This is an optimization exercise on Yosys and OpenROAD, whose aim is small area, not a production implementation. In this exercise RTL edits were held to simulation tests only and were not proved equivalent to the original.

==> design/flow/design.v <==
parameter low1 = 262, middle1 = 523, high1 = 1046,
          low2 = 294, middle2 = 587, high2 = 1175,
          low3 = 330, middle3 = 659, high3 = 1318,
          low4 = 349, middle4 = 699, high4 = 1398,
          low5 = 370, middle5 = 784, high5 = 1569,
          low6 = 440, middle6 = 880, high6 = 1762,
          low7 = 494, middle7 = 988, high7 = 1977,
          low1s = 277, middle1s = 277, high1s = 277,
          low2s = 311, middle2s = 311, high2s = 311,
          low4s = 370, middle4s = 370, high4s = 370,
          low5s = 415, middle5s = 415, high5s = 415,
          low6s = 466, middle6s = 466, high6s = 466,
          silence = 1;
    parameter high=3'b100, middle=3'b010, low=3'b001;
    parameter N = 100_000;  
    parameter not_playing_note = 8'b00000000;
    parameter learn = 2'b00, finish = 2'b01, evaluate = 2'b10, idle_learn = 2'b11;
     parameter period2 = 8;  
       parameter a0=8'h00, a1=8'h01, a2=8'h02, a3=8'h03, a4=8'h04, a5=8'h05, 
       a6=8'h06, a7=8'h07, a8=8'h08, a9=8'h09, 
       aa=8'h0a, bb=8'h0b, cc=8'h0c, dd=8'h0d, ee=8'h0e, ff=8'h10,  
       gg=8'h11, hh=8'h12, ii=8'h13, jj=8'h14, kk=8'h15, ll=8'h16,mm=8'h17,
       nn=8'h18,oo=8'h19,pp=8'h1a,qq=8'h1b,rr=8'h1c,ss=8'h1d,tt=8'h1e,
       uu=8'h1f,vv=8'h20,ww=8'h21,xx=8'h22,yy=8'h23,zz=8'h24, null_ch = 8'h25;
   parameter one = 3'b001, two = 3'b010, three = 3'b011, four = 3'b100;
   parameter s1_length = 6'd42, s2_length = 6'd57;
   parameter sstop = 2'b00, splay = 2'b01, spause = 2'b10;
   parameter menu = 2'b000, auto = 2'b001, free = 2'b010, learning = 2'b011, rcd = 3'b100;
   parameter hi = 2'b00, mi = 2'b01, lo = 2'b10;
   parameter idle = 2'b00, record = 2'b01, play = 2'b10;
`timescale 1ns / 1ps
module account(
input clk, input reset,
input [1:0] state,
input [3:0] rating1, rating2,
input userbtn,
input updatebtn, clearbtn,
output reg [1:0] user,
output reg [3:0] user0_rating1, user0_rating2, user1_rating1, user1_rating2, user2_rating1, user2_rating2, user3_rating1, user3_rating2
    );
parameter low1 = 262, middle1 = 523, high1 = 1046,
          low2 = 294, middle2 = 587, high2 = 1175,
          low3 = 330, middle3 = 659, high3 = 1318,
          low4 = 349, middle4 = 699, high4 = 1398,
          low5 = 370, middle5 = 784, high5 = 1569,
          low6 = 440, middle6 = 880, high6 = 1762,
          low7 = 494, middle7 = 988, high7 = 1977,
          low1s = 277, middle1s = 277, high1s = 277,
          low2s = 311, middle2s = 311, high2s = 311,
          low4s = 370, middle4s = 370, high4s = 370,
          low5s = 415, middle5s = 415, high5s = 415,
          low6s = 466, middle6s = 466, high6s = 466,
          silence = 1;
    parameter high=3'b100, middle=3'b010, low=3'b001;
    parameter N = 100_000;  
    parameter not_playing_note = 8'b00000000;
    parameter learn = 2'b00, finish = 2'b01, evaluate = 2'b10, idle_learn = 2'b11;
     parameter period2 = 8;  
       parameter a0=8'h00, a1=8'h01, a2=8'h02, a3=8'h03, a4=8'h04, a5=8'h05, 
       a6=8'h06, a7=8'h07, a8=8'h08, a9=8'h09, 
       aa=8'h0a, bb=8'h0b, cc=8'h0c, dd=8'h0d, ee=8'h0e, ff=8'h10,  
       gg=8'h11, hh=8'h12, ii=8'h13, jj=8'h14, kk=8'h15, ll=8'h16,mm=8'h17,
       nn=8'h18,oo=8'h19,pp=8'h1a,qq=8'h1b,rr=8'h1c,ss=8'h1d,tt=8'h1e,
       uu=8'h1f,vv=8'h20,ww=8'h21,xx=8'h22,yy=8'h23,zz=8'h24, null_ch = 8'h25;
   parameter one = 3'b001, two = 3'b010, three = 3'b011, four = 3'b100;
   parameter s1_length = 6'd42, s2_length = 6'd57;
   parameter sstop = 2'b00, splay = 2'b01, spause = 2'b10;
   parameter menu = 2'b000, auto = 2'b001, free = 2'b010, learning = 2'b011, rcd = 3'b100;
   parameter hi = 2'b00, mi = 2'b01, lo = 2'b10;
   parameter idle = 2'b00, record = 2'b01, play = 2'b10;
     reg [1:0] user_next;
     always@(*) begin
              user_next = user;
              if(state == evaluate && userbtn == 1) begin
                  case(user)
                      0: user_next = 1;
                      1: user_next = 2;
                      2: user_next = 3;
                      3: user_next = 0;
                      default: begin user_next = 0; end
                  endcase
              end
     end
     always@(posedge clk, negedge reset) begin
              if(~reset) begin
                  user <= 0;
                  user0_rating1 <= 0; user0_rating2 <= 0; user1_rating1 <= 0; user1_rating2 <= 0;
                  user2_rating1 <= 0; user2_rating2 <= 0; user3_rating1 <= 0; user3_rating2 <= 0;
              end 
              else if(state == evaluate) begin
              user <= user_next;
            if(updatebtn == 1) begin
                case(user_next)
                    0: begin user0_rating1 <= rating1; user0_rating2 <= rating2; end
                    1: begin user1_rating1 <= rating1; user1_rating2 <= rating2; end
                    2: begin user2_rating1 <= rating1; user2_rating2 <= rating2; end
                    3: begin user3_rating1 <= rating1; user3_rating2 <= rating2; end
                    endcase
                end
                if(clearbtn == 1) begin
                    case(user_next)
                        0: begin user0_rating1 <= 0; user0_rating2 <= 0; end
                        1: begin user1_rating1 <= 0; user1_rating2 <= 0; end
                        2: begin user2_rating1 <= 0; user2_rating2 <= 0; end
                        3: begin user3_rating1 <= 0; user3_rating2 <= 0; end
                        endcase
                    end
            end
            end
endmodule
`timescale 1ns / 1ps
module auto_play(
input en,
input wire clk,rst,
input selectsongbtn, pausebtn,
input stopbtn, playbtn,
output wire melody,
output [7:0]seg_en,
output [7:0]seg_outl,  
output [7:0]seg_outr,  
output [7:0] led, 
output [7:0] range  
    ); 
parameter low1 = 262, middle1 = 523, high1 = 1046,
          low2 = 294, middle2 = 587, high2 = 1175,
          low3 = 330, middle3 = 659, high3 = 1318,
          low4 = 349, middle4 = 699, high4 = 1398,
          low5 = 370, middle5 = 784, high5 = 1569,
          low6 = 440, middle6 = 880, high6 = 1762,
          low7 = 494, middle7 = 988, high7 = 1977,
          low1s = 277, middle1s = 277, high1s = 277,
          low2s = 311, middle2s = 311, high2s = 311,
          low4s = 370, middle4s = 370, high4s = 370,
          low5s = 415, middle5s = 415, high5s = 415,
          low6s = 466, middle6s = 466, high6s = 466,
          silence = 1;
    parameter high=3'b100, middle=3'b010, low=3'b001;
    parameter N = 100_000;  
    parameter not_playing_note = 8'b00000000;
    parameter learn = 2'b00, finish = 2'b01, evaluate = 2'b10, idle_learn = 2'b11;
     parameter period2 = 8;  
       parameter a0=8'h00, a1=8'h01, a2=8'h02, a3=8'h03, a4=8'h04, a5=8'h05, 
       a6=8'h06, a7=8'h07, a8=8'h08, a9=8'h09, 
       aa=8'h0a, bb=8'h0b, cc=8'h0c, dd=8'h0d, ee=8'h0e, ff=8'h10,  
       gg=8'h11, hh=8'h12, ii=8'h13, jj=8'h14, kk=8'h15, ll=8'h16,mm=8'h17,
       nn=8'h18,oo=8'h19,pp=8'h1a,qq=8'h1b,rr=8'h1c,ss=8'h1d,tt=8'h1e,
       uu=8'h1f,vv=8'h20,ww=8'h21,xx=8'h22,yy=8'h23,zz=8'h24, null_ch = 8'h25;
   parameter one = 3'b001, two = 3'b010, three = 3'b011, four = 3'b100;
   parameter s1_length = 6'd42, s2_length = 6'd57;
   parameter sstop = 2'b00, splay = 2'b01, spause = 2'b10;
   parameter menu = 2'b000, auto = 2'b001, free = 2'b010, learning = 2'b011, rcd = 3'b100;
   parameter hi = 2'b00, mi = 2'b01, lo = 2'b10;
   parameter idle = 2'b00, record = 2'b01, play = 2'b10;
    wire [5:0]cnt;
    reg [4:0] music;
    wire [4:0] music1;
    wire [4:0]music2;
    wire [4:0]music3;
    wire [10:0] frequency;
    reg [1:0] counter;
    reg [1:0] state;  
    wire clk1;
    wire clk1_en;  
    wire pause, play1, stop;  
    wire select;
    reg [1:0] music_flag;
    wire [7:0]data7, data6, data5, data4, data3, data2, data1, data0;
    clock1 cl1(clk, rst, clk1, clk1_en);
    song1 s1(clk, clk1_en, rst,state, cnt, music1);
    song2 s2(clk, clk1_en, rst, music2);
    song3 s3(clk, clk1_en, rst, music3);
    debounce2 d1(clk, rst, stopbtn, stop);
    debounce2 d2(clk, rst, playbtn, play1);
    debounce2 d3(clk, rst, pausebtn, pause);
    debounce2 d4(clk, rst, selectsongbtn, select);
    autoplay_led ledd(clk, rst, music, led, range);
    auto_tubs getdata(clk, rst, state, counter, music, 
        data7, data6, data5, data4, data3, data2, data1, data0);
    tubes_display td(clk, ~rst, data7, data6, data5, data4, data3, data2, data1, data0,
        seg_en, seg_outl, seg_outr);
    always@(posedge clk, negedge rst) begin
        if(~rst) begin
            state <= sstop;
        end else if(en) begin
            case(state)
                sstop:
                    if(play1 == 1)
                        state <= splay;
                splay:
                    if(stop == 1)
                        state <= sstop;
                    else if(pause == 1)
                        state <= spause;
                spause:
                    if(stop == 1)
                        state <= sstop;
                    else if(play1 == 1)
                        state <= splay;
                    else if(pause == 1)
                        state <= splay;
            endcase
        end
    end
    always@(posedge clk, negedge rst) begin
        if(~rst) begin
            counter <= 0;
        end else if(en) begin
            if(state == sstop && select == 1) begin
            case(counter)
                0: counter <= 2'b01;
                1: counter <= 2'b10;
                2: counter <= 2'b00;
            endcase
        end else
            counter <= counter;
        end
    end
     always @(posedge clk or negedge rst) begin
          if(~rst) begin
              music <= 5'b0;
              music_flag <= 2'b00;
          end else if(en) begin
            if(state == splay) begin
              case(counter)
                 0: begin music <= music2; music_flag <= 2'b00; end
                 1: begin music <= music1; music_flag <= 2'b01; end
                 2: begin music <= music3; music_flag <= 2'b10; end
                 default: begin music <= music2; music_flag <= 2'b00;end
                endcase
            end
            else
                music <= 5'b0;
            end
      end
     music_to_frequency mf(clk, music, frequency);
     generate_melody gm(clk, rst, frequency, melody);
endmodule
`timescale 1ns / 1ps
module auto_tubs(
    input clk, rst,
    input [1:0] states,
    input [1:0]counter,  
    input [4:0]music,  
    output reg [7:0] data7, data6, data5, data4, data3, data2, data1, data0
    );
parameter low1 = 262, middle1 = 523, high1 = 1046,
          low2 = 294, middle2 = 587, high2 = 1175,
          low3 = 330, middle3 = 659, high3 = 1318,
          low4 = 349, middle4 = 699, high4 = 1398,
          low5 = 370, middle5 = 784, high5 = 1569,
          low6 = 440, middle6 = 880, high6 = 1762,
          low7 = 494, middle7 = 988, high7 = 1977,
          low1s = 277, middle1s = 277, high1s = 277,
          low2s = 311, middle2s = 311, high2s = 311,
          low4s = 370, middle4s = 370, high4s = 370,
          low5s = 415, middle5s = 415, high5s = 415,
          low6s = 466, middle6s = 466, high6s = 466,
          silence = 1;
    parameter high=3'b100, middle=3'b010, low=3'b001;
    parameter N = 100_000;  
    parameter not_playing_note = 8'b00000000;
    parameter learn = 2'b00, finish = 2'b01, evaluate = 2'b10, idle_learn = 2'b11;
     parameter period2 = 8;  
       parameter a0=8'h00, a1=8'h01, a2=8'h02, a3=8'h03, a4=8'h04, a5=8'h05, 
       a6=8'h06, a7=8'h07, a8=8'h08, a9=8'h09, 
       aa=8'h0a, bb=8'h0b, cc=8'h0c, dd=8'h0d, ee=8'h0e, ff=8'h10,  
       gg=8'h11, hh=8'h12, ii=8'h13, jj=8'h14, kk=8'h15, ll=8'h16,mm=8'h17,
       nn=8'h18,oo=8'h19,pp=8'h1a,qq=8'h1b,rr=8'h1c,ss=8'h1d,tt=8'h1e,
       uu=8'h1f,vv=8'h20,ww=8'h21,xx=8'h22,yy=8'h23,zz=8'h24, null_ch = 8'h25;
   parameter one = 3'b001, two = 3'b010, three = 3'b011, four = 3'b100;
   parameter s1_length = 6'd42, s2_length = 6'd57;
   parameter sstop = 2'b00, splay = 2'b01, spause = 2'b10;
   parameter menu = 2'b000, auto = 2'b001, free = 2'b010, learning = 2'b011, rcd = 3'b100;
   parameter hi = 2'b00, mi = 2'b01, lo = 2'b10;
   parameter idle = 2'b00, record = 2'b01, play = 2'b10;
    always @(posedge clk, negedge rst) begin
        if(~rst)begin
            data7<=a8;data6<=a8;data5<=a8;data4<=a8;
            data3<=a3;data2<=a3;data1<=a3;data0<=a3;
        end else if(states == spause) begin
            data7 <= null_ch; data6 <= null_ch;
            data5 <= pp;
            data4 <= aa;
            data3 <= uu;
            data2 <= ss;
            data1 <= ee;
            data0 <= null_ch;
        end else if(states == splay) begin
            data7<=null_ch;data6<=null_ch;data5<=null_ch;data4<=null_ch;
            data3<=null_ch;data2<=null_ch;
            if(music == 0) begin
                data1 <= null_ch;
            end else if(music >= 1 && music <= 7)begin
                data1 <= ll;
            end else if(music >= 8 && music <= 14) begin
                data1 <= mm;
            end else if(music >= 15 && music <= 21) begin
                data1 <= hh;
            end else begin
                data1 <= a8;
            end
            if(music == 0) begin
                data0 <= a0;
            end else if( music%7 == 1) begin
                data0 <= a1;
            end else if( music%7 == 2) begin
                data0 <= a2;
            end else if( music%7 == 3) begin
                data0 <= a3;
            end else if( music%7 == 4) begin
                data0 <= a4;
            end else if( music%7 == 5) begin
                data0 <= a5;
            end else if( music%7 == 6) begin
                data0 <= a6;
            end else if( music%7 == 0) begin
                data0 <= a7;
            end else 
                data0 <= a8;
        end else if(states == sstop) begin
            if(counter == 0) begin
                data7 <= null_ch; data6 <= null_ch;
                data5 <= ss;
                data4 <= oo;
                data3 <= nn;
                data2 <= gg;
                data1 <= a1;
                data0 <= null_ch;
            end else if(counter == 1) begin
                data7 <= null_ch; data6 <= null_ch;
                data5 <= ss;
                data4 <= oo;
                data3 <= nn;
                data2 <= gg;
                data1 <= a2;
                data0 <= null_ch;
            end else if(counter == 2) begin
                data7 <= null_ch; data6 <= null_ch;
                data5 <= ss;
                data4 <= oo;
                data3 <= nn;
                data2 <= gg;
                data1 <= a3;
                data0 <= null_ch;
            end else begin
                data7<=a8;data6<=a8;data5<=a8;data4<=a8;
                data3<=a8;data2<=a8;data1<=a8;data0<=a8;
            end
        end
    end
endmodule
`timescale 1ns / 1ps
module autoplay_led(
    input clk, rst,
    input [4:0]music,
    output reg [7:0] led,
    output reg [7:0] range
    );
    always@(posedge clk, negedge rst) begin
        if(~rst) begin
            range <= 0;
        end else if(music == 0) begin
            range <= 0;
        end else if(music >= 1 && music <= 7)begin
            range <= 8'b0000_0100;
        end else if(music >= 8 && music <= 14) begin
            range <= 8'b0000_0010;
        end else if(music >= 15 && music <= 21) begin
            range <= 8'b0000_0001;
        end else begin
            range <= 8'b0000_0111;
        end
    end
    always @(posedge clk, negedge rst) begin
        if(~rst) begin
            led <= 0;
        end else if(music == 0) begin
            led <= 8'b00000_000;
        end else if( music == 1 | music == 8 | music == 15) begin
            led <= 8'b01000_000;
        end else if( music == 2 | music == 9 | music == 16) begin
            led <= 8'b00100_000;
        end else if( music == 3 | music == 10 | music == 17) begin
            led <= 8'b00010_000;
        end else if( music == 4 | music == 11 | music == 18) begin
            led <= 8'b00001_000;
        end else if( music == 5 | music == 12 | music == 19) begin
            led <= 8'b00000_100;
        end else if( music == 6 | music == 13 | music == 20) begin
            led <= 8'b00000_010;
        end else if( music == 7 | music == 14 | music == 21) begin
            led <= 8'b00000_001;
        end else 
            led <= 8'b01111_111;
    end
endmodule
`timescale 1ns / 1ps
module clock1(
input wire clk,rst,
output reg clk_1,
output wire clk_1_rise  
    );
    reg [31:0] div_cnt;
parameter TIME_03S = 64;  
    assign clk_1_rise = (div_cnt == (TIME_03S>>1) -1);
    always @(posedge clk, negedge rst) begin
        if(~rst)
            div_cnt <= 0;
        else if(div_cnt == TIME_03S) 
            div_cnt <= 0;
        else 
            div_cnt <= div_cnt + 1;
    end
    always @(posedge clk, negedge rst) begin
        if(~rst)
            clk_1 <= 0;
        else if( div_cnt == (TIME_03S>>1) -1)
            clk_1 <= 1;
        else if(div_cnt == TIME_03S -1 ) 
            clk_1 <= 0;
    end
endmodule
`timescale 1ns / 1ps
module clock2(
input wire clk,rst,
output reg clk_1,
output wire clk_1_rise  
    );
    reg [31:0] div_cnt;
parameter TIME_1SEC = 96;  
    assign clk_1_rise = (div_cnt == (TIME_1SEC>>1) -1);
    always @(posedge clk, negedge rst) begin
        if(~rst)
            div_cnt <= 0;
        else if(div_cnt == TIME_1SEC) 
            div_cnt <= 0;
        else 
            div_cnt <= div_cnt + 1;
    end
    always @(posedge clk, negedge rst) begin
        if(~rst)
            clk_1 <= 0;
        else if( div_cnt == (TIME_1SEC>>1) -1)
            clk_1 <= 1;
        else if(div_cnt == TIME_1SEC -1 ) 
            clk_1 <= 0;
    end
endmodule
`timescale 1ns / 1ps
module debounce(
    input clk, rst,
    input key_in,
    output reg key_out
    );
    reg pos_key;
    reg neg_key;
    reg cnt_start;
    reg [21:0] cnt;
    reg [1:0]state_key;
    reg [1:0] count;  
    reg [1:0]count_start;
    parameter TIME_20MS = 8;  
    always @( posedge clk)
        state_key <= {state_key[0], key_out};
    always @( posedge clk, negedge rst) begin
        if(~rst)begin
            key_out <= 0;
        end else if(cnt == TIME_20MS -1)
            key_out <= key_in;
    end
    always @( posedge clk, negedge rst) begin
        if(~rst)
            cnt <= 22'b0;
        else if( cnt_start == 0)
            cnt <= 22'b0;
        else
            cnt <= cnt + 1;
    end
    always @( posedge clk, negedge rst) begin
        if(~rst)
            cnt_start <= 0;
        else if( cnt_start == 0 && key_in != key_out)
            cnt_start <= 1;
        else if(cnt == TIME_20MS -1)
            cnt_start <= 0;
    end
    always @(posedge clk, negedge rst) begin
        if(~rst) begin
            pos_key <= 0;
            neg_key <= 0;
            count <= 0;
            count_start <= 0;
        end else if(state_key == 2'b10) begin
            count_start <= 1;
        end else if(state_key == 2'b01) begin
             count_start <= 1;
        end
    end
endmodule
`timescale 1ns / 1ps
module debounce2(
    input clk,
    input rst,
    input key,
    output reg key_pflag  
    );
    wire key_flag;  
    reg key_state;  
    reg key_rflag;  
    assign key_flag = (key_pflag | key_rflag);
    reg [1:0] r_key; 
    always@(posedge clk, negedge rst)
        if(~rst)
            r_key <= 2'b00;
        else
            r_key <= {r_key[0], key};
    wire pos_key;
    wire neg_key;
    assign neg_key = (r_key == 2'b10);
    assign pos_key = (r_key == 2'b01);
    reg[21:0] cnt;
    reg[1:0] state;
    parameter idle = 2'b00, p_filter = 2'b01, wait_r = 2'b10, n_filter = 2'b11;
    parameter TIME = 8;  
    always@(posedge clk, negedge rst) begin
        if(~rst) begin
            state <= idle;
            cnt <= 0;
            key_pflag <= 0;
            key_rflag <= 0;
            key_state <= 0;
        end else begin
            case(state)
                idle: begin
                    key_rflag <= 0;
                    if(pos_key)
                        state <= p_filter;
                    else
                        state <= idle;
                end
                p_filter: begin
                    if(cnt < TIME -1) begin
                        if(neg_key) begin
                            state <= idle;
                            cnt <= 0;
                        end else
                            cnt <= cnt +1;
                    end else if(cnt >= TIME -1) begin
                        key_pflag <= 1;
                        state <= wait_r;
                        cnt <= 0;  
                        key_state <= 1;
                    end
                end
                wait_r: begin
                    key_pflag <= 0;
                    if(neg_key)
                        state <= n_filter;
                    else
                        state <= wait_r;
                end
                n_filter: begin
                if(cnt < TIME -1) begin
                    if(pos_key) begin
                        state <= wait_r;
                        cnt <= 0;
                    end else
                        cnt <= cnt +1;
                end else if(cnt >= TIME -1) begin
                    key_rflag <= 1;
                    state <= idle;
                    cnt <= 0;
                    key_state <= 0;
                end 
            end
        endcase
    end
end
endmodule
`timescale 1ns / 1ps
module debounce3(
    input clk,
    input rst,
    input key,
    output reg key_rflag  
    );
    wire key_flag;  
    reg key_state;  
    reg key_pflag;  
    assign key_flag = (key_pflag | key_rflag);
    reg [1:0] r_key; 
    always@(posedge clk, negedge rst)
        if(~rst)
            r_key <= 2'b00;
        else
            r_key <= {r_key[0], key};
    wire pos_key;
    wire neg_key;
    assign neg_key = (r_key == 2'b10);
    assign pos_key = (r_key == 2'b01);
    reg[21:0] cnt;
    reg[1:0] state;
    parameter idle = 2'b00, p_filter = 2'b01, wait_r = 2'b10, n_filter = 2'b11;
    parameter TIME = 8;  
    always@(posedge clk, negedge rst) begin
        if(~rst) begin
            state <= idle;
            cnt <= 0;
            key_pflag <= 0;
            key_rflag <= 0;
            key_state <= 0;
        end else begin
            case(state)
                idle: begin
                    key_rflag <= 0;
                    if(pos_key)
                        state <= p_filter;
                    else
                        state <= idle;
                end
                p_filter: begin
                    if(cnt < TIME -1) begin
                        if(neg_key) begin
                            state <= idle;
                            cnt <= 0;
                        end else
                            cnt <= cnt +1;
                    end else if(cnt >= TIME -1) begin
                        key_pflag <= 1;
                        state <= wait_r;
                        cnt <= 0;  
                        key_state <= 1;
                    end
                end
                wait_r: begin
                    key_pflag <= 0;
                    if(neg_key)
                        state <= n_filter;
                    else
                        state <= wait_r;
                end
                n_filter: begin
                if(cnt < TIME -1) begin
                    if(pos_key) begin
                        state <= wait_r;
                        cnt <= 0;
                    end else
                        cnt <= cnt +1;
                end else if(cnt >= TIME -1) begin
                    key_rflag <= 1;
                    state <= idle;
                    cnt <= 0;
                    key_state <= 0;
                end 
            end
        endcase
    end
end
endmodule
`timescale 1ns / 1ps
module free_play(
    input en,
    input clk, rst,
    input [2:0]button,
    input [7:0]sw,
    output reg [10:0] frequency,
    output reg [1:0]state,
    output reg [2:0]note
    );
    reg [2:0]range;
parameter low1 = 262, middle1 = 523, high1 = 1046,
          low2 = 294, middle2 = 587, high2 = 1175,
          low3 = 330, middle3 = 659, high3 = 1318,
          low4 = 349, middle4 = 699, high4 = 1398,
          low5 = 370, middle5 = 784, high5 = 1569,
          low6 = 440, middle6 = 880, high6 = 1762,
          low7 = 494, middle7 = 988, high7 = 1977,
          low1s = 277, middle1s = 277, high1s = 277,
          low2s = 311, middle2s = 311, high2s = 311,
          low4s = 370, middle4s = 370, high4s = 370,
          low5s = 415, middle5s = 415, high5s = 415,
          low6s = 466, middle6s = 466, high6s = 466,
          silence = 1;
    parameter high=3'b100, middle=3'b010, low=3'b001;
    parameter N = 100_000;  
    parameter not_playing_note = 8'b00000000;
    parameter learn = 2'b00, finish = 2'b01, evaluate = 2'b10, idle_learn = 2'b11;
     parameter period2 = 8;  
       parameter a0=8'h00, a1=8'h01, a2=8'h02, a3=8'h03, a4=8'h04, a5=8'h05, 
       a6=8'h06, a7=8'h07, a8=8'h08, a9=8'h09, 
       aa=8'h0a, bb=8'h0b, cc=8'h0c, dd=8'h0d, ee=8'h0e, ff=8'h10,  
       gg=8'h11, hh=8'h12, ii=8'h13, jj=8'h14, kk=8'h15, ll=8'h16,mm=8'h17,
       nn=8'h18,oo=8'h19,pp=8'h1a,qq=8'h1b,rr=8'h1c,ss=8'h1d,tt=8'h1e,
       uu=8'h1f,vv=8'h20,ww=8'h21,xx=8'h22,yy=8'h23,zz=8'h24, null_ch = 8'h25;
   parameter one = 3'b001, two = 3'b010, three = 3'b011, four = 3'b100;
   parameter s1_length = 6'd42, s2_length = 6'd57;
   parameter sstop = 2'b00, splay = 2'b01, spause = 2'b10;
   parameter menu = 2'b000, auto = 2'b001, free = 2'b010, learning = 2'b011, rcd = 3'b100;
   parameter hi = 2'b00, mi = 2'b01, lo = 2'b10;
   parameter idle = 2'b00, record = 2'b01, play = 2'b10;
    wire hb, mb, lb;
    debounce2 h(clk, rst,button[2], hb);
    debounce2 m(clk, rst, button[1], mb);
    debounce2 l(clk, rst, button[0], lb);
    always@(posedge clk, negedge rst) begin
        if(~rst) begin
            state <= mi;
        end else if(en) begin
         if(hb == 1)
            state <= hi;
        else if(mb == 1)
            state <= mi;
        else if(lb == 1)
            state <= lo;
    end
    end
    always @(state) begin
        case(state)
            hi: range = high;
            mi: range = middle;
            lo: range = low;
            default: range = middle;  
        endcase
    end
    always @(posedge clk, negedge rst) begin
        if(~rst) begin
            frequency <= silence;
            note <= 3'd0;
        end
        else if(en) begin
        case(sw) 
            8'b0100_0000: begin
                note <= 8'd7;
                case(range)
                    high: frequency <= high7;
                    middle: frequency <= middle7;
                    low: frequency <= low7;
                    endcase
                end
           8'b0010_0000: begin
                note <= 8'd6;
                case(range)
                    high: frequency <= high6;
                    middle: frequency <= middle6;
                    low: frequency <= low6;                     
                    endcase
                end
           8'b0001_0000: begin
                note <= 8'd5;
                case(range)
                    high: frequency <= high5;
                    middle: frequency <= middle5;
                    low: frequency <= low5;
                    endcase
                end
            8'b0000_1000: begin
                note <= 8'd4;
                case(range)
                    high: frequency <= high4;
                    middle: frequency <= middle4;
                    low: frequency <= low4;
                    endcase
                end
          8'b0000_0100: begin
                note <= 8'd3;      
                case(range)
                    high: frequency <= high3;
                    middle: frequency <= middle3;
                    low: frequency <= low3;
                    endcase
                end
            8'b0000_0010: begin
                note <= 8'd2;
                case(range)
                    high: frequency <= high2;
                    middle: frequency <= middle2;
                    low: frequency <= low2;
                    endcase
                end
             8'b0000_0001: begin
                note <= 8'd1;
                case(range)
                    high: frequency <= high1;
                    middle: frequency <= middle1;
                    low: frequency <= low1;
                    endcase
                end
           default: begin
            frequency <= silence;
            note <= 8'd0;
            end
           endcase
        end
    end
endmodule
`timescale 1ns / 1ps
module free_play_learn(
    input clk, reset,
    input [2:0]button,
    input [7:0]sw,
    output reg [10:0] frequency
    );
    reg [2:0]range;
parameter low1 = 262, middle1 = 523, high1 = 1046,
          low2 = 294, middle2 = 587, high2 = 1175,
          low3 = 330, middle3 = 659, high3 = 1318,
          low4 = 349, middle4 = 699, high4 = 1398,
          low5 = 370, middle5 = 784, high5 = 1569,
          low6 = 440, middle6 = 880, high6 = 1762,
          low7 = 494, middle7 = 988, high7 = 1977,
          low1s = 277, middle1s = 277, high1s = 277,
          low2s = 311, middle2s = 311, high2s = 311,
          low4s = 370, middle4s = 370, high4s = 370,
          low5s = 415, middle5s = 415, high5s = 415,
          low6s = 466, middle6s = 466, high6s = 466,
          silence = 1;
    parameter high=3'b100, middle=3'b010, low=3'b001;
    parameter N = 100_000;  
    parameter not_playing_note = 8'b00000000;
    parameter learn = 2'b00, finish = 2'b01, evaluate = 2'b10, idle_learn = 2'b11;
     parameter period2 = 8;  
       parameter a0=8'h00, a1=8'h01, a2=8'h02, a3=8'h03, a4=8'h04, a5=8'h05, 
       a6=8'h06, a7=8'h07, a8=8'h08, a9=8'h09, 
       aa=8'h0a, bb=8'h0b, cc=8'h0c, dd=8'h0d, ee=8'h0e, ff=8'h10,  
       gg=8'h11, hh=8'h12, ii=8'h13, jj=8'h14, kk=8'h15, ll=8'h16,mm=8'h17,
       nn=8'h18,oo=8'h19,pp=8'h1a,qq=8'h1b,rr=8'h1c,ss=8'h1d,tt=8'h1e,
       uu=8'h1f,vv=8'h20,ww=8'h21,xx=8'h22,yy=8'h23,zz=8'h24, null_ch = 8'h25;
   parameter one = 3'b001, two = 3'b010, three = 3'b011, four = 3'b100;
   parameter s1_length = 6'd42, s2_length = 6'd57;
   parameter sstop = 2'b00, splay = 2'b01, spause = 2'b10;
   parameter menu = 2'b000, auto = 2'b001, free = 2'b010, learning = 2'b011, rcd = 3'b100;
   parameter hi = 2'b00, mi = 2'b01, lo = 2'b10;
   parameter idle = 2'b00, record = 2'b01, play = 2'b10;
    always @(posedge clk, negedge reset) begin
        if(~reset) range <= middle; else
        case(button)
            high: range <= high;
            middle: range <= middle;
            low: range <= low;
        endcase
    end
    always @(posedge clk, negedge reset) begin
        if(~reset) frequency <= silence; else
        case(sw) 
            8'b0100_0000: 
                case(range)
                    high: frequency <= high7;
                    middle: frequency <= middle7;
                    low: frequency <= low7;
                    endcase
           8'b0010_0000: 
                case(range)
                    high: frequency <= high6;
                    middle: frequency <= middle6;
                    low: frequency <= low6;
                    endcase
           8'b1010_0000: 
                case(range)
                    high: frequency <= high6s;
                    middle: frequency <= middle6s;
                    low: frequency <= low6s;                                       
                    endcase
           8'b0001_0000: 
                case(range)
                    high: frequency <= high5;
                    middle: frequency <= middle5;
                    low: frequency <= low5;
                    endcase
           8'b1001_0000: 
                case(range)
                    high: frequency <= high5s;
                    middle: frequency <= middle5s;
                    low: frequency <= low5s;
                    endcase
            8'b0000_1000: 
                case(range)
                    high: frequency <= high4;
                    middle: frequency <= middle4;
                    low: frequency <= low4;
                    endcase
           8'b1000_1000: 
                case(range)
                    high: frequency <= high4;
                    middle: frequency <= middle4;
                    low: frequency <= low4;
                    endcase    
          8'b0000_0100:       
                case(range)
                    high: frequency <= high3;
                    middle: frequency <= middle3;
                    low: frequency <= low3;
                    endcase
            8'b0000_0010: 
                case(range)
                    high: frequency <= high2;
                    middle: frequency <= middle2;
                    low: frequency <= low2;
                    endcase
           8'b1000_0010: 
                case(range)
                    high: frequency <= high2s;
                    middle: frequency <= middle2s;
                    low: frequency <= low2s;   
                    endcase   
             8'b0000_0001: 
                case(range)
                    high: frequency <= high1;
                    middle: frequency <= middle1;
                    low: frequency <= low1;
                    endcase
           8'b1000_0001: 
                case(range)
                    high: frequency <= high1s;
                    middle: frequency <= middle1s;
                    low: frequency <= low1s; 
                    endcase       
           default: frequency <= silence;
           endcase
    end
endmodule
`timescale 1ns / 1ps
module free_play_top(
 input en,
 input clk, input reset,
 input wire [2:0] button,
 input [7:0] sw,
 output melody,
 output [7:0] ledsw,
 output [7:0] ledrange,
 output [7:0] seg_en,
 output [7:0]seg_outl,  
 output [7:0]seg_outr  
    );
    wire [10:0] frequency;
    wire [1:0] state;
    wire [2:0] note;
    free_play play(en, clk, reset, button, sw, frequency, state, note);
    led ll(en,clk, reset, sw, state, ledsw, ledrange);
    free_tubs ft(en, clk, reset, state, note, seg_en, seg_outl, seg_outr);
    generate_melody gm(.clk(clk), .rst(reset), .frequency(frequency), .melody(melody));
endmodule
`timescale 1ns / 1ps
module free_tubs(
    input en,
    input clk, rst,
    input [1:0]state,
    input [2:0] note,
    output [7:0] seg_en,
    output [7:0]seg_outl,  
    output [7:0]seg_outr  
    );
    reg [7:0]data7, data6, data5, data4, data3, data2, data1, data0;
parameter low1 = 262, middle1 = 523, high1 = 1046,
          low2 = 294, middle2 = 587, high2 = 1175,
          low3 = 330, middle3 = 659, high3 = 1318,
          low4 = 349, middle4 = 699, high4 = 1398,
          low5 = 370, middle5 = 784, high5 = 1569,
          low6 = 440, middle6 = 880, high6 = 1762,
          low7 = 494, middle7 = 988, high7 = 1977,
          low1s = 277, middle1s = 277, high1s = 277,
          low2s = 311, middle2s = 311, high2s = 311,
          low4s = 370, middle4s = 370, high4s = 370,
          low5s = 415, middle5s = 415, high5s = 415,
          low6s = 466, middle6s = 466, high6s = 466,
          silence = 1;
    parameter high=3'b100, middle=3'b010, low=3'b001;
    parameter N = 100_000;  
    parameter not_playing_note = 8'b00000000;
    parameter learn = 2'b00, finish = 2'b01, evaluate = 2'b10, idle_learn = 2'b11;
     parameter period2 = 8;  
       parameter a0=8'h00, a1=8'h01, a2=8'h02, a3=8'h03, a4=8'h04, a5=8'h05, 
       a6=8'h06, a7=8'h07, a8=8'h08, a9=8'h09, 
       aa=8'h0a, bb=8'h0b, cc=8'h0c, dd=8'h0d, ee=8'h0e, ff=8'h10,  
       gg=8'h11, hh=8'h12, ii=8'h13, jj=8'h14, kk=8'h15, ll=8'h16,mm=8'h17,
       nn=8'h18,oo=8'h19,pp=8'h1a,qq=8'h1b,rr=8'h1c,ss=8'h1d,tt=8'h1e,
       uu=8'h1f,vv=8'h20,ww=8'h21,xx=8'h22,yy=8'h23,zz=8'h24, null_ch = 8'h25;
   parameter one = 3'b001, two = 3'b010, three = 3'b011, four = 3'b100;
   parameter s1_length = 6'd42, s2_length = 6'd57;
   parameter sstop = 2'b00, splay = 2'b01, spause = 2'b10;
   parameter menu = 2'b000, auto = 2'b001, free = 2'b010, learning = 2'b011, rcd = 3'b100;
   parameter hi = 2'b00, mi = 2'b01, lo = 2'b10;
   parameter idle = 2'b00, record = 2'b01, play = 2'b10;
    always@(posedge clk, negedge rst)begin
        if(~rst)begin
            data7<=null_ch;data6<=null_ch;data5<=null_ch;data4<=null_ch;
            data3<=null_ch;data2<=null_ch;data1<=null_ch;data0<=null_ch;
        end else if(en) begin
            data7 <= ff; 
            data6 <= pp;
            data5 <= null_ch;
            data4 <= null_ch;
            data3 <= null_ch;
            data2 <= null_ch;
            if(note != 0)begin
            case(state)
                hi:data1<= hh;
                mi:data1<= mm;
                lo:data1<= ll;
                default: data1 <= a0;
            endcase
            end else data1 <= null_ch;
            case(note)
                1:data0 <=a1;
                2:data0 <=a2;
                3:data0 <=a3;
                4:data0 <=a4;
                5:data0 <=a5;
                6:data0 <=a6;
                7:data0 <=a7;
                default: data0 <= a0;
            endcase
        end
    end
    tubes_display td(clk, ~rst, data7, data6, data5, data4, data3, data2, data1, data0,
            seg_en, seg_outl, seg_outr);
endmodule
`timescale 1ns / 1ps
module generate_melody(
    input clk,
    input rst,  
    input [10:0]frequency,
    output wire melody
    );
    reg [31:0]period;
    reg [31:0]counter;
    reg pwm;
parameter low1 = 262, middle1 = 523, high1 = 1046,
          low2 = 294, middle2 = 587, high2 = 1175,
          low3 = 330, middle3 = 659, high3 = 1318,
          low4 = 349, middle4 = 699, high4 = 1398,
          low5 = 370, middle5 = 784, high5 = 1569,
          low6 = 440, middle6 = 880, high6 = 1762,
          low7 = 494, middle7 = 988, high7 = 1977,
          low1s = 277, middle1s = 277, high1s = 277,
          low2s = 311, middle2s = 311, high2s = 311,
          low4s = 370, middle4s = 370, high4s = 370,
          low5s = 415, middle5s = 415, high5s = 415,
          low6s = 466, middle6s = 466, high6s = 466,
          silence = 1;
    parameter high=3'b100, middle=3'b010, low=3'b001;
    parameter N = 100_000;  
    parameter not_playing_note = 8'b00000000;
    parameter learn = 2'b00, finish = 2'b01, evaluate = 2'b10, idle_learn = 2'b11;
     parameter period2 = 8;  
       parameter a0=8'h00, a1=8'h01, a2=8'h02, a3=8'h03, a4=8'h04, a5=8'h05, 
       a6=8'h06, a7=8'h07, a8=8'h08, a9=8'h09, 
       aa=8'h0a, bb=8'h0b, cc=8'h0c, dd=8'h0d, ee=8'h0e, ff=8'h10,  
       gg=8'h11, hh=8'h12, ii=8'h13, jj=8'h14, kk=8'h15, ll=8'h16,mm=8'h17,
       nn=8'h18,oo=8'h19,pp=8'h1a,qq=8'h1b,rr=8'h1c,ss=8'h1d,tt=8'h1e,
       uu=8'h1f,vv=8'h20,ww=8'h21,xx=8'h22,yy=8'h23,zz=8'h24, null_ch = 8'h25;
   parameter one = 3'b001, two = 3'b010, three = 3'b011, four = 3'b100;
   parameter s1_length = 6'd42, s2_length = 6'd57;
   parameter sstop = 2'b00, splay = 2'b01, spause = 2'b10;
   parameter menu = 2'b000, auto = 2'b001, free = 2'b010, learning = 2'b011, rcd = 3'b100;
   parameter hi = 2'b00, mi = 2'b01, lo = 2'b10;
   parameter idle = 2'b00, record = 2'b01, play = 2'b10;
    always@(frequency) begin
    if(frequency == 1)
        period = 1;
    else
        period = N / (2 * frequency);
    end
    always@(posedge clk, negedge rst) begin
        if(~rst) begin
            counter <= 0;
            pwm <= 0;
        end
        else if(counter < period || period == 1) begin
            counter  <= counter + 1;
        end
        else begin
            pwm <= ~pwm;
            counter <= 0;
        end
    end
    assign melody = pwm;
endmodule
`timescale 1ns / 1ps
module learn_mode(
input en,  
input clk, reset,
input [7:0] sw,
input topbtn, midbtn, botbtn, leftbtn,
output melody,
output reg [7:0] guide_lights,
output [7:0] seg_en,
output [7:0] seg_out0, seg_out1,
output reg [3:0] interval_led,
output reg [2:0] state_led
    );
parameter low1 = 262, middle1 = 523, high1 = 1046,
          low2 = 294, middle2 = 587, high2 = 1175,
          low3 = 330, middle3 = 659, high3 = 1318,
          low4 = 349, middle4 = 699, high4 = 1398,
          low5 = 370, middle5 = 784, high5 = 1569,
          low6 = 440, middle6 = 880, high6 = 1762,
          low7 = 494, middle7 = 988, high7 = 1977,
          low1s = 277, middle1s = 277, high1s = 277,
          low2s = 311, middle2s = 311, high2s = 311,
          low4s = 370, middle4s = 370, high4s = 370,
          low5s = 415, middle5s = 415, high5s = 415,
          low6s = 466, middle6s = 466, high6s = 466,
          silence = 1;
    parameter high=3'b100, middle=3'b010, low=3'b001;
    parameter N = 100_000;  
    parameter not_playing_note = 8'b00000000;
    parameter learn = 2'b00, finish = 2'b01, evaluate = 2'b10, idle_learn = 2'b11;
     parameter period2 = 8;  
       parameter a0=8'h00, a1=8'h01, a2=8'h02, a3=8'h03, a4=8'h04, a5=8'h05, 
       a6=8'h06, a7=8'h07, a8=8'h08, a9=8'h09, 
       aa=8'h0a, bb=8'h0b, cc=8'h0c, dd=8'h0d, ee=8'h0e, ff=8'h10,  
       gg=8'h11, hh=8'h12, ii=8'h13, jj=8'h14, kk=8'h15, ll=8'h16,mm=8'h17,
       nn=8'h18,oo=8'h19,pp=8'h1a,qq=8'h1b,rr=8'h1c,ss=8'h1d,tt=8'h1e,
       uu=8'h1f,vv=8'h20,ww=8'h21,xx=8'h22,yy=8'h23,zz=8'h24, null_ch = 8'h25;
   parameter one = 3'b001, two = 3'b010, three = 3'b011, four = 3'b100;
   parameter s1_length = 6'd42, s2_length = 6'd57;
   parameter sstop = 2'b00, splay = 2'b01, spause = 2'b10;
   parameter menu = 2'b000, auto = 2'b001, free = 2'b010, learning = 2'b011, rcd = 3'b100;
   parameter hi = 2'b00, mi = 2'b01, lo = 2'b10;
   parameter idle = 2'b00, record = 2'b01, play = 2'b10;
   reg [1:0] state;  
   reg [1:0] prev_state;
   reg [5:0] cnt;  
   reg [4:0] music;
   wire [4:0] music1, music2;  
   wire [10:0] frequency;
   reg [7:0] prev;  
   reg [3:0] digit1, digit2;  
   reg [3:0] temp;
   wire [7:0] sw_d, sw_d2;  
   reg [2:0] interval;  
   wire [2:0] interval1;  
   wire [2:0] interval2;  
   reg [2:0] octave;  
   reg [2:0] octave_sw;  
   wire clk_1sec;  
   wire clk_1sec_en;  
   reg [2:0] countdown;  
   reg [7:0] guide_lights_holder; 
   wire idlelearn_button, evaluate_button, userbtnd, updatebtnd, clearbtnd, learn_button;
   reg select_song_btn, idlelearn_btn, evaluate_btn, learn_btn, userbtn, updatebtn, clearbtn;
   reg counter_for_sss;
   reg [1:0] sss_shift;
   wire select;  
   wire [7:0] data7, data6, data5, data4, data3, data2, data1, data0;  
   reg [1:0] score;  
   reg [5:0] mistakes; 
   reg [3:0] rating1, rating2; 
   wire [3:0] user0_r1, user0_r2, user1_r1, user1_r2, user2_r1, user2_r2, user3_r1, user3_r2;
   wire [1:0] user;
   reg [5:0] song_length;
   reg song_finish;
   wire hb, mb, lb;  
   reg hb2, mb2, lb2;  
    free_play_learn play1(clk, reset, octave_sw, sw, frequency);
    generate_melody gm(.clk(clk), .rst(reset), .frequency(frequency), .melody(melody));
    learn_song1 song1(cnt, music1, interval1);
    learn_song2 song2(cnt, music2, interval2);  
    tubes_display tb(clk, ~reset, data7, data6, data5, data4, data3, data2, data1, data0, seg_en, seg_out1, seg_out0);
    learnmode_7seg l7(cnt, clk, reset, state, octave, octave_sw, interval, score, digit1, digit2, user, user0_r1, user0_r2, user1_r1, user1_r2, user2_r1, user2_r2, user3_r1, user3_r2, rating1, rating2, counter_for_sss, data7, data6, data5, data4, data3, data2, data1, data0);
    clock2 c2(clk, reset, clk_1sec, clk_1sec_en);
    account acc(clk, reset, state, rating1, rating2, userbtnd, updatebtnd, clearbtnd, user, user0_r1, user0_r2, user1_r1, user1_r2, user2_r1, user2_r2, user3_r1, user3_r2);
        debounce debounce0(clk ,reset, sw[0], sw_d[0]);
        debounce debounce1(clk ,reset, sw[1], sw_d[1]);
        debounce debounce2(clk ,reset, sw[2], sw_d[2]);
        debounce debounce3(clk ,reset, sw[3], sw_d[3]);
        debounce debounce4(clk ,reset, sw[4], sw_d[4]);
        debounce debounce5(clk ,reset, sw[5], sw_d[5]);
        debounce debounce6(clk ,reset, sw[6], sw_d[6]);
        debounce debounce7(clk ,reset, sw[7], sw_d[7]);
        debounce idlelearnbutton(clk, reset, idlelearn_btn, idlelearn_button);
        debounce learnbutton(clk, reset, learn_btn, learn_button);
        debounce2 evalbutton(clk, reset, evaluate_btn, evaluate_button);
        debounce2 debounce20(clk ,reset, sw[0], sw_d2[0]);
        debounce2 debounce21(clk ,reset, sw[1], sw_d2[1]);
        debounce2 debounce22(clk ,reset, sw[2], sw_d2[2]);
        debounce2 debounce23(clk ,reset, sw[3], sw_d2[3]);
        debounce2 debounce24(clk ,reset, sw[4], sw_d2[4]);
        debounce2 debounce25(clk ,reset, sw[5], sw_d2[5]);
        debounce2 debounce26(clk ,reset, sw[6], sw_d2[6]);
        debounce2 debounce27(clk ,reset, sw[7], sw_d2[7]);
        debounce2 ssdebounce(clk, reset, select_song_btn, select);
        debounce2 user_btn(clk, reset, userbtn, userbtnd);
        debounce2 update_btn(clk,reset,updatebtn, updatebtnd);
        debounce2 clear_btn(clk,reset,clearbtn, clearbtnd);
        debounce2 debouncehb(clk ,reset, hb2, hb);
        debounce2 debouncemb(clk ,reset, mb2, mb);
        debounce2 debouncelb(clk ,reset, lb2, lb);
            always @(posedge clk, negedge reset) begin
            if(~reset) begin octave_sw <= middle; end
            else if(hb == 1) begin octave_sw <= high; end
            else if(mb == 1) begin octave_sw <= middle; end
            else if (lb ==1 ) begin octave_sw <= low; end
       end
    always @(posedge clk, negedge reset) begin
            if(~reset)
                sss_shift <= 2'b00;
            else
                sss_shift <= {sss_shift[0], counter_for_sss};
        end
    always@(posedge clk, negedge reset) begin
            if(~reset) begin
                state_led <= 3'b111;
                state <= idle_learn;
                select_song_btn <= 0; learn_btn <= 0; idlelearn_btn <= 0; evaluate_btn <= 0;
                userbtn <= 0; updatebtn <= 0; clearbtn <= 0; hb2 <= 0; mb2 <= 0; lb2 <= 0;
            end else if(en) begin
                case(state)
                    idle_learn: begin
                        state_led <= 3'b111;
                        select_song_btn <= leftbtn;
                        learn_btn <= midbtn;
                        if(learn_button == 1)
                            state <= learn;
                        end
                    learn: begin
                        state_led <= 3'b001;
                        hb2 <= topbtn;
                        mb2 <= midbtn;
                        lb2 <= botbtn;
                        if(cnt >= song_length)  
                            state <= finish;
                            end
                    finish: begin
                        state_led <= 3'b010;
                        idlelearn_btn <= leftbtn;
                        evaluate_btn <= botbtn;
                        if(idlelearn_button == 1) begin
                            state <= idle_learn; end
                        if(evaluate_button == 1)
                            state <= evaluate;
                            end
                    evaluate:
                    begin
                        state_led <= 3'b100;
                        userbtn <= botbtn;
                        updatebtn <= midbtn;
                        idlelearn_btn <= leftbtn;
                        clearbtn <= topbtn;
                        if(idlelearn_button == 1) begin
                            state <= idle_learn; end
                            end
                            default: state <= idle_learn;
                endcase
            end
        end
     always @(posedge clk, negedge reset) begin
       if(~reset) begin
           cnt <= 0;
           guide_lights <= 8'b0000_0000;
           octave <= 3'b000;
           prev <= 8'b0000_0000;
       end
       else if(state == idle_learn) begin
           if(sss_shift[1] ^ sss_shift[0]) begin
            cnt <= 0;
            guide_lights <= 8'b0000_0000;
        end end 
        else if(state == learn) begin 
                guide_lights <= 8'b0000_0000;
      case(music)
           5'd1: begin guide_lights[0] <= 1'b1; octave <= low; end
           5'd2: begin guide_lights[1] <= 1'b1; octave <= low; end
           5'd3:begin guide_lights[2] <= 1'b1; octave <= low; end
           5'd4:begin guide_lights[3] <= 1'b1; octave <= low; end
           5'd5:begin guide_lights[4] <= 1'b1; octave <= low; end
           5'd6:begin guide_lights[5] <= 1'b1; octave <= low; end
           5'd7:begin guide_lights[6] <= 1'b1; octave <= low; end
           5'd8:begin guide_lights[0] <= 1'b1; octave <= middle; end
           5'd9:begin guide_lights[1] <= 1'b1; octave <= middle; end
           5'd10:begin guide_lights[2] <= 1'b1; octave <= middle; end
           5'd11:begin guide_lights[3] <= 1'b1; octave <= middle; end
           5'd12:begin guide_lights[4] <= 1'b1; octave <= middle; end
           5'd13:begin guide_lights[5] <= 1'b1; octave <= middle; end
           5'd14:begin guide_lights[6] <= 1'b1; octave <= middle; end
           5'd15:begin guide_lights[0] <= 1'b1; octave <= high; end
           5'd16:begin guide_lights[1] <= 1'b1; octave <= high; end
           5'd17:begin guide_lights[2] <= 1'b1; octave <= high; end
           5'd18:begin guide_lights[3] <= 1'b1; octave <= high; end
           5'd19:begin guide_lights[4] <= 1'b1; octave <= high; end
           5'd20:begin guide_lights[5] <= 1'b1; octave <= high; end
           5'd21:begin guide_lights[6] <= 1'b1; octave <= high; end
           default:
           guide_lights <= 8'b0000_0000;
           endcase
            if(guide_lights[0] == 1'b1) begin
           if(prev == not_playing_note) begin
               if((sw_d[0] == 1'b1 & octave_sw == low & music == 5'd1) | sw_d[0] == 1'b1 & octave_sw == middle & music == 5'd8 | sw_d[0] == 1'b1 & octave_sw == high & music == 5'd15) begin
                   cnt <= cnt + 1;
                   guide_lights[0] <= 1'b0;
               end
               end
           end
            if(guide_lights[1] == 1'b1) begin
            if(prev == not_playing_note) begin
                if((sw_d[1] == 1'b1 & octave_sw == low & music == 5'd2) | (sw_d[1] == 1'b1 & octave_sw == middle & music == 5'd9) | (sw_d[1] == 1'b1 & octave_sw == high & music == 5'd16)) begin
                    cnt <= cnt + 1;
                    guide_lights[1] <= 1'b0;
                    end
                end
                end
            if(guide_lights[2] == 1'b1) begin
            if(prev == not_playing_note) begin
                if((sw_d[2] == 1'b1 & octave_sw == low & music == 5'd3) | (sw_d[2] == 1'b1 & octave_sw == middle & music == 5'd10) | (sw_d[2] == 1'b1 & octave_sw == high & music == 5'd17)) begin
                    cnt <= cnt + 1;
                    guide_lights[2] <= 1'b0;
                    end
                    end
                end
            if(guide_lights[3] == 1'b1) begin
            if(prev == not_playing_note) begin
                if((sw_d[3] == 1'b1 & octave_sw == low & music == 5'd4) | (sw_d[3] == 1'b1 & octave_sw == middle & music == 5'd11) | (sw_d[3] == 1'b1 & octave_sw == high & music == 5'd18)) begin
                    cnt <= cnt + 1;
                    guide_lights[3] <= 1'b0;
                    end
                    end
                end
            if(guide_lights[4] == 1'b1) begin
            if(prev == not_playing_note) begin
                if((sw_d[4] == 1'b1 & octave_sw == low & music == 5'd5) | (sw_d[4] == 1'b1 & octave_sw == middle & music == 5'd12) | (sw_d[4] == 1'b1 & octave_sw == high & music == 5'd19)) begin
                    cnt <= cnt + 1;
                    guide_lights[4] <= 1'b0;
                    end
                    end
                end
            if(guide_lights[5] == 1'b1) begin
            if(prev == not_playing_note) begin
                if((sw_d[5] == 1'b1 & octave_sw == low & music == 5'd6) | (sw_d[5] == 1'b1 & octave_sw == middle & music == 5'd13) | (sw_d[5] == 1'b1 & octave_sw == high & music == 5'd20)) begin
                    cnt <= cnt + 1;
                    guide_lights[5] <= 1'b0;
                    end
                    end
                end
            if(guide_lights[6] == 1'b1) begin
            if(prev == not_playing_note) begin
                if((sw_d[6] == 1'b1 & octave_sw == low & music == 5'd7) | (sw_d[6] == 1'b1 & octave_sw == middle & music == 5'd14) | (sw_d[6] == 1'b1 & octave_sw == high & music == 5'd21)) begin
                    cnt <= cnt + 1;
                    guide_lights[6] <= 1'b0;
                    end
                    end
               end
               prev <= sw_d;
            end
            end
            always @(posedge clk or negedge reset) begin
                if(~reset) begin digit1 <= 0; digit2 <= 0; guide_lights_holder <= 8'b0000_0000; end
                else begin
                if(sw_d2 == 8'b00000001| sw_d2 == 8'b00000010 | sw_d2 == 8'b00000100 | sw_d2 == 8'b00001000   | sw_d2 == 8'b00010000 |sw_d2 == 8'b00100000 | sw_d2 == 8'b01000000) begin
                if((sw_d !== guide_lights_holder | (sw_d == guide_lights_holder & octave !== octave_sw)) & sw_d !== not_playing_note) begin
                if(guide_lights_holder == guide_lights) begin
                    if(digit1 == 4'd9) begin
                        digit1 <= 4'd0;
                        digit2 <= digit2 + 1;
                        end
                    else begin 
                    digit1 <= digit1 + 1;  
                    end
                    guide_lights_holder <= 8'b0000_0000;
                    end
                end
                end
                if(sw_d == not_playing_note)begin guide_lights_holder <= guide_lights; end
            end
            end
           always@(posedge clk, negedge reset) begin
                       if(~reset) begin
                           counter_for_sss <= 0;
                       end else if(select == 1) begin   
                           case(counter_for_sss)
                               0: counter_for_sss <= 1;
                               1: counter_for_sss <= 0;
                               default: counter_for_sss <= 0;
                           endcase
                       end else
                           counter_for_sss <= counter_for_sss;
                   end
                   always @(posedge clk, negedge reset) begin
                         if(~reset) begin
                             music <= 5'b0;
                             interval <= 3'b000;
                             song_length <= 6'd0;
                         end else begin
                           case(counter_for_sss)
                                0: begin music <= music1; interval <= interval1; song_length <= s1_length; end
                                1: begin music <= music2; interval <= interval2; song_length <= s2_length; end
                                default: begin music <= music1; interval <= interval1; song_length <= s1_length; end
                               endcase
                           end
                     end
            always @(posedge clk, negedge reset) begin
                if(~reset) begin
                    countdown <= 3'b000;
                    interval_led <= 4'b0000;
                end
                else if(!clk_1sec_en) begin
                end
                else if(sw_d == not_playing_note) begin
                    countdown<=interval;
                    case(countdown)
                    1: interval_led <= 4'b1000;
                    2: interval_led <= 4'b1100;
                    3: interval_led <= 4'b1110;
                    4: begin interval_led <= 4'b1111;end
                    default:
                    interval_led <= 4'b0000;
                    endcase
                    end
                else begin
                    countdown <= countdown - 1;
                    case(countdown)
                        1: interval_led <= 4'b1000;
                        2: interval_led <= 4'b1100;
                        3: interval_led <= 4'b1110;
                        4: begin interval_led <= 4'b1111;end
                        default:
                        interval_led <= 4'b0000;
                        endcase
                    if(countdown == 0) begin countdown <= interval; end
                        end
                    end
            always @(posedge clk or negedge reset) begin
            if(~reset) begin rating1 <= 0; rating2 <= 0; mistakes <= 0; score <= 0; end
                else begin
                    mistakes <= 10 * digit2 + digit1;
                    if(14 - digit1 < 10) begin rating1 <= 14 - digit1; end
                    else rating1 <= 4 - digit1;
                    if(digit1 > 4) begin
                        rating2 <= 6 - digit2 - 1;
                        end
                    else rating2 <= 6- digit2;
                    if(mistakes == 6'd0) begin score <= 3; end
                    else if(mistakes == 5'd1 | mistakes == 5'd2 | mistakes == 5'd3 | mistakes == 5'd4 | mistakes == 5'd5) begin score <= 2; end
                    else if(mistakes == 5'd6  | mistakes == 5'd7 | mistakes == 5'd8 | mistakes == 5'd9) begin score <= 1; end
                    else begin score <= 0; end
                    end
                end
endmodule
`timescale 1ns / 1ps
module learn_song1(
input [5:0] cnt,
output reg [4:0] music,
output reg [2:0] interval
    );
parameter low1 = 262, middle1 = 523, high1 = 1046,
          low2 = 294, middle2 = 587, high2 = 1175,
          low3 = 330, middle3 = 659, high3 = 1318,
          low4 = 349, middle4 = 699, high4 = 1398,
          low5 = 370, middle5 = 784, high5 = 1569,
          low6 = 440, middle6 = 880, high6 = 1762,
          low7 = 494, middle7 = 988, high7 = 1977,
          low1s = 277, middle1s = 277, high1s = 277,
          low2s = 311, middle2s = 311, high2s = 311,
          low4s = 370, middle4s = 370, high4s = 370,
          low5s = 415, middle5s = 415, high5s = 415,
          low6s = 466, middle6s = 466, high6s = 466,
          silence = 1;
    parameter high=3'b100, middle=3'b010, low=3'b001;
    parameter N = 100_000;  
    parameter not_playing_note = 8'b00000000;
    parameter learn = 2'b00, finish = 2'b01, evaluate = 2'b10, idle_learn = 2'b11;
     parameter period2 = 8;  
       parameter a0=8'h00, a1=8'h01, a2=8'h02, a3=8'h03, a4=8'h04, a5=8'h05, 
       a6=8'h06, a7=8'h07, a8=8'h08, a9=8'h09, 
       aa=8'h0a, bb=8'h0b, cc=8'h0c, dd=8'h0d, ee=8'h0e, ff=8'h10,  
       gg=8'h11, hh=8'h12, ii=8'h13, jj=8'h14, kk=8'h15, ll=8'h16,mm=8'h17,
       nn=8'h18,oo=8'h19,pp=8'h1a,qq=8'h1b,rr=8'h1c,ss=8'h1d,tt=8'h1e,
       uu=8'h1f,vv=8'h20,ww=8'h21,xx=8'h22,yy=8'h23,zz=8'h24, null_ch = 8'h25;
   parameter one = 3'b001, two = 3'b010, three = 3'b011, four = 3'b100;
   parameter s1_length = 6'd42, s2_length = 6'd57;
   parameter sstop = 2'b00, splay = 2'b01, spause = 2'b10;
   parameter menu = 2'b000, auto = 2'b001, free = 2'b010, learning = 2'b011, rcd = 3'b100;
   parameter hi = 2'b00, mi = 2'b01, lo = 2'b10;
   parameter idle = 2'b00, record = 2'b01, play = 2'b10;
        always @(*) begin
            case(cnt) 
              6'd0    : begin  music <= 5'd1; interval = one; end
              6'd1    :   begin music <= 5'd1; interval = one; end
              6'd2    :   begin music <= 5'd5; interval = one; end
              6'd3    :   begin music <= 5'd5; interval = one; end
              6'd4    :   begin music <= 5'd6; interval = one; end
              6'd5    :   begin music <= 5'd6; interval = one; end
              6'd6    :   begin music <= 5'd5; interval = two; end
              6'd7    :   begin music <= 5'd4; interval = one; end
              6'd8    :   begin music <= 5'd4; interval = one; end
              6'd9    :   begin music <= 5'd3; interval = one; end
              6'd10   :   begin music <= 5'd3; interval = one; end
              6'd11   :   begin music <= 5'd2; interval = one; end
              6'd12   :   begin music <= 5'd2; interval = one; end
              6'd13   :   begin music <= 5'd1; interval = two; end
              6'd14   :   begin music <= 5'd6; interval = one; end
              6'd15   :   begin music <= 5'd6; interval = one; end
              6'd16   :   begin music <= 5'd5; interval = one; end
              6'd17   :   begin music <= 5'd5; interval = one; end
              6'd18   :   begin music <= 5'd4; interval = one; end
              6'd19   :   begin music <= 5'd4; interval = one; end
              6'd20   :   begin music <= 5'd3; interval = two; end
              6'd21   :   begin music <= 5'd6; interval = one; end
              6'd22   :   begin music <= 5'd6; interval = one; end
              6'd23   :   begin music <= 5'd5; interval = one; end
              6'd24   :   begin music <= 5'd5; interval = one; end
              6'd25   :   begin music <= 5'd4; interval = one; end
              6'd26   :   begin music <= 5'd4; interval = one; end
              6'd27   :   begin music <= 5'd3; interval = two; end
              6'd28   :   begin music <= 5'd1; interval = one; end
              6'd29   :   begin music <= 5'd1; interval = one; end
              6'd30   :   begin music <= 5'd5; interval = one; end
              6'd31   :   begin music <= 5'd5; interval = one; end
              6'd32   :   begin music <= 5'd6; interval = one; end
              6'd33   :   begin music <= 5'd6; interval = one; end
              6'd34   :   begin music <= 5'd5; interval = two; end
              6'd35   :   begin music <= 5'd4; interval = one; end
              6'd36   :   begin music <= 5'd4; interval = one; end
              6'd37   :   begin music <= 5'd3; interval = one; end
              6'd38   :   begin music <= 5'd3; interval = one; end
              6'd39   :   begin music <= 5'd2; interval = one; end
              6'd40   :   begin music <= 5'd2; interval = one; end
              6'd41   :   begin music <= 5'd1; interval = two; end
              default  :   begin music <= 5'd0; interval = 3'b000; end  
            endcase
            end
endmodule
`timescale 1ns / 1ps
module learn_song2(
input [5:0] cnt,
output reg [4:0] music,
output reg [2:0] interval
    );
parameter low1 = 262, middle1 = 523, high1 = 1046,
          low2 = 294, middle2 = 587, high2 = 1175,
          low3 = 330, middle3 = 659, high3 = 1318,
          low4 = 349, middle4 = 699, high4 = 1398,
          low5 = 370, middle5 = 784, high5 = 1569,
          low6 = 440, middle6 = 880, high6 = 1762,
          low7 = 494, middle7 = 988, high7 = 1977,
          low1s = 277, middle1s = 277, high1s = 277,
          low2s = 311, middle2s = 311, high2s = 311,
          low4s = 370, middle4s = 370, high4s = 370,
          low5s = 415, middle5s = 415, high5s = 415,
          low6s = 466, middle6s = 466, high6s = 466,
          silence = 1;
    parameter high=3'b100, middle=3'b010, low=3'b001;
    parameter N = 100_000;  
    parameter not_playing_note = 8'b00000000;
    parameter learn = 2'b00, finish = 2'b01, evaluate = 2'b10, idle_learn = 2'b11;
     parameter period2 = 8;  
       parameter a0=8'h00, a1=8'h01, a2=8'h02, a3=8'h03, a4=8'h04, a5=8'h05, 
       a6=8'h06, a7=8'h07, a8=8'h08, a9=8'h09, 
       aa=8'h0a, bb=8'h0b, cc=8'h0c, dd=8'h0d, ee=8'h0e, ff=8'h10,  
       gg=8'h11, hh=8'h12, ii=8'h13, jj=8'h14, kk=8'h15, ll=8'h16,mm=8'h17,
       nn=8'h18,oo=8'h19,pp=8'h1a,qq=8'h1b,rr=8'h1c,ss=8'h1d,tt=8'h1e,
       uu=8'h1f,vv=8'h20,ww=8'h21,xx=8'h22,yy=8'h23,zz=8'h24, null_ch = 8'h25;
   parameter one = 3'b001, two = 3'b010, three = 3'b011, four = 3'b100;
   parameter s1_length = 6'd42, s2_length = 6'd57;
   parameter sstop = 2'b00, splay = 2'b01, spause = 2'b10;
   parameter menu = 2'b000, auto = 2'b001, free = 2'b010, learning = 2'b011, rcd = 3'b100;
   parameter hi = 2'b00, mi = 2'b01, lo = 2'b10;
   parameter idle = 2'b00, record = 2'b01, play = 2'b10;
        always @(*) begin
            case(cnt) 
              6'd0    : begin  music <= 5'd13; interval = one; end
              6'd1    :   begin music <= 5'd14; interval = one; end
              6'd2    :   begin music <= 5'd13; interval = one; end
              6'd3    :   begin music <= 5'd12; interval = one; end
              6'd4    :   begin music <= 5'd11; interval = one; end
              6'd5    :   begin music <= 5'd14; interval = one; end
              6'd6    :   begin music <= 5'd13; interval = one; end
              6'd7    :   begin music <= 5'd12; interval = one; end
              6'd8    :   begin music <= 5'd11; interval = one; end
              6'd9    :   begin music <= 5'd11; interval = one; end
              6'd10   :   begin music <= 5'd10; interval = one; end
              6'd11   :   begin music <= 5'd9; interval = one; end
              6'd12   :   begin music <= 5'd9; interval = one; end
              6'd13   :   begin music <= 5'd10; interval = one; end
              6'd14   :   begin music <= 5'd8; interval = three; end
              6'd15   :   begin music <= 5'd8; interval = one; end
              6'd16   :   begin music <= 5'd8; interval = one; end
              6'd17   :   begin music <= 5'd8; interval = one; end
              6'd18   :   begin music <= 5'd8; interval = one; end
              6'd19   :   begin music <= 5'd15; interval = one; end
              6'd20   :   begin music <= 5'd15; interval = three; end
              6'd21   :   begin music <= 5'd13; interval = one; end
              6'd22   :   begin music <= 5'd12; interval = one; end
              6'd23   :   begin music <= 5'd12; interval = one; end
              6'd24   :   begin music <= 5'd12; interval = one; end
              6'd25   :   begin music <= 5'd13; interval = one; end
              6'd26   :   begin music <= 5'd13; interval = two; end
              6'd27   :   begin music <= 5'd6; interval = one; end
              6'd28   :   begin music <= 5'd7; interval = one; end
              6'd29   :   begin music <= 5'd6; interval = one; end
              6'd30   :   begin music <= 5'd5; interval = one; end
              6'd31   :   begin music <= 5'd4; interval = one; end
              6'd32   :   begin music <= 5'd7; interval = one; end
              6'd33   :   begin music <= 5'd6; interval = one; end
              6'd34   :   begin music <= 5'd5; interval = one; end
              6'd35   :   begin music <= 5'd4; interval = one; end
              6'd36   :   begin music <= 5'd4; interval = one; end
              6'd37   :   begin music <= 5'd3; interval = one; end
              6'd38   :   begin music <= 5'd2; interval = one; end
              6'd39   :   begin music <= 5'd2; interval = one; end
              6'd40   :   begin music <= 5'd3; interval = one; end
              6'd41   :   begin music <= 5'd1; interval = two; end
              6'd42   :   begin music <= 5'd5; interval = one; end
              6'd43   :   begin music <= 5'd6; interval = one; end
              6'd44   :   begin music <= 5'd6; interval = one; end
              6'd45   :   begin music <= 5'd6; interval = one; end
              6'd46   :   begin music <= 5'd6; interval = one; end
              6'd47   :   begin music <= 5'd8; interval = one; end
              6'd48   :   begin music <= 5'd8; interval = one; end
              6'd49   :   begin music <= 5'd7; interval = one; end
              6'd50   :   begin music <= 5'd7; interval = one; end
              6'd51   :   begin music <= 5'd6; interval = one; end
              6'd52   :   begin music <= 5'd7; interval = one; end
              6'd53   :   begin music <= 5'd6; interval = one; end
              6'd54   :   begin music <= 5'd5; interval = one; end
              6'd55   :   begin music <= 5'd3; interval = one; end
              6'd56   :   begin music <= 5'd1; interval = two; end
              default  :   begin music <= 5'd0; interval = 3'b000; end  
            endcase
            end
endmodule
`timescale 1ns / 1ps
module learnmode_7seg(input [5:0] cnt,
input clk, reset, input [1:0] state, input [2:0] octave, input [2:0] octave_sw, input [2:0] interval, input [1:0] score, input [3:0] digit1, input [3:0] digit2, input [1:0] user,
input [3:0] user0_r1, user0_r2, user1_r1, user1_r2, user2_r1, user2_r2, user3_r1, user3_r2,
input [3:0] rating1, rating2,
input counter_for_sss,  
output reg [7:0] data7, data6, data5, data4, data3, data2, data1, data0   
    );
parameter low1 = 262, middle1 = 523, high1 = 1046,
          low2 = 294, middle2 = 587, high2 = 1175,
          low3 = 330, middle3 = 659, high3 = 1318,
          low4 = 349, middle4 = 699, high4 = 1398,
          low5 = 370, middle5 = 784, high5 = 1569,
          low6 = 440, middle6 = 880, high6 = 1762,
          low7 = 494, middle7 = 988, high7 = 1977,
          low1s = 277, middle1s = 277, high1s = 277,
          low2s = 311, middle2s = 311, high2s = 311,
          low4s = 370, middle4s = 370, high4s = 370,
          low5s = 415, middle5s = 415, high5s = 415,
          low6s = 466, middle6s = 466, high6s = 466,
          silence = 1;
    parameter high=3'b100, middle=3'b010, low=3'b001;
    parameter N = 100_000;  
    parameter not_playing_note = 8'b00000000;
    parameter learn = 2'b00, finish = 2'b01, evaluate = 2'b10, idle_learn = 2'b11;
     parameter period2 = 8;  
       parameter a0=8'h00, a1=8'h01, a2=8'h02, a3=8'h03, a4=8'h04, a5=8'h05, 
       a6=8'h06, a7=8'h07, a8=8'h08, a9=8'h09, 
       aa=8'h0a, bb=8'h0b, cc=8'h0c, dd=8'h0d, ee=8'h0e, ff=8'h10,  
       gg=8'h11, hh=8'h12, ii=8'h13, jj=8'h14, kk=8'h15, ll=8'h16,mm=8'h17,
       nn=8'h18,oo=8'h19,pp=8'h1a,qq=8'h1b,rr=8'h1c,ss=8'h1d,tt=8'h1e,
       uu=8'h1f,vv=8'h20,ww=8'h21,xx=8'h22,yy=8'h23,zz=8'h24, null_ch = 8'h25;
   parameter one = 3'b001, two = 3'b010, three = 3'b011, four = 3'b100;
   parameter s1_length = 6'd42, s2_length = 6'd57;
   parameter sstop = 2'b00, splay = 2'b01, spause = 2'b10;
   parameter menu = 2'b000, auto = 2'b001, free = 2'b010, learning = 2'b011, rcd = 3'b100;
   parameter hi = 2'b00, mi = 2'b01, lo = 2'b10;
   parameter idle = 2'b00, record = 2'b01, play = 2'b10;
    always @(posedge clk, negedge reset) begin
        if(~reset) begin
            data7 <= null_ch; data6 <= null_ch; data5 <= null_ch; data4 <= null_ch;
            data3 <= null_ch; data2 <= null_ch; data1 <= null_ch; data0 <= null_ch;
        end
        else if(state == learn) begin
            case(octave)
                low: data7 <= ll;
                middle: data7 <= mm;
                high: data7 <= hh;
            default: data7 <= null_ch;
            endcase
            case(octave_sw)
                low: data6 <= ll;
                middle: data6 <= mm;
                high: data6 <= hh;
            default: data6 <= null_ch;
            endcase
            case(interval)
                1: data5 <= a1;
                2: data5 <= a2;
                3: data5 <= a3;
                4: data5 <= a4;
                default: data5 <= null_ch;
                endcase
                data4<=null_ch;
                data3<=null_ch;
                case(cnt)
                0: data2 <= a0;
                1: data2 <= a1;
                2:data2 <= a2;
                3:data2 <= a3;
                4:data2 <= a4;
                5:data2 <= a5;
                6:data2 <= a6;
                7:data2 <= a7;
                8:data2 <= a8;
                9:data2 <= a9;
                default: data1 <= a0;
            endcase
            case(digit2)
                0: data1 <= a0;
                1: data1 <= a1;
                2:data1 <= a2;
                3:data1 <= a3;
                4:data1 <= a4;
                5:data1 <= a5;
                6:data1 <= a6;
                7:data1 <= a7;
                8:data1 <= a8;
                9:data1 <= a9;
                default: data1 <= a0;
            endcase
            case(digit1)
                0: data0 <= a0;
                1: data0 <= a1;
                2:data0 <= a2;
                3:data0 <= a3;
                4:data0 <= a4;
                5:data0 <= a5;
                6:data0 <= a6;
                7:data0 <= a7;
                8:data0 <= a8;
                9:data0 <= a9;
                default: data0 <= aa;
            endcase
            end
                else if(state == finish) begin
                case(score)
                    0: begin
                    data7 <= ff;
                    data6 <= aa;
                    data5 <= ii;
                    data4 <= ll;
                    end
                    1: begin
                    data7 <= oo;
                    data6 <= kk;
                    data5 <= aa;
                    data4 <= yy;
                    end
                    2: begin
                    data7 <= gg;
                    data6 <= oo;
                    data5 <= oo;
                    data4 <= dd;
                    end
                    3: begin
                    data7 <= aa;
                    data6 <= cc;
                    data5 <= ee;
                    data4 <= null_ch;
                    data3 <= null_ch;
                    data2 <= null_ch;
                    end
                    default: data7<= null_ch;
                endcase
                case(rating2)
                    0: data1 <= a0;
                    1: data1 <= a1;
                    2:data1 <= a2;
                    3:data1 <= a3;
                    4:data1 <= a4;
                    5:data1 <= a5;
                    6:data1 <= a6;
                    7:data1 <= a7;
                    8:data1 <= a8;
                    9:data1 <= a9;
                    default: data1 <= a0;
                    endcase
                    case(rating1)
                    0: data0 <= a0;
                    1: data0 <= a1;
                    2:data0 <= a2;
                    3:data0 <= a3;
                    4:data0 <= a4;
                    5:data0 <= a5;
                    6:data0 <= a6;
                    7:data0 <= a7;
                    8:data0 <= a8;
                    9:data0 <= a9;
                    default: data0 <= aa;
                    endcase
                end
                else if(state == evaluate) begin
                    data7 <= uu;
                    data6 <= ss;
                    data5 <= ee;
                    data4 <= rr;
                    case(user)
                    0: data3 <= a4;
                    1: data3 <= a1;
                    2: data3 <= a2;
                    3: data3 <= a3;
                    default: data3<= null_ch;
                    endcase
                    data2 <= null_ch;
                     case(user)
                   0: begin
                        case(user0_r2)
                          0: data1 <= a0;
                          1: data1 <= a1;
                          2:data1 <= a2;
                          3:data1 <= a3;
                          4:data1 <= a4;
                          5:data1 <= a5;
                          6:data1 <= a6;
                          7:data1 <= a7;
                          8:data1 <= a8;
                          9:data1 <= a9;
                          default: data1 <= aa;
                          endcase
                      case(user0_r1)
                        0: data0 <= a0;
                        1: data0 <= a1;
                        2:data0 <= a2;
                        3:data0 <= a3;
                        4:data0 <= a4;
                        5:data0 <= a5;
                        6:data0 <= a6;
                        7:data0 <= a7;
                        8:data0 <= a8;
                        9:data0 <= a9;
                        default: data0 <= aa;
                        endcase
                      end
              1: begin
                    case(user1_r2)
                        0: data1 <= a0;
                        1: data1 <= a1;
                        2:data1 <= a2;
                        3:data1 <= a3;
                        4:data1 <= a4;
                        5:data1 <= a5;
                        6:data1 <= a6;
                        7:data1 <= a7;
                        8:data1 <= a8;
                        9:data1 <= a9;
                        default: data1 <= aa;
                        endcase
                        case(user1_r1)
                        0: data0 <= a0;
                        1: data0 <= a1;
                        2:data0 <= a2;
                        3:data0 <= a3;
                        4:data0 <= a4;
                        5:data0 <= a5;
                        6:data0 <= a6;
                        7:data0 <= a7;
                        8:data0 <= a8;
                        9:data0 <= a9;
                        default: data0 <= aa;
                        endcase
                        end
                          2: begin
                        case(user2_r2)
                            0: data1 <= a0;
                            1: data1 <= a1;
                            2:data1 <= a2;
                            3:data1 <= a3;
                            4:data1 <= a4;
                            5:data1 <= a5;
                            6:data1 <= a6;
                            7:data1 <= a7;
                            8:data1 <= a8;
                            9:data1 <= a9;
                            default: data1 <= aa;
                            endcase
                            case(user2_r1)
                            0: data0 <= a0;
                            1: data0 <= a1;
                            2:data0 <= a2;
                            3:data0 <= a3;
                            4:data0 <= a4;
                            5:data0 <= a5;
                            6:data0 <= a6;
                            7:data0 <= a7;
                            8:data0 <= a8;
                            9:data0 <= a9;
                            default: data0 <= aa;
                            endcase
                            end
                      3: begin
                        case(user3_r2)
                            0: data1 <= a0;
                            1: data1 <= a1;
                            2:data1 <= a2;
                            3:data1 <= a3;
                            4:data1 <= a4;
                            5:data1 <= a5;
                            6:data1 <= a6;
                            7:data1 <= a7;
                            8:data1 <= a8;
                            9:data1 <= a9;
                            default: data1 <= aa;
                            endcase
                            case(user3_r1)
                            0: data0 <= a0;
                            1: data0 <= a1;
                            2:data0 <= a2;
                            3:data0 <= a3;
                            4:data0 <= a4;
                            5:data0 <= a5;
                            6:data0 <= a6;
                            7:data0 <= a7;
                            8:data0 <= a8;
                            9:data0 <= a9;
                            default: data0 <= aa;
                            endcase
                            end
                            endcase
                        end
                         else if(state == idle_learn) begin
                            data7 <= ll; 
                            data6 <= ee;
                            data5 <= aa;
                            data4 <= rr;
                            data3 <= nn;
                            data2 <= null_ch;
                            data1 <= ss;
                            case(counter_for_sss)
                            0: data0 <= a1;
                            1: data0 <= a2;
                            default: data0 <= null_ch;
                            endcase
                        end
                        end
endmodule
`timescale 1ns / 1ps
module led(
input en,
input clk, rst,
input  [7:0] sw,
input  [1:0] state,
output reg [7:0] ledsw,
output reg [7:0] ledrange
    );
parameter low1 = 262, middle1 = 523, high1 = 1046,
          low2 = 294, middle2 = 587, high2 = 1175,
          low3 = 330, middle3 = 659, high3 = 1318,
          low4 = 349, middle4 = 699, high4 = 1398,
          low5 = 370, middle5 = 784, high5 = 1569,
          low6 = 440, middle6 = 880, high6 = 1762,
          low7 = 494, middle7 = 988, high7 = 1977,
          low1s = 277, middle1s = 277, high1s = 277,
          low2s = 311, middle2s = 311, high2s = 311,
          low4s = 370, middle4s = 370, high4s = 370,
          low5s = 415, middle5s = 415, high5s = 415,
          low6s = 466, middle6s = 466, high6s = 466,
          silence = 1;
    parameter high=3'b100, middle=3'b010, low=3'b001;
    parameter N = 100_000;  
    parameter not_playing_note = 8'b00000000;
    parameter learn = 2'b00, finish = 2'b01, evaluate = 2'b10, idle_learn = 2'b11;
     parameter period2 = 8;  
       parameter a0=8'h00, a1=8'h01, a2=8'h02, a3=8'h03, a4=8'h04, a5=8'h05, 
       a6=8'h06, a7=8'h07, a8=8'h08, a9=8'h09, 
       aa=8'h0a, bb=8'h0b, cc=8'h0c, dd=8'h0d, ee=8'h0e, ff=8'h10,  
       gg=8'h11, hh=8'h12, ii=8'h13, jj=8'h14, kk=8'h15, ll=8'h16,mm=8'h17,
       nn=8'h18,oo=8'h19,pp=8'h1a,qq=8'h1b,rr=8'h1c,ss=8'h1d,tt=8'h1e,
       uu=8'h1f,vv=8'h20,ww=8'h21,xx=8'h22,yy=8'h23,zz=8'h24, null_ch = 8'h25;
   parameter one = 3'b001, two = 3'b010, three = 3'b011, four = 3'b100;
   parameter s1_length = 6'd42, s2_length = 6'd57;
   parameter sstop = 2'b00, splay = 2'b01, spause = 2'b10;
   parameter menu = 2'b000, auto = 2'b001, free = 2'b010, learning = 2'b011, rcd = 3'b100;
   parameter hi = 2'b00, mi = 2'b01, lo = 2'b10;
   parameter idle = 2'b00, record = 2'b01, play = 2'b10;
   always@(posedge clk, negedge rst) begin
        if(~rst) begin
            ledrange <= 8'b0;
        end else if(en) begin
            case(state)
                hi:ledrange <= 8'b0000_0100;
                mi:ledrange <= 8'b0000_0010;
                lo:ledrange <= 8'b0000_0001;
                default:ledrange <= 8'b0000_0000;
            endcase
        end
    end
    always @(sw) begin
        ledsw = sw;       
   end
endmodule
`timescale 1ns / 1ps
module music_to_frequency(
    input clk,
    input [4:0] music,
    output reg [11:0]frequency
    );
parameter low1 = 262, middle1 = 523, high1 = 1046,
          low2 = 294, middle2 = 587, high2 = 1175,
          low3 = 330, middle3 = 659, high3 = 1318,
          low4 = 349, middle4 = 699, high4 = 1398,
          low5 = 370, middle5 = 784, high5 = 1569,
          low6 = 440, middle6 = 880, high6 = 1762,
          low7 = 494, middle7 = 988, high7 = 1977,
          low1s = 277, middle1s = 277, high1s = 277,
          low2s = 311, middle2s = 311, high2s = 311,
          low4s = 370, middle4s = 370, high4s = 370,
          low5s = 415, middle5s = 415, high5s = 415,
          low6s = 466, middle6s = 466, high6s = 466,
          silence = 1;
    parameter high=3'b100, middle=3'b010, low=3'b001;
    parameter N = 100_000;  
    parameter not_playing_note = 8'b00000000;
    parameter learn = 2'b00, finish = 2'b01, evaluate = 2'b10, idle_learn = 2'b11;
     parameter period2 = 8;  
       parameter a0=8'h00, a1=8'h01, a2=8'h02, a3=8'h03, a4=8'h04, a5=8'h05, 
       a6=8'h06, a7=8'h07, a8=8'h08, a9=8'h09, 
       aa=8'h0a, bb=8'h0b, cc=8'h0c, dd=8'h0d, ee=8'h0e, ff=8'h10,  
       gg=8'h11, hh=8'h12, ii=8'h13, jj=8'h14, kk=8'h15, ll=8'h16,mm=8'h17,
       nn=8'h18,oo=8'h19,pp=8'h1a,qq=8'h1b,rr=8'h1c,ss=8'h1d,tt=8'h1e,
       uu=8'h1f,vv=8'h20,ww=8'h21,xx=8'h22,yy=8'h23,zz=8'h24, null_ch = 8'h25;
   parameter one = 3'b001, two = 3'b010, three = 3'b011, four = 3'b100;
   parameter s1_length = 6'd42, s2_length = 6'd57;
   parameter sstop = 2'b00, splay = 2'b01, spause = 2'b10;
   parameter menu = 2'b000, auto = 2'b001, free = 2'b010, learning = 2'b011, rcd = 3'b100;
   parameter hi = 2'b00, mi = 2'b01, lo = 2'b10;
   parameter idle = 2'b00, record = 2'b01, play = 2'b10;
    always @* begin
        case(music)
        5'd0 : frequency = silence;
        5'd1 : frequency = low1;
        5'd2 : frequency = low2;
        5'd3 : frequency = low3;
        5'd4 : frequency = low4;
        5'd5 : frequency = low5;
        5'd6 : frequency = low6;
        5'd7 : frequency = low7;
        5'd8 : frequency = middle1;
        5'd9 : frequency = middle2;
        5'd10 : frequency = middle3;
        5'd11 : frequency = middle4;
        5'd12 : frequency = middle5;
        5'd13 : frequency = middle6;
        5'd14 : frequency = middle7;
        5'd15 : frequency = high1;
        5'd16 : frequency = high2;
        5'd17 : frequency = high3;
        5'd18 : frequency = high4;
        5'd19 : frequency = high5;
        5'd20 : frequency = high6;
        5'd21 : frequency = high7;
        default: frequency = silence;
        endcase              
     end 
endmodule
`timescale 1ns / 1ps
module recording(
    input en,
    input clk, rst,
    input [7:0] sw,
    input btn_up,
    input btn_center,
    input btn_left,
    input btn_down, 
    output reg [7:0] led,
    output reg [7:0] range,
    output reg pwm,
    output reg [7:0] seg_en,
    output reg [7:0]seg_outl,  
    output reg [7:0]seg_outr  
    );
parameter low1 = 262, middle1 = 523, high1 = 1046,
          low2 = 294, middle2 = 587, high2 = 1175,
          low3 = 330, middle3 = 659, high3 = 1318,
          low4 = 349, middle4 = 699, high4 = 1398,
          low5 = 370, middle5 = 784, high5 = 1569,
          low6 = 440, middle6 = 880, high6 = 1762,
          low7 = 494, middle7 = 988, high7 = 1977,
          low1s = 277, middle1s = 277, high1s = 277,
          low2s = 311, middle2s = 311, high2s = 311,
          low4s = 370, middle4s = 370, high4s = 370,
          low5s = 415, middle5s = 415, high5s = 415,
          low6s = 466, middle6s = 466, high6s = 466,
          silence = 1;
    parameter high=3'b100, middle=3'b010, low=3'b001;
    parameter N = 100_000;  
    parameter not_playing_note = 8'b00000000;
    parameter learn = 2'b00, finish = 2'b01, evaluate = 2'b10, idle_learn = 2'b11;
     parameter period2 = 8;  
       parameter a0=8'h00, a1=8'h01, a2=8'h02, a3=8'h03, a4=8'h04, a5=8'h05, 
       a6=8'h06, a7=8'h07, a8=8'h08, a9=8'h09, 
       aa=8'h0a, bb=8'h0b, cc=8'h0c, dd=8'h0d, ee=8'h0e, ff=8'h10,  
       gg=8'h11, hh=8'h12, ii=8'h13, jj=8'h14, kk=8'h15, ll=8'h16,mm=8'h17,
       nn=8'h18,oo=8'h19,pp=8'h1a,qq=8'h1b,rr=8'h1c,ss=8'h1d,tt=8'h1e,
       uu=8'h1f,vv=8'h20,ww=8'h21,xx=8'h22,yy=8'h23,zz=8'h24, null_ch = 8'h25;
   parameter one = 3'b001, two = 3'b010, three = 3'b011, four = 3'b100;
   parameter s1_length = 6'd42, s2_length = 6'd57;
   parameter sstop = 2'b00, splay = 2'b01, spause = 2'b10;
   parameter menu = 2'b000, auto = 2'b001, free = 2'b010, learning = 2'b011, rcd = 3'b100;
   parameter hi = 2'b00, mi = 2'b01, lo = 2'b10;
   parameter idle = 2'b00, record = 2'b01, play = 2'b10;
    assign sd = 1'b1;
    wire note0,note1,note2,note3,
    note4,note5,note6,note7;
    wire n0,n1,n2,n3,
        n4,n5,n6,n7;
    wire note77, note66, note55, note44, 
    note33, note22, note11, note00;
    debounce2 s0(clk, rst, sw[0], note0);
    debounce2 s1(clk, rst, sw[1], note1);
    debounce2 s2(clk, rst, sw[2], note2);
    debounce2 s3(clk, rst, sw[3], note3);
    debounce2 s4(clk, rst, sw[4], note4);
    debounce2 s5(clk, rst, sw[5], note5);
    debounce2 s6(clk, rst, sw[6], note6);
    debounce2 s7(clk, rst, sw[7], note7);
    debounce3 ss0(clk, rst, sw[0], n0);
    debounce3 ss1(clk, rst, sw[1], n1);
    debounce3 ss2(clk, rst, sw[2], n2);
    debounce3 ss3(clk, rst, sw[3], n3);
    debounce3 ss4(clk, rst, sw[4], n4);
    debounce3 ss5(clk, rst, sw[5], n5);
    debounce3 ss6(clk, rst, sw[6], n6);
    debounce3 ss7(clk, rst, sw[7], n7);
    debounce s00(clk, rst, sw[0], note00);
    debounce s11(clk, rst, sw[1], note11);
    debounce s22(clk, rst, sw[2], note22);
    debounce s33(clk, rst, sw[3], note33);
    debounce s44(clk, rst, sw[4], note44);
    debounce s55(clk, rst, sw[5], note55);
    debounce s66(clk, rst, sw[6], note66);
    debounce s77(clk, rst, sw[7], note77);
    wire [7:0] note = {note7, note6, note5, note4, note3, note2, note1, note0};
    wire [7:0] note_de1 = {note77, note66, note55, note44, note33, note22, note11, note00};
    wire [7:0] note_de2 = {n0,n1,n2,n3,n4,n5,n6,n7};
    reg [1:0]state;
    reg [6:0] cnt;
    reg [4:0] music [99:0];
    reg [3:0] interval [99:0];
    reg [1:0]octave;
    wire [4:0] music1;
    wire up, center, down, left;
    reg [3:0] counter; 
    reg [31:0] count;
    debounce2 h(clk, rst,btn_up, up);
    debounce2 m(clk, rst, btn_center, center);
    debounce2 l(clk, rst, btn_down, down);
    debounce2 left_btn(clk, rst, btn_left, left);
    reg led2_0, led2_1, led2_7;  
    wire [7:0] led2 = {led2_7, 5'b0, led2_1, led2_0};
    wire [7:0] ledrange2 = 8'b0;  
    wire [7:0]led1, ledrange1;
    wire pwm1, pwm2;
    wire [7:0] seg_en1, seg_outl1, seg_outr1, 
    seg_en2, seg_outr2;
    wire [7:0] seg_outl2 = 8'b0;  
    always@(posedge clk, negedge rst) begin
        if(~rst) begin
            state <= idle;
            led <= 8'b0; range <= 8'b0; pwm <= 1'b0;
            seg_en <= 8'b0; seg_outl <= 8'b0; seg_outr <= 8'b0;
        end else if(en)begin
            case(state)
                idle:begin
                    led <= 8'b01010101;
                    range <= 8'b01010101;
                    pwm <= 1;
                    seg_en <= 0;
                    seg_outl <= 0;
                    seg_outr <= 0;
                    if(up == 1)
                        state <= record;
                    else if(down == 1)
                        state <= play;
                    else
                        state <= state;
                end
                record:begin
                    led <= led1;
                    range <= ledrange1;
                    pwm <= pwm1;
                    seg_en <= seg_en1;
                    seg_outl <= seg_outl1;
                    seg_outr <= seg_outr1;
                    if(left == 1)
                        state <= idle;
                    else if(cnt == 100)
                        state <= idle;
                    else
                        state <= state;
                end
                play:begin
                    led <= led2;
                    range <= ledrange2;
                    pwm <= pwm2;
                    seg_en <= 8'b0000_0001;
                    seg_outl <= seg_outl2;
                    seg_outr <= 8'b1111_1111;
                    if(left == 1)
                        state <= idle;
                end
            endcase
        end
    end
    always@(posedge clk, negedge rst) begin
        if(~rst) begin
            octave <= mi;
        end else if(up == 1)
            octave <= hi;
        else if(center == 1)
            octave <= mi;
        else if(down == 1)
            octave <= lo;
    end
    always @(posedge clk, negedge rst) begin
        if(~rst)
            cnt <= 7'b0;
        else if( state == record)begin
            if(note > 0) 
            cnt <= cnt + 2;
            else cnt <= cnt;
        end
    end
    reg count_start;
    reg count_start_q;
    always@(*) begin
        if(note_de1 == 8'b0) begin  
            count_start = 1'b0;
        end else if(note_de1 > 0 && state == record)begin
            count_start = 1'b1;
        end else
            count_start = count_start_q;
    end
    always @(posedge clk, negedge rst) begin
        if(~rst)
            count_start_q <= 1'b0;
        else
            count_start_q <= count_start;
    end
    integer i;
     always @(posedge clk, negedge rst) begin
        if(~rst) begin
            count <= 32'b0;
            counter <= 0;
            interval[0] <= 1;
            for( i = 0; i < 100; i = i+1) begin
                music[i] <= 0;
                interval[i] <= 0;
            end
        end else if(en) begin
        if(state == idle && up == 1) begin
            for( i = 0; i < 100; i = i+1) begin
                        music[i] <= 0;
                        interval[i] <= 0;
                    end
        end    
        if(state == record) begin
            if(count >= 16) begin
                counter <= counter +1;
                count <= 0;
            end else if(count_start) 
            count <= count + 1;
            end
            if(count_start) begin
            music[cnt] <= music1;
            music[cnt + 1] <= 0; end
             else if(note == 8'b0)
            counter <= 16'b0;
            if(note_de2)begin
                if(count < 16 & counter == 0) begin
                    interval[cnt] <= 1;
                end else begin
                    interval[cnt] <= counter;
                end
                counter <= 0;
            end
        end
    end
        reg clkout;
         reg [31:0] cnt_clk;  
         reg [5:0] cnt_note;
         reg [3:0] cnt_interval;
         reg [4:0] music0;
         parameter period3 = 32;  
             always @(posedge clk, negedge rst)
         begin
             if(~rst) begin
                 cnt_clk<= 0;
                 clkout <= 0;
                 led2_0 <= 1'b0;
             end else begin
             if(cnt_clk == (period3 >>1) -1) begin
                 clkout <= ~clkout;
                 cnt_clk <= 0;
             end else
                 cnt_clk <= cnt_clk +1;
                 led2_0 <= cnt_clk[0];
             end
         end 
         wire clkout_rise = (cnt_clk == (period3 >>1) -1) & ~clkout;  
         always @(posedge clk, negedge rst) begin
             if(~rst) begin
                 music0 <= 5'b0;
                 cnt_note <= 0;
                 cnt_interval <= 0;
                 led2_1 <= 1'b0;
                 led2_7 <= 1'b0;
             end else if(en & clkout_rise) begin
                if(state == play) begin
                music0 <= music[cnt_note];
                 led2_7 <= 1;
                 if(music[cnt_note] == 0) begin  
                     cnt_interval <= cnt_interval + 2;
                     led2_1 <= 1;
                     end
                 if(cnt_interval < interval[cnt_note] & music[cnt_note] !== 0)begin
                     cnt_interval <= cnt_interval + 1;
                     led2_1 <= 1;
                 end else if(cnt_interval == interval[cnt_note])begin
                    cnt_note <= cnt_note + 1;
                    cnt_interval <= 0;
                 end 
             end 
             else if(state == idle | state == record) begin
                 music0 <= 5'b0;
             end
             end
         end
         wire [11:0]frequency;
         music_to_frequency mtf(clk, music0, frequency);
         generate_melody gm(clk, rst, frequency, pwm2);
         free_play_top fpt(1,clk,rst,{btn_up, btn_center, btn_down},sw,pwm1,led1,ledrange1,seg_en1,seg_outl1, seg_outr1);
         store_music sm(clk, sw, octave, music1);
endmodule
`timescale 1ns / 1ps
module show_mode(
    input en,
    input clk, rst,
    input [2:0]state,
    output [7:0]seg_en,
    output [7:0]seg_outl,  
    output [7:0]seg_outr  
    );
parameter low1 = 262, middle1 = 523, high1 = 1046,
          low2 = 294, middle2 = 587, high2 = 1175,
          low3 = 330, middle3 = 659, high3 = 1318,
          low4 = 349, middle4 = 699, high4 = 1398,
          low5 = 370, middle5 = 784, high5 = 1569,
          low6 = 440, middle6 = 880, high6 = 1762,
          low7 = 494, middle7 = 988, high7 = 1977,
          low1s = 277, middle1s = 277, high1s = 277,
          low2s = 311, middle2s = 311, high2s = 311,
          low4s = 370, middle4s = 370, high4s = 370,
          low5s = 415, middle5s = 415, high5s = 415,
          low6s = 466, middle6s = 466, high6s = 466,
          silence = 1;
    parameter high=3'b100, middle=3'b010, low=3'b001;
    parameter N = 100_000;  
    parameter not_playing_note = 8'b00000000;
    parameter learn = 2'b00, finish = 2'b01, evaluate = 2'b10, idle_learn = 2'b11;
     parameter period2 = 8;  
       parameter a0=8'h00, a1=8'h01, a2=8'h02, a3=8'h03, a4=8'h04, a5=8'h05, 
       a6=8'h06, a7=8'h07, a8=8'h08, a9=8'h09, 
       aa=8'h0a, bb=8'h0b, cc=8'h0c, dd=8'h0d, ee=8'h0e, ff=8'h10,  
       gg=8'h11, hh=8'h12, ii=8'h13, jj=8'h14, kk=8'h15, ll=8'h16,mm=8'h17,
       nn=8'h18,oo=8'h19,pp=8'h1a,qq=8'h1b,rr=8'h1c,ss=8'h1d,tt=8'h1e,
       uu=8'h1f,vv=8'h20,ww=8'h21,xx=8'h22,yy=8'h23,zz=8'h24, null_ch = 8'h25;
   parameter one = 3'b001, two = 3'b010, three = 3'b011, four = 3'b100;
   parameter s1_length = 6'd42, s2_length = 6'd57;
   parameter sstop = 2'b00, splay = 2'b01, spause = 2'b10;
   parameter menu = 2'b000, auto = 2'b001, free = 2'b010, learning = 2'b011, rcd = 3'b100;
   parameter hi = 2'b00, mi = 2'b01, lo = 2'b10;
   parameter idle = 2'b00, record = 2'b01, play = 2'b10;
    reg [7:0] data7, data6, data5, data4, data3, data2, data1, data0;
    always@(*) begin
        begin
        case(state)
            menu:begin
                data7 = null_ch; 
                data6 = null_ch;
                data5 = pp;
                data4 = ii;
                data3 = aa;
                data2 = nn;
                data1 = oo;
                data0 = null_ch;
            end
            auto:begin
                data7 = aa; 
                data6 = uu;
                data5 = tt;
                data4 = oo;
                data3 = pp;
                data2 = ll;
                data1 = aa;
                data0 = yy;
            end
            learning: begin
                data7 = null_ch; 
                data6 = null_ch;
                data5 = ll;
                data4 = ee;
                data3 = aa;
                data2 = rr;
                data1 = nn;
                data0 = null_ch;
            end
            free: begin
                data7 = ff; 
                data6 = rr;
                data5 = ee;
                data4 = ee;
                data3 = pp;
                data2 = ll;
                data1 = aa;
                data0 = yy;
            end
            rcd: begin
                data7 = null_ch; 
                data6 = rr;
                data5 = ee;
                data4 = cc;
                data3 = oo;
                data2 = rr;
                data1 = dd;
                data0 = null_ch;
            end
            default:begin
                data7 = null_ch; 
                data6 = null_ch;
                data5 = null_ch;
                data4 = null_ch;
                data3 = null_ch;
                data2 = null_ch;
                data1 = null_ch;
                data0 = null_ch;
            end
        endcase
        end
    end
    tubes_display td(clk, ~rst, data7, data6, data5, data4, data3, data2, data1, data0,
            seg_en, seg_outl, seg_outr);
endmodule
`timescale 1ns / 1ps
module song1(
input wire clk,
input wire en,  
input wire reset,
input wire [1:0] state,
output reg [5:0] cnt,
output reg [4:0] music
    );
parameter low1 = 262, middle1 = 523, high1 = 1046,
          low2 = 294, middle2 = 587, high2 = 1175,
          low3 = 330, middle3 = 659, high3 = 1318,
          low4 = 349, middle4 = 699, high4 = 1398,
          low5 = 370, middle5 = 784, high5 = 1569,
          low6 = 440, middle6 = 880, high6 = 1762,
          low7 = 494, middle7 = 988, high7 = 1977,
          low1s = 277, middle1s = 277, high1s = 277,
          low2s = 311, middle2s = 311, high2s = 311,
          low4s = 370, middle4s = 370, high4s = 370,
          low5s = 415, middle5s = 415, high5s = 415,
          low6s = 466, middle6s = 466, high6s = 466,
          silence = 1;
    parameter high=3'b100, middle=3'b010, low=3'b001;
    parameter N = 100_000;  
    parameter not_playing_note = 8'b00000000;
    parameter learn = 2'b00, finish = 2'b01, evaluate = 2'b10, idle_learn = 2'b11;
     parameter period2 = 8;  
       parameter a0=8'h00, a1=8'h01, a2=8'h02, a3=8'h03, a4=8'h04, a5=8'h05, 
       a6=8'h06, a7=8'h07, a8=8'h08, a9=8'h09, 
       aa=8'h0a, bb=8'h0b, cc=8'h0c, dd=8'h0d, ee=8'h0e, ff=8'h10,  
       gg=8'h11, hh=8'h12, ii=8'h13, jj=8'h14, kk=8'h15, ll=8'h16,mm=8'h17,
       nn=8'h18,oo=8'h19,pp=8'h1a,qq=8'h1b,rr=8'h1c,ss=8'h1d,tt=8'h1e,
       uu=8'h1f,vv=8'h20,ww=8'h21,xx=8'h22,yy=8'h23,zz=8'h24, null_ch = 8'h25;
   parameter one = 3'b001, two = 3'b010, three = 3'b011, four = 3'b100;
   parameter s1_length = 6'd42, s2_length = 6'd57;
   parameter sstop = 2'b00, splay = 2'b01, spause = 2'b10;
   parameter menu = 2'b000, auto = 2'b001, free = 2'b010, learning = 2'b011, rcd = 3'b100;
   parameter hi = 2'b00, mi = 2'b01, lo = 2'b10;
   parameter idle = 2'b00, record = 2'b01, play = 2'b10;
    always @(posedge clk or negedge reset)begin
        if(~reset) begin
            music <= 5'd0;
            cnt <= 6'd0;
        end else if(en) begin
        if(state == spause) begin
            cnt <= cnt;
            music <= 5'b0;
        end else if(state == sstop) begin
            cnt <= 0;
            music <= 5'b0;
        end else if(state == splay) begin
            cnt <= cnt + 1;
        end
            case(cnt) 
              6'd0    :   music <= 5'd12;
              6'd1    :   music <= 5'd13;
              6'd2    :   music <= 5'd13;
              6'd3    :   music <= 5'd12;
              6'd4    :   music <= 5'd10;
              6'd5    :   music <= 5'd10;
              6'd6    :   music <= 5'd12;
              6'd7    :   music <= 5'd12;
              6'd8    :   music <= 5'd15;
              6'd9    :   music <= 5'd15;
              6'd10   :   music <= 5'd13;
              6'd11   :   music <= 5'd12;
              6'd12   :   music <= 5'd13;
              6'd13   :   music <= 5'd13;
              6'd14   :   music <= 5'd13;
              6'd15   :   music <= 5'd13;
              6'd16   :   music <= 5'd10;
              6'd17   :   music <= 5'd10;
              6'd18   :   music <= 5'd12;
              6'd19   :   music <= 5'd13;
              6'd20   :   music <= 5'd12;
              6'd21   :   music <= 5'd12;
              6'd22   :   music <= 5'd10;
              6'd23   :   music <= 5'd10;
              6'd24   :   music <= 5'd8;
              6'd25   :   music <= 5'd6;
              6'd26   :   music <= 5'd12;
              6'd27   :   music <= 5'd10;
              6'd28   :   music <= 5'd9;
              6'd29   :   music <= 5'd9;
              6'd30   :   music <= 5'd9;
              6'd31   :   music <= 5'd9;
              6'd32   :   music <= 5'd9;
              6'd33   :   music <= 5'd9;
              6'd34   :   music <= 5'd9;
              6'd35   :   music <= 5'd10;
              6'd36   :   music <= 5'd12;
              6'd37   :   music <= 5'd12;
              6'd38   :   music <= 5'd13;
              6'd39   :   music <= 5'd13;
              6'd40   :   music <= 5'd10;
              6'd41   :   music <= 5'd10;
              6'd42   :   music <= 5'd10;
              6'd43   :   music <= 5'd9;
              6'd44   :   music <= 5'd8;
              6'd45   :   music <= 5'd8;
              6'd46   :   music <= 5'd8;
              6'd47   :   music <= 5'd8;
              6'd48   :   music <= 5'd12;
              6'd49   :   music <= 5'd12;
              6'd50   :   music <= 5'd12;
              6'd51   :   music <= 5'd10;
              6'd52   :   music <= 5'd9;
              6'd53   :   music <= 5'd8;
              6'd54   :   music <= 5'd6;
              6'd55   :   music <= 5'd8;
              6'd56   :   music <= 5'd5;
              6'd57   :   music <= 5'd5;
              6'd58   :   music <= 5'd5;
              6'd59   :   music <= 5'd5;
              6'd60   :   music <= 5'd5;
              6'd61   :   music <= 5'd5;
              6'd62   :   music <= 5'd5;
              6'd63   :   music <= 5'd5;
              default  :   music <= 5'd0;
            endcase
            end
            end
endmodule
`timescale 1ns / 1ps
module song2(
input wire clk,
input wire en,  
input wire reset,
output reg [4:0] music
    );
    reg [5:0] cnt;
    always @(posedge clk or negedge reset)begin
        if(reset == 1'b0) begin
            music <= 5'd0;
            cnt <= 6'd0;
        end else if(en)
        cnt <= cnt +1;
            end
endmodule
`timescale 1ns / 1ps
module song3(
input wire clk,
input wire en,  
input wire reset,
output reg [4:0] music
    );
    reg [5:0] cnt;
    always @(posedge clk or negedge reset)begin
        if(reset == 1'b0) begin
            music <= 5'd0;
            cnt <= 6'd0;
        end else if(en)
        cnt <= cnt +1;
            end
endmodule
`timescale 1ns / 1ps
module store_music(
    input clk,
    input [7:0] note,
    input [1:0] octave,
    output reg [4:0] music
    );
parameter low1 = 262, middle1 = 523, high1 = 1046,
          low2 = 294, middle2 = 587, high2 = 1175,
          low3 = 330, middle3 = 659, high3 = 1318,
          low4 = 349, middle4 = 699, high4 = 1398,
          low5 = 370, middle5 = 784, high5 = 1569,
          low6 = 440, middle6 = 880, high6 = 1762,
          low7 = 494, middle7 = 988, high7 = 1977,
          low1s = 277, middle1s = 277, high1s = 277,
          low2s = 311, middle2s = 311, high2s = 311,
          low4s = 370, middle4s = 370, high4s = 370,
          low5s = 415, middle5s = 415, high5s = 415,
          low6s = 466, middle6s = 466, high6s = 466,
          silence = 1;
    parameter high=3'b100, middle=3'b010, low=3'b001;
    parameter N = 100_000;  
    parameter not_playing_note = 8'b00000000;
    parameter learn = 2'b00, finish = 2'b01, evaluate = 2'b10, idle_learn = 2'b11;
     parameter period2 = 8;  
       parameter a0=8'h00, a1=8'h01, a2=8'h02, a3=8'h03, a4=8'h04, a5=8'h05, 
       a6=8'h06, a7=8'h07, a8=8'h08, a9=8'h09, 
       aa=8'h0a, bb=8'h0b, cc=8'h0c, dd=8'h0d, ee=8'h0e, ff=8'h10,  
       gg=8'h11, hh=8'h12, ii=8'h13, jj=8'h14, kk=8'h15, ll=8'h16,mm=8'h17,
       nn=8'h18,oo=8'h19,pp=8'h1a,qq=8'h1b,rr=8'h1c,ss=8'h1d,tt=8'h1e,
       uu=8'h1f,vv=8'h20,ww=8'h21,xx=8'h22,yy=8'h23,zz=8'h24, null_ch = 8'h25;
   parameter one = 3'b001, two = 3'b010, three = 3'b011, four = 3'b100;
   parameter s1_length = 6'd42, s2_length = 6'd57;
   parameter sstop = 2'b00, splay = 2'b01, spause = 2'b10;
   parameter menu = 2'b000, auto = 2'b001, free = 2'b010, learning = 2'b011, rcd = 3'b100;
   parameter hi = 2'b00, mi = 2'b01, lo = 2'b10;
   parameter idle = 2'b00, record = 2'b01, play = 2'b10;
    always @(posedge clk) begin
        if(note == 8'b0) 
            music <= 5'b0;
        else case(octave) 
            hi:begin
                case(note) 
                    8'b0100_0000:music <= 5'd21;
                    8'b0010_0000:music <= 5'd20;
                    8'b0001_0000:music <= 5'd19;
                    8'b0000_1000:music <= 5'd18;
                    8'b0000_0100:music <= 5'd17;
                    8'b0000_0010:music <= 5'd16;
                    8'b0000_0001:music <= 5'd15;
                endcase
            end
            mi:begin
                case(note) 
                8'b0100_0000:music <= 5'd14;
                8'b0010_0000:music <= 5'd13;
                8'b0001_0000:music <= 5'd12;
                8'b0000_1000:music <= 5'd11;
                8'b0000_0100:music <= 5'd10;
                8'b0000_0010:music <= 5'd9;
                8'b0000_0001:music <= 5'd8;
            endcase
            end
            lo:begin
                case(note) 
                8'b0100_0000:music <= 5'd7;
                8'b0010_0000:music <= 5'd6;
                8'b0001_0000:music <= 5'd5;
                8'b0000_1000:music <= 5'd4;
                8'b0000_0100:music <= 5'd3;
                8'b0000_0010:music <= 5'd2;
                8'b0000_0001:music <= 5'd1;
            endcase
            end
        endcase
    end
endmodule
`timescale 1ns / 1ps
`timescale 1ns / 1ps
module tubes_display(
    input clk, rst,
    input [7:0] data7, data6, data5, data4, data3, data2, data1, data0,
    output reg [7:0]seg_en,
    output [7:0]seg_out0,  
    output [7:0]seg_out1  
    );
parameter low1 = 262, middle1 = 523, high1 = 1046,
          low2 = 294, middle2 = 587, high2 = 1175,
          low3 = 330, middle3 = 659, high3 = 1318,
          low4 = 349, middle4 = 699, high4 = 1398,
          low5 = 370, middle5 = 784, high5 = 1569,
          low6 = 440, middle6 = 880, high6 = 1762,
          low7 = 494, middle7 = 988, high7 = 1977,
          low1s = 277, middle1s = 277, high1s = 277,
          low2s = 311, middle2s = 311, high2s = 311,
          low4s = 370, middle4s = 370, high4s = 370,
          low5s = 415, middle5s = 415, high5s = 415,
          low6s = 466, middle6s = 466, high6s = 466,
          silence = 1;
    parameter high=3'b100, middle=3'b010, low=3'b001;
    parameter N = 100_000;  
    parameter not_playing_note = 8'b00000000;
    parameter learn = 2'b00, finish = 2'b01, evaluate = 2'b10, idle_learn = 2'b11;
     parameter period2 = 8;  
       parameter a0=8'h00, a1=8'h01, a2=8'h02, a3=8'h03, a4=8'h04, a5=8'h05, 
       a6=8'h06, a7=8'h07, a8=8'h08, a9=8'h09, 
       aa=8'h0a, bb=8'h0b, cc=8'h0c, dd=8'h0d, ee=8'h0e, ff=8'h10,  
       gg=8'h11, hh=8'h12, ii=8'h13, jj=8'h14, kk=8'h15, ll=8'h16,mm=8'h17,
       nn=8'h18,oo=8'h19,pp=8'h1a,qq=8'h1b,rr=8'h1c,ss=8'h1d,tt=8'h1e,
       uu=8'h1f,vv=8'h20,ww=8'h21,xx=8'h22,yy=8'h23,zz=8'h24, null_ch = 8'h25;
   parameter one = 3'b001, two = 3'b010, three = 3'b011, four = 3'b100;
   parameter s1_length = 6'd42, s2_length = 6'd57;
   parameter sstop = 2'b00, splay = 2'b01, spause = 2'b10;
   parameter menu = 2'b000, auto = 2'b001, free = 2'b010, learning = 2'b011, rcd = 3'b100;
   parameter hi = 2'b00, mi = 2'b01, lo = 2'b10;
   parameter idle = 2'b00, record = 2'b01, play = 2'b10;
    reg clkout;
    reg [17:0] cnt;
    reg [2:0] scan_cnt;
    reg [7:0] datain;
    reg [7:0] seg_out;
    reg [7:0] seg_hold0, seg_hold1;  
    wire clkout_rise = (cnt == (period2 >>1) -1) & ~clkout;  
    always @(posedge clk, posedge rst)
    begin
        if(rst) begin
            cnt<= 0;
            clkout <= 0;
        end else if(cnt == (period2 >>1) -1) begin
            clkout <= ~clkout;
            cnt <= 0;
        end else
            cnt <= cnt +1;
    end 
    always @(posedge clk, posedge rst) begin
        if(rst)
            scan_cnt <= 0;
        else if(clkout_rise) begin
            if(scan_cnt == 3'd7)
                scan_cnt <= 0;
            else
                scan_cnt <= scan_cnt +1;
            end
        end
    always@(*) begin
        case(scan_cnt)
            3'b000: begin seg_en = 8'h01; datain = data0;end
            3'b001: begin seg_en = 8'h02; datain = data1;end
            3'b010: begin seg_en = 8'h04; datain = data2;end
            3'b011: begin seg_en = 8'h08; datain = data3; end
            3'b100: begin seg_en = 8'h10; datain = data4; end
            3'b101: begin seg_en = 8'h20; datain = data5; end
            3'b110: begin seg_en = 8'h40; datain = data6; end
            3'b111: begin seg_en = 8'h80; datain = data7; end
            default: begin seg_en = 8'h00; datain = 4'b0; end
        endcase
    end
    always @(posedge clk, posedge rst) begin
        if(rst) begin
            seg_hold0 <= 8'b0;
            seg_hold1 <= 8'b0;
        end else if(seg_en <= 8'h08)
            seg_hold1 <= seg_out;
        else
            seg_hold0 <= seg_out;
    end
    assign seg_out1 = (seg_en <= 8'h08) ? seg_out : seg_hold1;
    assign seg_out0 = (seg_en <= 8'h08) ? seg_hold0 : seg_out;
    always @(posedge clk, posedge rst) begin
        if(rst)
            seg_out <= 8'b0;
        else
        case(datain)
            8'h00: seg_out <= 8'b1111_1100;
            8'h01: seg_out <= 8'b0110_0000;
            8'h02: seg_out <= 8'b1101_1010;
            8'h03: seg_out <= 8'b1111_0010;
            8'h04: seg_out <= 8'b0110_0110;
            8'h05: seg_out <= 8'b1011_0110;
            8'h06: seg_out <= 8'b1011_1110;
            8'h07: seg_out <= 8'b1110_0000;
            8'h08: seg_out <= 8'b1111_1110;
            8'h09: seg_out <= 8'b1110_0110;
            8'h0a: seg_out <= 8'b1110_1110;
            8'h0b: seg_out <= 8'b0011_1110;
            8'h0c: seg_out <= 8'b1001_1100;
            8'h0d: seg_out <= 8'b0111_1010;
            8'h0e: seg_out <= 8'b1001_1110;
            8'h10: seg_out <= 8'b1000_1110;  
            8'h11: seg_out <= 8'b1011_1100;  
            8'h12: seg_out <= 8'b0110_1110;  
            8'h13: seg_out <= 8'b0000_1000;  
            8'h14: seg_out <= 8'b0111_0000; 
            8'h15: seg_out <= 8'b0101_1110; 
            8'h16: seg_out <= 8'b0001_1100; 
            8'h17: seg_out <= 8'b1010_1010; 
            8'h18: seg_out <= 8'b0010_1010; 
            8'h19: seg_out <= 8'b0011_1010; 
            8'h1a: seg_out <= 8'b1100_1110; 
            8'h1b: seg_out <= 8'b1110_0110; 
            8'h1c: seg_out <= 8'b0000_1010; 
            8'h1d: seg_out <= 8'b1011_0110; 
            8'h1e: seg_out <= 8'b0001_1110; 
            8'h1f: seg_out <= 8'b0111_1100; 
            8'h20: seg_out <= 8'b0100_0110; 
            8'h21: seg_out <= 8'b0101_0110; 
            8'h22: seg_out <= 8'b0110_1100; 
            8'h23: seg_out <= 8'b0111_0110; 
            8'h24: seg_out <= 8'b1001_0010; 
            default: seg_out <= 0;
        endcase
    end
endmodule
`timescale 1ns / 1ps
module top_module(
    input clk, rst,
    input btn_up,
    input btn_center,
    input btn_left,
    input btn_right,
    input btn_down,
    input [7:0] bg_sw,
    input [7:0] sm_sw,
    output reg [7:0] bg_led,
    output reg [7:0] sm_led,
    output reg [7:0] seg_en,
    output reg [7:0] seg_sel_l,
    output reg [7:0] seg_sel_r,
    output reg pwm,
    output sd
    );
    assign sd = 1'b1;
parameter low1 = 262, middle1 = 523, high1 = 1046,
          low2 = 294, middle2 = 587, high2 = 1175,
          low3 = 330, middle3 = 659, high3 = 1318,
          low4 = 349, middle4 = 699, high4 = 1398,
          low5 = 370, middle5 = 784, high5 = 1569,
          low6 = 440, middle6 = 880, high6 = 1762,
          low7 = 494, middle7 = 988, high7 = 1977,
          low1s = 277, middle1s = 277, high1s = 277,
          low2s = 311, middle2s = 311, high2s = 311,
          low4s = 370, middle4s = 370, high4s = 370,
          low5s = 415, middle5s = 415, high5s = 415,
          low6s = 466, middle6s = 466, high6s = 466,
          silence = 1;
    parameter high=3'b100, middle=3'b010, low=3'b001;
    parameter N = 100_000;  
    parameter not_playing_note = 8'b00000000;
    parameter learn = 2'b00, finish = 2'b01, evaluate = 2'b10, idle_learn = 2'b11;
     parameter period2 = 8;  
       parameter a0=8'h00, a1=8'h01, a2=8'h02, a3=8'h03, a4=8'h04, a5=8'h05, 
       a6=8'h06, a7=8'h07, a8=8'h08, a9=8'h09, 
       aa=8'h0a, bb=8'h0b, cc=8'h0c, dd=8'h0d, ee=8'h0e, ff=8'h10,  
       gg=8'h11, hh=8'h12, ii=8'h13, jj=8'h14, kk=8'h15, ll=8'h16,mm=8'h17,
       nn=8'h18,oo=8'h19,pp=8'h1a,qq=8'h1b,rr=8'h1c,ss=8'h1d,tt=8'h1e,
       uu=8'h1f,vv=8'h20,ww=8'h21,xx=8'h22,yy=8'h23,zz=8'h24, null_ch = 8'h25;
   parameter one = 3'b001, two = 3'b010, three = 3'b011, four = 3'b100;
   parameter s1_length = 6'd42, s2_length = 6'd57;
   parameter sstop = 2'b00, splay = 2'b01, spause = 2'b10;
   parameter menu = 2'b000, auto = 2'b001, free = 2'b010, learning = 2'b011, rcd = 3'b100;
   parameter hi = 2'b00, mi = 2'b01, lo = 2'b10;
   parameter idle = 2'b00, record = 2'b01, play = 2'b10;
    reg [2:0] state;
    wire up, center, down, left, right;
    reg en_auto, en_free, en_learn, en_record;
    reg en_top;
    reg [2:0]counter;
    wire [7:0] seg_en1, seg_sel_l1, seg_sel_r1, 
    seg_en2, seg_sel_l2, seg_sel_r2,
    seg_en3, seg_sel_l3, seg_sel_r3,
    seg_en4, seg_sel_l4, seg_sel_r4,
    seg_en5, seg_sel_l5, seg_sel_r5;
    wire [7:0] bg_led1, sm_led1,bg_led3, sm_led3,bg_led2, sm_led2,bg_led4, sm_led4, bg_led5, sm_led5;
    wire pwm1, pwm2, pwm3, pwm4, pwm5;
    debounce2 c(clk, rst, btn_center, center);
    debounce2 r(clk, rst, btn_right, right);
    assign left = 1'b0;  
    assign sm_led2[7:3] = 5'b0;
    assign sm_led4[3] = 1'b0;
    assign bg_led1 = 8'b0;
    assign sm_led1 = 8'b0;
    assign pwm1 = 1;
    always@(posedge clk, negedge rst)begin
        if(~rst) begin
            state <= menu;
            en_top <=1'b1;
            en_auto <= 1'b0;
            en_free <= 1'b0;
            en_learn <= 1'b0;
            en_record <= 1'b0;
        end else if(counter == 0) begin
            state <= menu;
            en_top <=1'b1;
            en_auto <= 1'b0;
            en_free <= 1'b0;
            en_learn <= 1'b0;
            en_record <= 1'b0;
        end else if(right == 1)begin
                if(state == menu) begin
                    if(counter == 1) begin
                        state <= auto;
                        en_auto <= 1'b1;
                        en_free <= 1'b0;
                        en_learn <= 1'b0;
                        en_record <= 1'b0;
                    end else if(counter == 2) begin
                        state <= free;
                        en_auto <= 1'b0;
                        en_free <= 1'b1;
                        en_learn <= 1'b0;
                        en_record <= 1'b0;
                    end else if(counter == 3) begin
                        state <= learning;
                        en_auto <= 1'b0;
                        en_free <= 1'b0;
                        en_learn <= 1'b1;
                        en_record <= 1'b0;
                    end else if(counter == 4) begin
                        state <= rcd;
                        en_auto <= 1'b0;
                        en_free <= 1'b0;
                        en_learn <= 1'b0;
                        en_record <= 1'b1;
                    end
                    en_top <= 1'b0;
                end else begin
                    state <= menu;
                    en_top <=1'b1;
                    en_auto <= 1'b0;
                    en_free <= 1'b0;
                    en_learn <= 1'b0;
                end
            end
    end
    always@(posedge clk, negedge rst)begin
        if(~rst) begin
            counter <= 0;
        end else if(en_top) begin
             if(counter == 5)
                counter <= 0;
            else if(en_top == 1 & center == 1'b1)
                counter <= counter +1;
            else if(left)
                counter <= 0;
            else
                counter <= counter;
        end
    end    
    always @(posedge clk) begin
            case(state)
                menu:begin
                bg_led <= bg_led1;
                sm_led <= sm_led1;
                seg_en <= seg_en1;
                seg_sel_l <= seg_sel_l1;
                seg_sel_r <= seg_sel_r1;
                pwm <= pwm1;
                end
                auto: begin
                bg_led <= bg_led2;
                sm_led <= sm_led2;
                seg_en <= seg_en2;
                seg_sel_l <= seg_sel_l2;
                seg_sel_r <= seg_sel_r2;
                pwm <= pwm2;
                end
                free: begin
                bg_led <= bg_led3;
                sm_led <= sm_led3;
                seg_en <= seg_en3;
                seg_sel_l <= seg_sel_l3;
                seg_sel_r <= seg_sel_r3;
                pwm <= pwm3;
                end
                learning:begin
                bg_led <= bg_led4;
                sm_led <= sm_led4;
                seg_en <= seg_en4;
                seg_sel_l <= seg_sel_l4;
                seg_sel_r <= seg_sel_r4;
                pwm <= pwm4;
                end
                rcd: begin
                bg_led <= bg_led5;
                sm_led <= sm_led5;
                seg_en <= seg_en5;
                seg_sel_l <= seg_sel_l5;
                seg_sel_r <= seg_sel_r5;
                pwm <= pwm5;
                end
            endcase
    end
    show_mode sm(en_top, clk, rst,counter, seg_en1, seg_sel_l1, seg_sel_r1);
    auto_play m1(en_auto, clk, rst, btn_left, btn_center, btn_down, btn_up,
                pwm2, seg_en2, seg_sel_l2, seg_sel_r2, bg_led2[7:0], sm_led2[2:0]);
    free_play_top m2(en_free, clk, rst, {btn_up, btn_center, btn_down}, bg_sw, 
                pwm3, bg_led3, sm_led3,seg_en3, seg_sel_l3, seg_sel_r3);
    learn_mode m3(en_learn, clk, rst, bg_sw, btn_up,
                btn_center, btn_down, btn_left, 
                pwm4, bg_led4, seg_en4,seg_sel_r4,seg_sel_l4,sm_led4[7:4], sm_led4[2:0]);
    recording m4(en_record, clk, rst, bg_sw, btn_up, btn_center, btn_left, btn_down,
                bg_led5, sm_led5, pwm5, seg_en5, seg_sel_l5, seg_sel_r5);
endmodule
==> design/flow/run.sh <==
#!/bin/bash
# synth_recipe.tcl (not shown) runs the flow's synth.tcl, then flattens the netlist and writes it again
# the make line also repeats each setting of config.mk as NAME=value (left out here)
make -C /OpenROAD-flow-scripts/flow DESIGN_CONFIG=/design/flow/config.mk WORK_HOME=/design/flow/orfs CLKGATE_MAP_FILE= SYNTH_SCRIPT=/design/flow/synth_recipe.tcl finish
==> design/flow/config.mk <==
export PLATFORM = sky130hd
export DESIGN_NAME = top_module
export DESIGN_NICKNAME = top_module
export VERILOG_FILES = /design/flow/design.v
export SDC_FILE = /design/flow/constraint.sdc
export NUM_CORES = 4
export LEC_CHECK = 0
export CAP_MARGIN = 20
export CORE_MARGIN = 2
export CORE_UTILIZATION = 30
export GPL_ROUTABILITY_DRIVEN = 1
export PLACE_DENSITY = 0.4
export SLEW_MARGIN = 20
==> design/flow/constraint.sdc <==
create_clock -name core_clock -period 100.0 [get_ports {clk}]
set_input_delay 20.0000 -clock core_clock [delete_from_list [all_inputs] [get_ports {clk}]]
set_output_delay 20.0000 -clock core_clock [all_outputs]
set_load 0.01 [all_outputs]
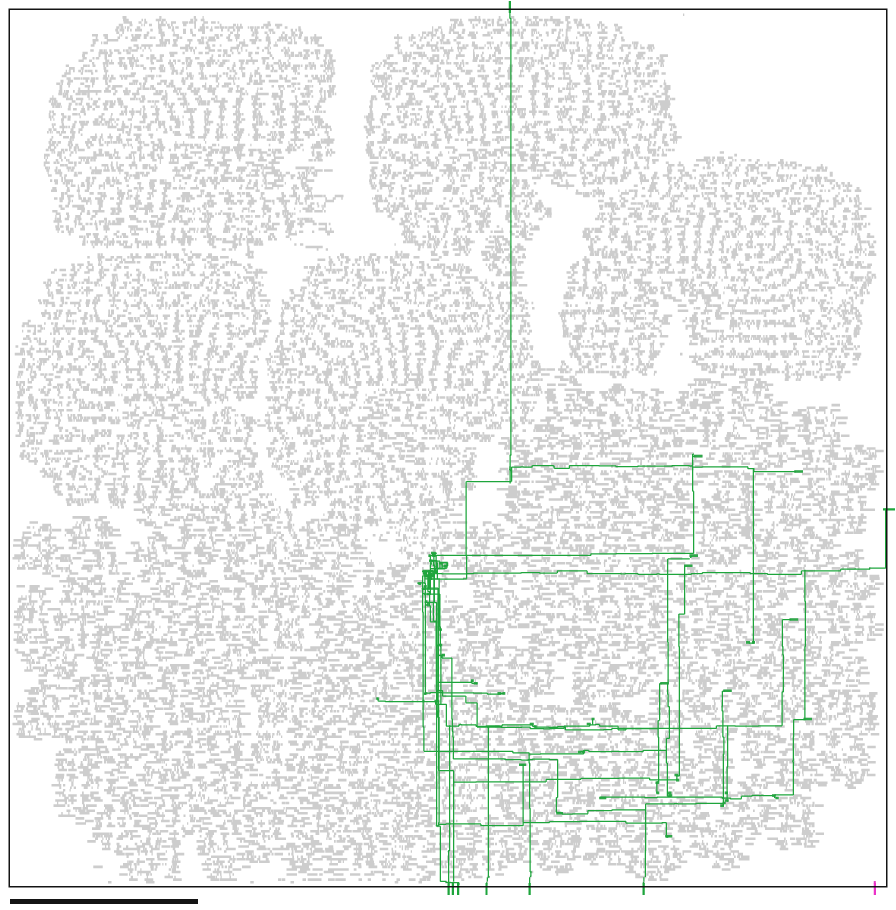
(I/O nets highlighted)
The bar under the picture is 200 µm long.
sd: marked magenta, bits 1, direction output, end cells 1, buffers 0, wire 3.40 µm. bg_sw: marked green, bits 8, direction input, end cells 79, buffers 13, wire 8570 µm.

==> impl_metrics.env <==
export IMPL_status="complete, no violations"
export IMPL_clk_share=0.0439
export IMPL_setup_tns_ns=0
export IMPL_wl_met1_mm=407
export IMPL_seq_share=0.268
export IMPL_r2r_end="m1.gm.pwm"
export IMPL_grt_max_degree=164
export IMPL_die_area_um2=872000
export IMPL_endpoint_kind="flop"
export IMPL_met2_usage=0.296
export IMPL_nNetsFinal=33425
export IMPL_drt_initial_drc_count=14455
export IMPL_design_seq_count=3058
export IMPL_first_pass_iters=6
export IMPL_vias=232301
export IMPL_ctsHoldBuffers=0
export IMPL_cp_required_ns=100.80
export IMPL_cp_max_fo=33
export IMPL_inverters=927
export IMPL_cp_top_family="compound AO/OA/AOI/OAI gates"
export IMPL_dp_cells=42594
export IMPL_wl_met3_mm=24.1
export IMPL_pre_cts_ws_ns=8.30
export IMPL_highest_layer="met4"
export IMPL_cp_arrival_ns=92.35
export IMPL_clock_buffers=536
export IMPL_multi_input_area_share=0.612
export IMPL_clk_pin_slew_worst_paths_ns=0.06
export IMPL_min_period_ns=91.54
export IMPL_fin_util=0.332
export IMPL_crit_slowest_cell="nor4_1"
export IMPL_whs_endpoint="m4.fpt.ft.data0[2]"
export IMPL_synthArstFlopShare=0.985
export IMPL_buf_share=0.0135
export IMPL_regMostFlops="m4.music"
export IMPL_worstSetupStartpoint="m1.music[0]"
export IMPL_wl_per_cell_um=18.9
export IMPL_rsz0062_at_grt="no"
export IMPL_seq_area_um2=76800
export IMPL_num_nonclk_buffers=484
export IMPL_nWellTaps=11490
export IMPL_slew_violations=0
export IMPL_area_delta_synth_final_pct=10.5
export IMPL_routabilityCongestion=0.818
export IMPL_synth_seq_area_share=0.296
export IMPL_yosysTopAreaCellShare=0.285
export IMPL_place_area_um2=274000
export IMPL_yosys_top_cells_count="nor2_1, dfrtp_1, nand2_1, a21oi_1, ha_1"
export IMPL_max_stage_delay_ns=0.88
export IMPL_setup_ws_ns=8.46
export IMPL_holdCritStartpoint="m4.fpt.play.note[2]"
export IMPL_diodes=21
export IMPL_holdPathStages=0
export IMPL_fin_hold_ws_ns=0.349
export IMPL_rrSetupSlack_ns=8.46
export IMPL_crit_end="m1.gm.pwm"
export IMPL_routed_wirelength_mm=817
export IMPL_grt_busiest_layer="met2"
export IMPL_yosysWarnings=34
export IMPL_drive_above_1_share=0.0724
export IMPL_htreeDepth=5
export IMPL_post_cts_buffers=0
export IMPL_synthCells=31640
export IMPL_post_drt_via_cell_ratio=5.36
export IMPL_grt_pass1_vias=226770
export IMPL_largest_class="multi-input gates"
export IMPL_tightestPinTransition_ns=1.20
export IMPL_rows=341
export IMPL_final_cell_area_um2=287000
export IMPL_io_buffers=54
export IMPL_worstSetupPathType="flop to flop"
export IMPL_crit_cells=382
export IMPL_layout_commonest_cell="nor2_1"
export IMPL_drc=0
export IMPL_grt_first_pass_wirelength_mm=1300
export IMPL_io_pins=65
export IMPL_synth_edf_count=40
export IMPL_core_um2=862000
export IMPL_maxSlewHeadroom=0.195
export IMPL_cap_viol_max_count=0
export IMPL_cp_start_kind="flop"
export IMPL_hold_viol=0
export IMPL_top_regs="m4.music (320), m4.interval (128)"
export IMPL_synth_area_leaders="dfrtp_1, ha_1, nor2_1"
export IMPL_worstReg2RegStart="m1.music[0]"
export IMPL_num_fill_cells=90117
export IMPL_grt_usage=0.180
export IMPL_final_cells=43301
export IMPL_clockBufferDepth=4
export IMPL_synth_most_common_cell="nor2_1"
export IMPL_post_dp_hpwl_mm=603
export IMPL_use_met3=0.0139
export IMPL_multi_input_area_um2=175000
export IMPL_nMultiInputCombCells=26641
export IMPL_fmax_ghz=0.0109
export IMPL_hold_path_class="flop to flop"
export IMPL_cts_tree="built"
export IMPL_die_h_um=934
export IMPL_fin_skew_ns=0.0902
export IMPL_synth_flop_cell="dfrtp_1"
export IMPL_grt_antenna_before_repair=15
export IMPL_cts_root_buf="clkbuf_16"
export IMPL_avgSynthCellArea_um2=8.20
export IMPL_die_w_um=934
export IMPL_wl_met2_mm=369
export IMPL_crit_buf_inv=19
export IMPL_start_util=0.301
export IMPL_overflow=0
export IMPL_final_cell_mix="nor2_1, dfrtp_1, nand2_1"
export IMPL_ys_seq_elements=3058
export IMPL_yosys_area_top_type="dfrtp_1"
export IMPL_synth_cell_area_um2=259000
export IMPL_yosys_cell_types_count=171
export IMPL_drt_antenna_violating_nets=0
export IMPL_grtUsageMet1=0.259
export IMPL_largest_reg_flops=320
export IMPL_reg2regPathDepth=382
export IMPL_path_common_cell="o21a_1"
export IMPL_setup_viol_count_final=0
export IMPL_min_period_over_period=0.915
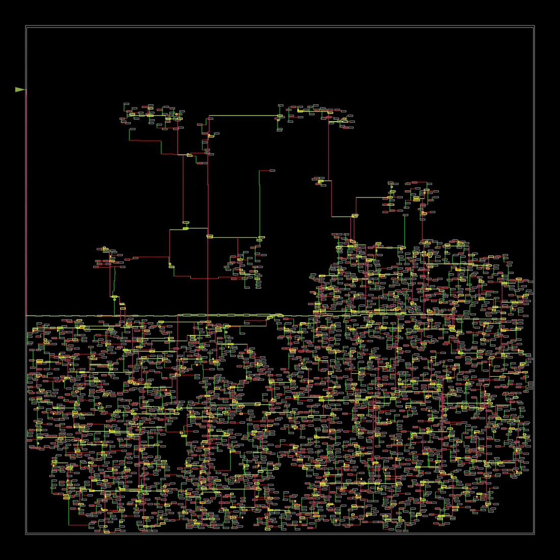
(the clock network)
Clk Latency, worst-skew pair: 1.03 ns
clk sinks: 3058
CTS buffer count: 368

-- cells by family (layout without fill, tap and decap cells) --
group	count (synthesis)	in the layout	share of synthesized area
adders and majority gates	1925	1925	0.0928
other	2	31	0.0000289
buffers and inverters	1949	2091	0.0297
AOI/OAI and AO/OA	8901	8901	0.231
and+or+nand+nor	13019	13019	0.250
muxes	738	738	0.0310
xor gates and xnor gates	2048	2048	0.0693
DFF	3058	3058	0.296
-- repair_timing --
item / 4_1_cts / 5_1_grt
hold endpoints to repair: 0 / 0
endpoints found under the setup margin: 0 / 33
gates resized for setup: 0 / 3

-- what the ideal ports hide --
How much do the figures lean on ideal ports? The routed layout below was timed once more, with nothing changed but the port constraints.
Step 1 (the two cells are an assumption about what drives the block):
set clk [get_ports {clk}]
set_driving_cell -lib_cell sky130_fd_sc_hd__clkbuf_16 $clk
set_driving_cell -lib_cell sky130_fd_sc_hd__buf_2 [delete_from_list [all_inputs] $clk]
Step 2 adds t to the input delays and takes it off the output delays; t is the mean of the earliest and latest rising clock arrival at the registers after step 1. Input paths then give back, and output paths get back, about the clock's delay inside the block.
Three values: ideal, step 1, step 2; two values: the first two.
shift t [ns]: 1.103
slack for setup (ns): 8.456 / 8.456 / 8.456
worst setup path after step 2: register to register
cell pins on the clock port's net: 1
After both steps setup and hold are still met in this run. The setup slack of this run moves by 0.000 ns with the drivers and by 0.000 ns with both steps.
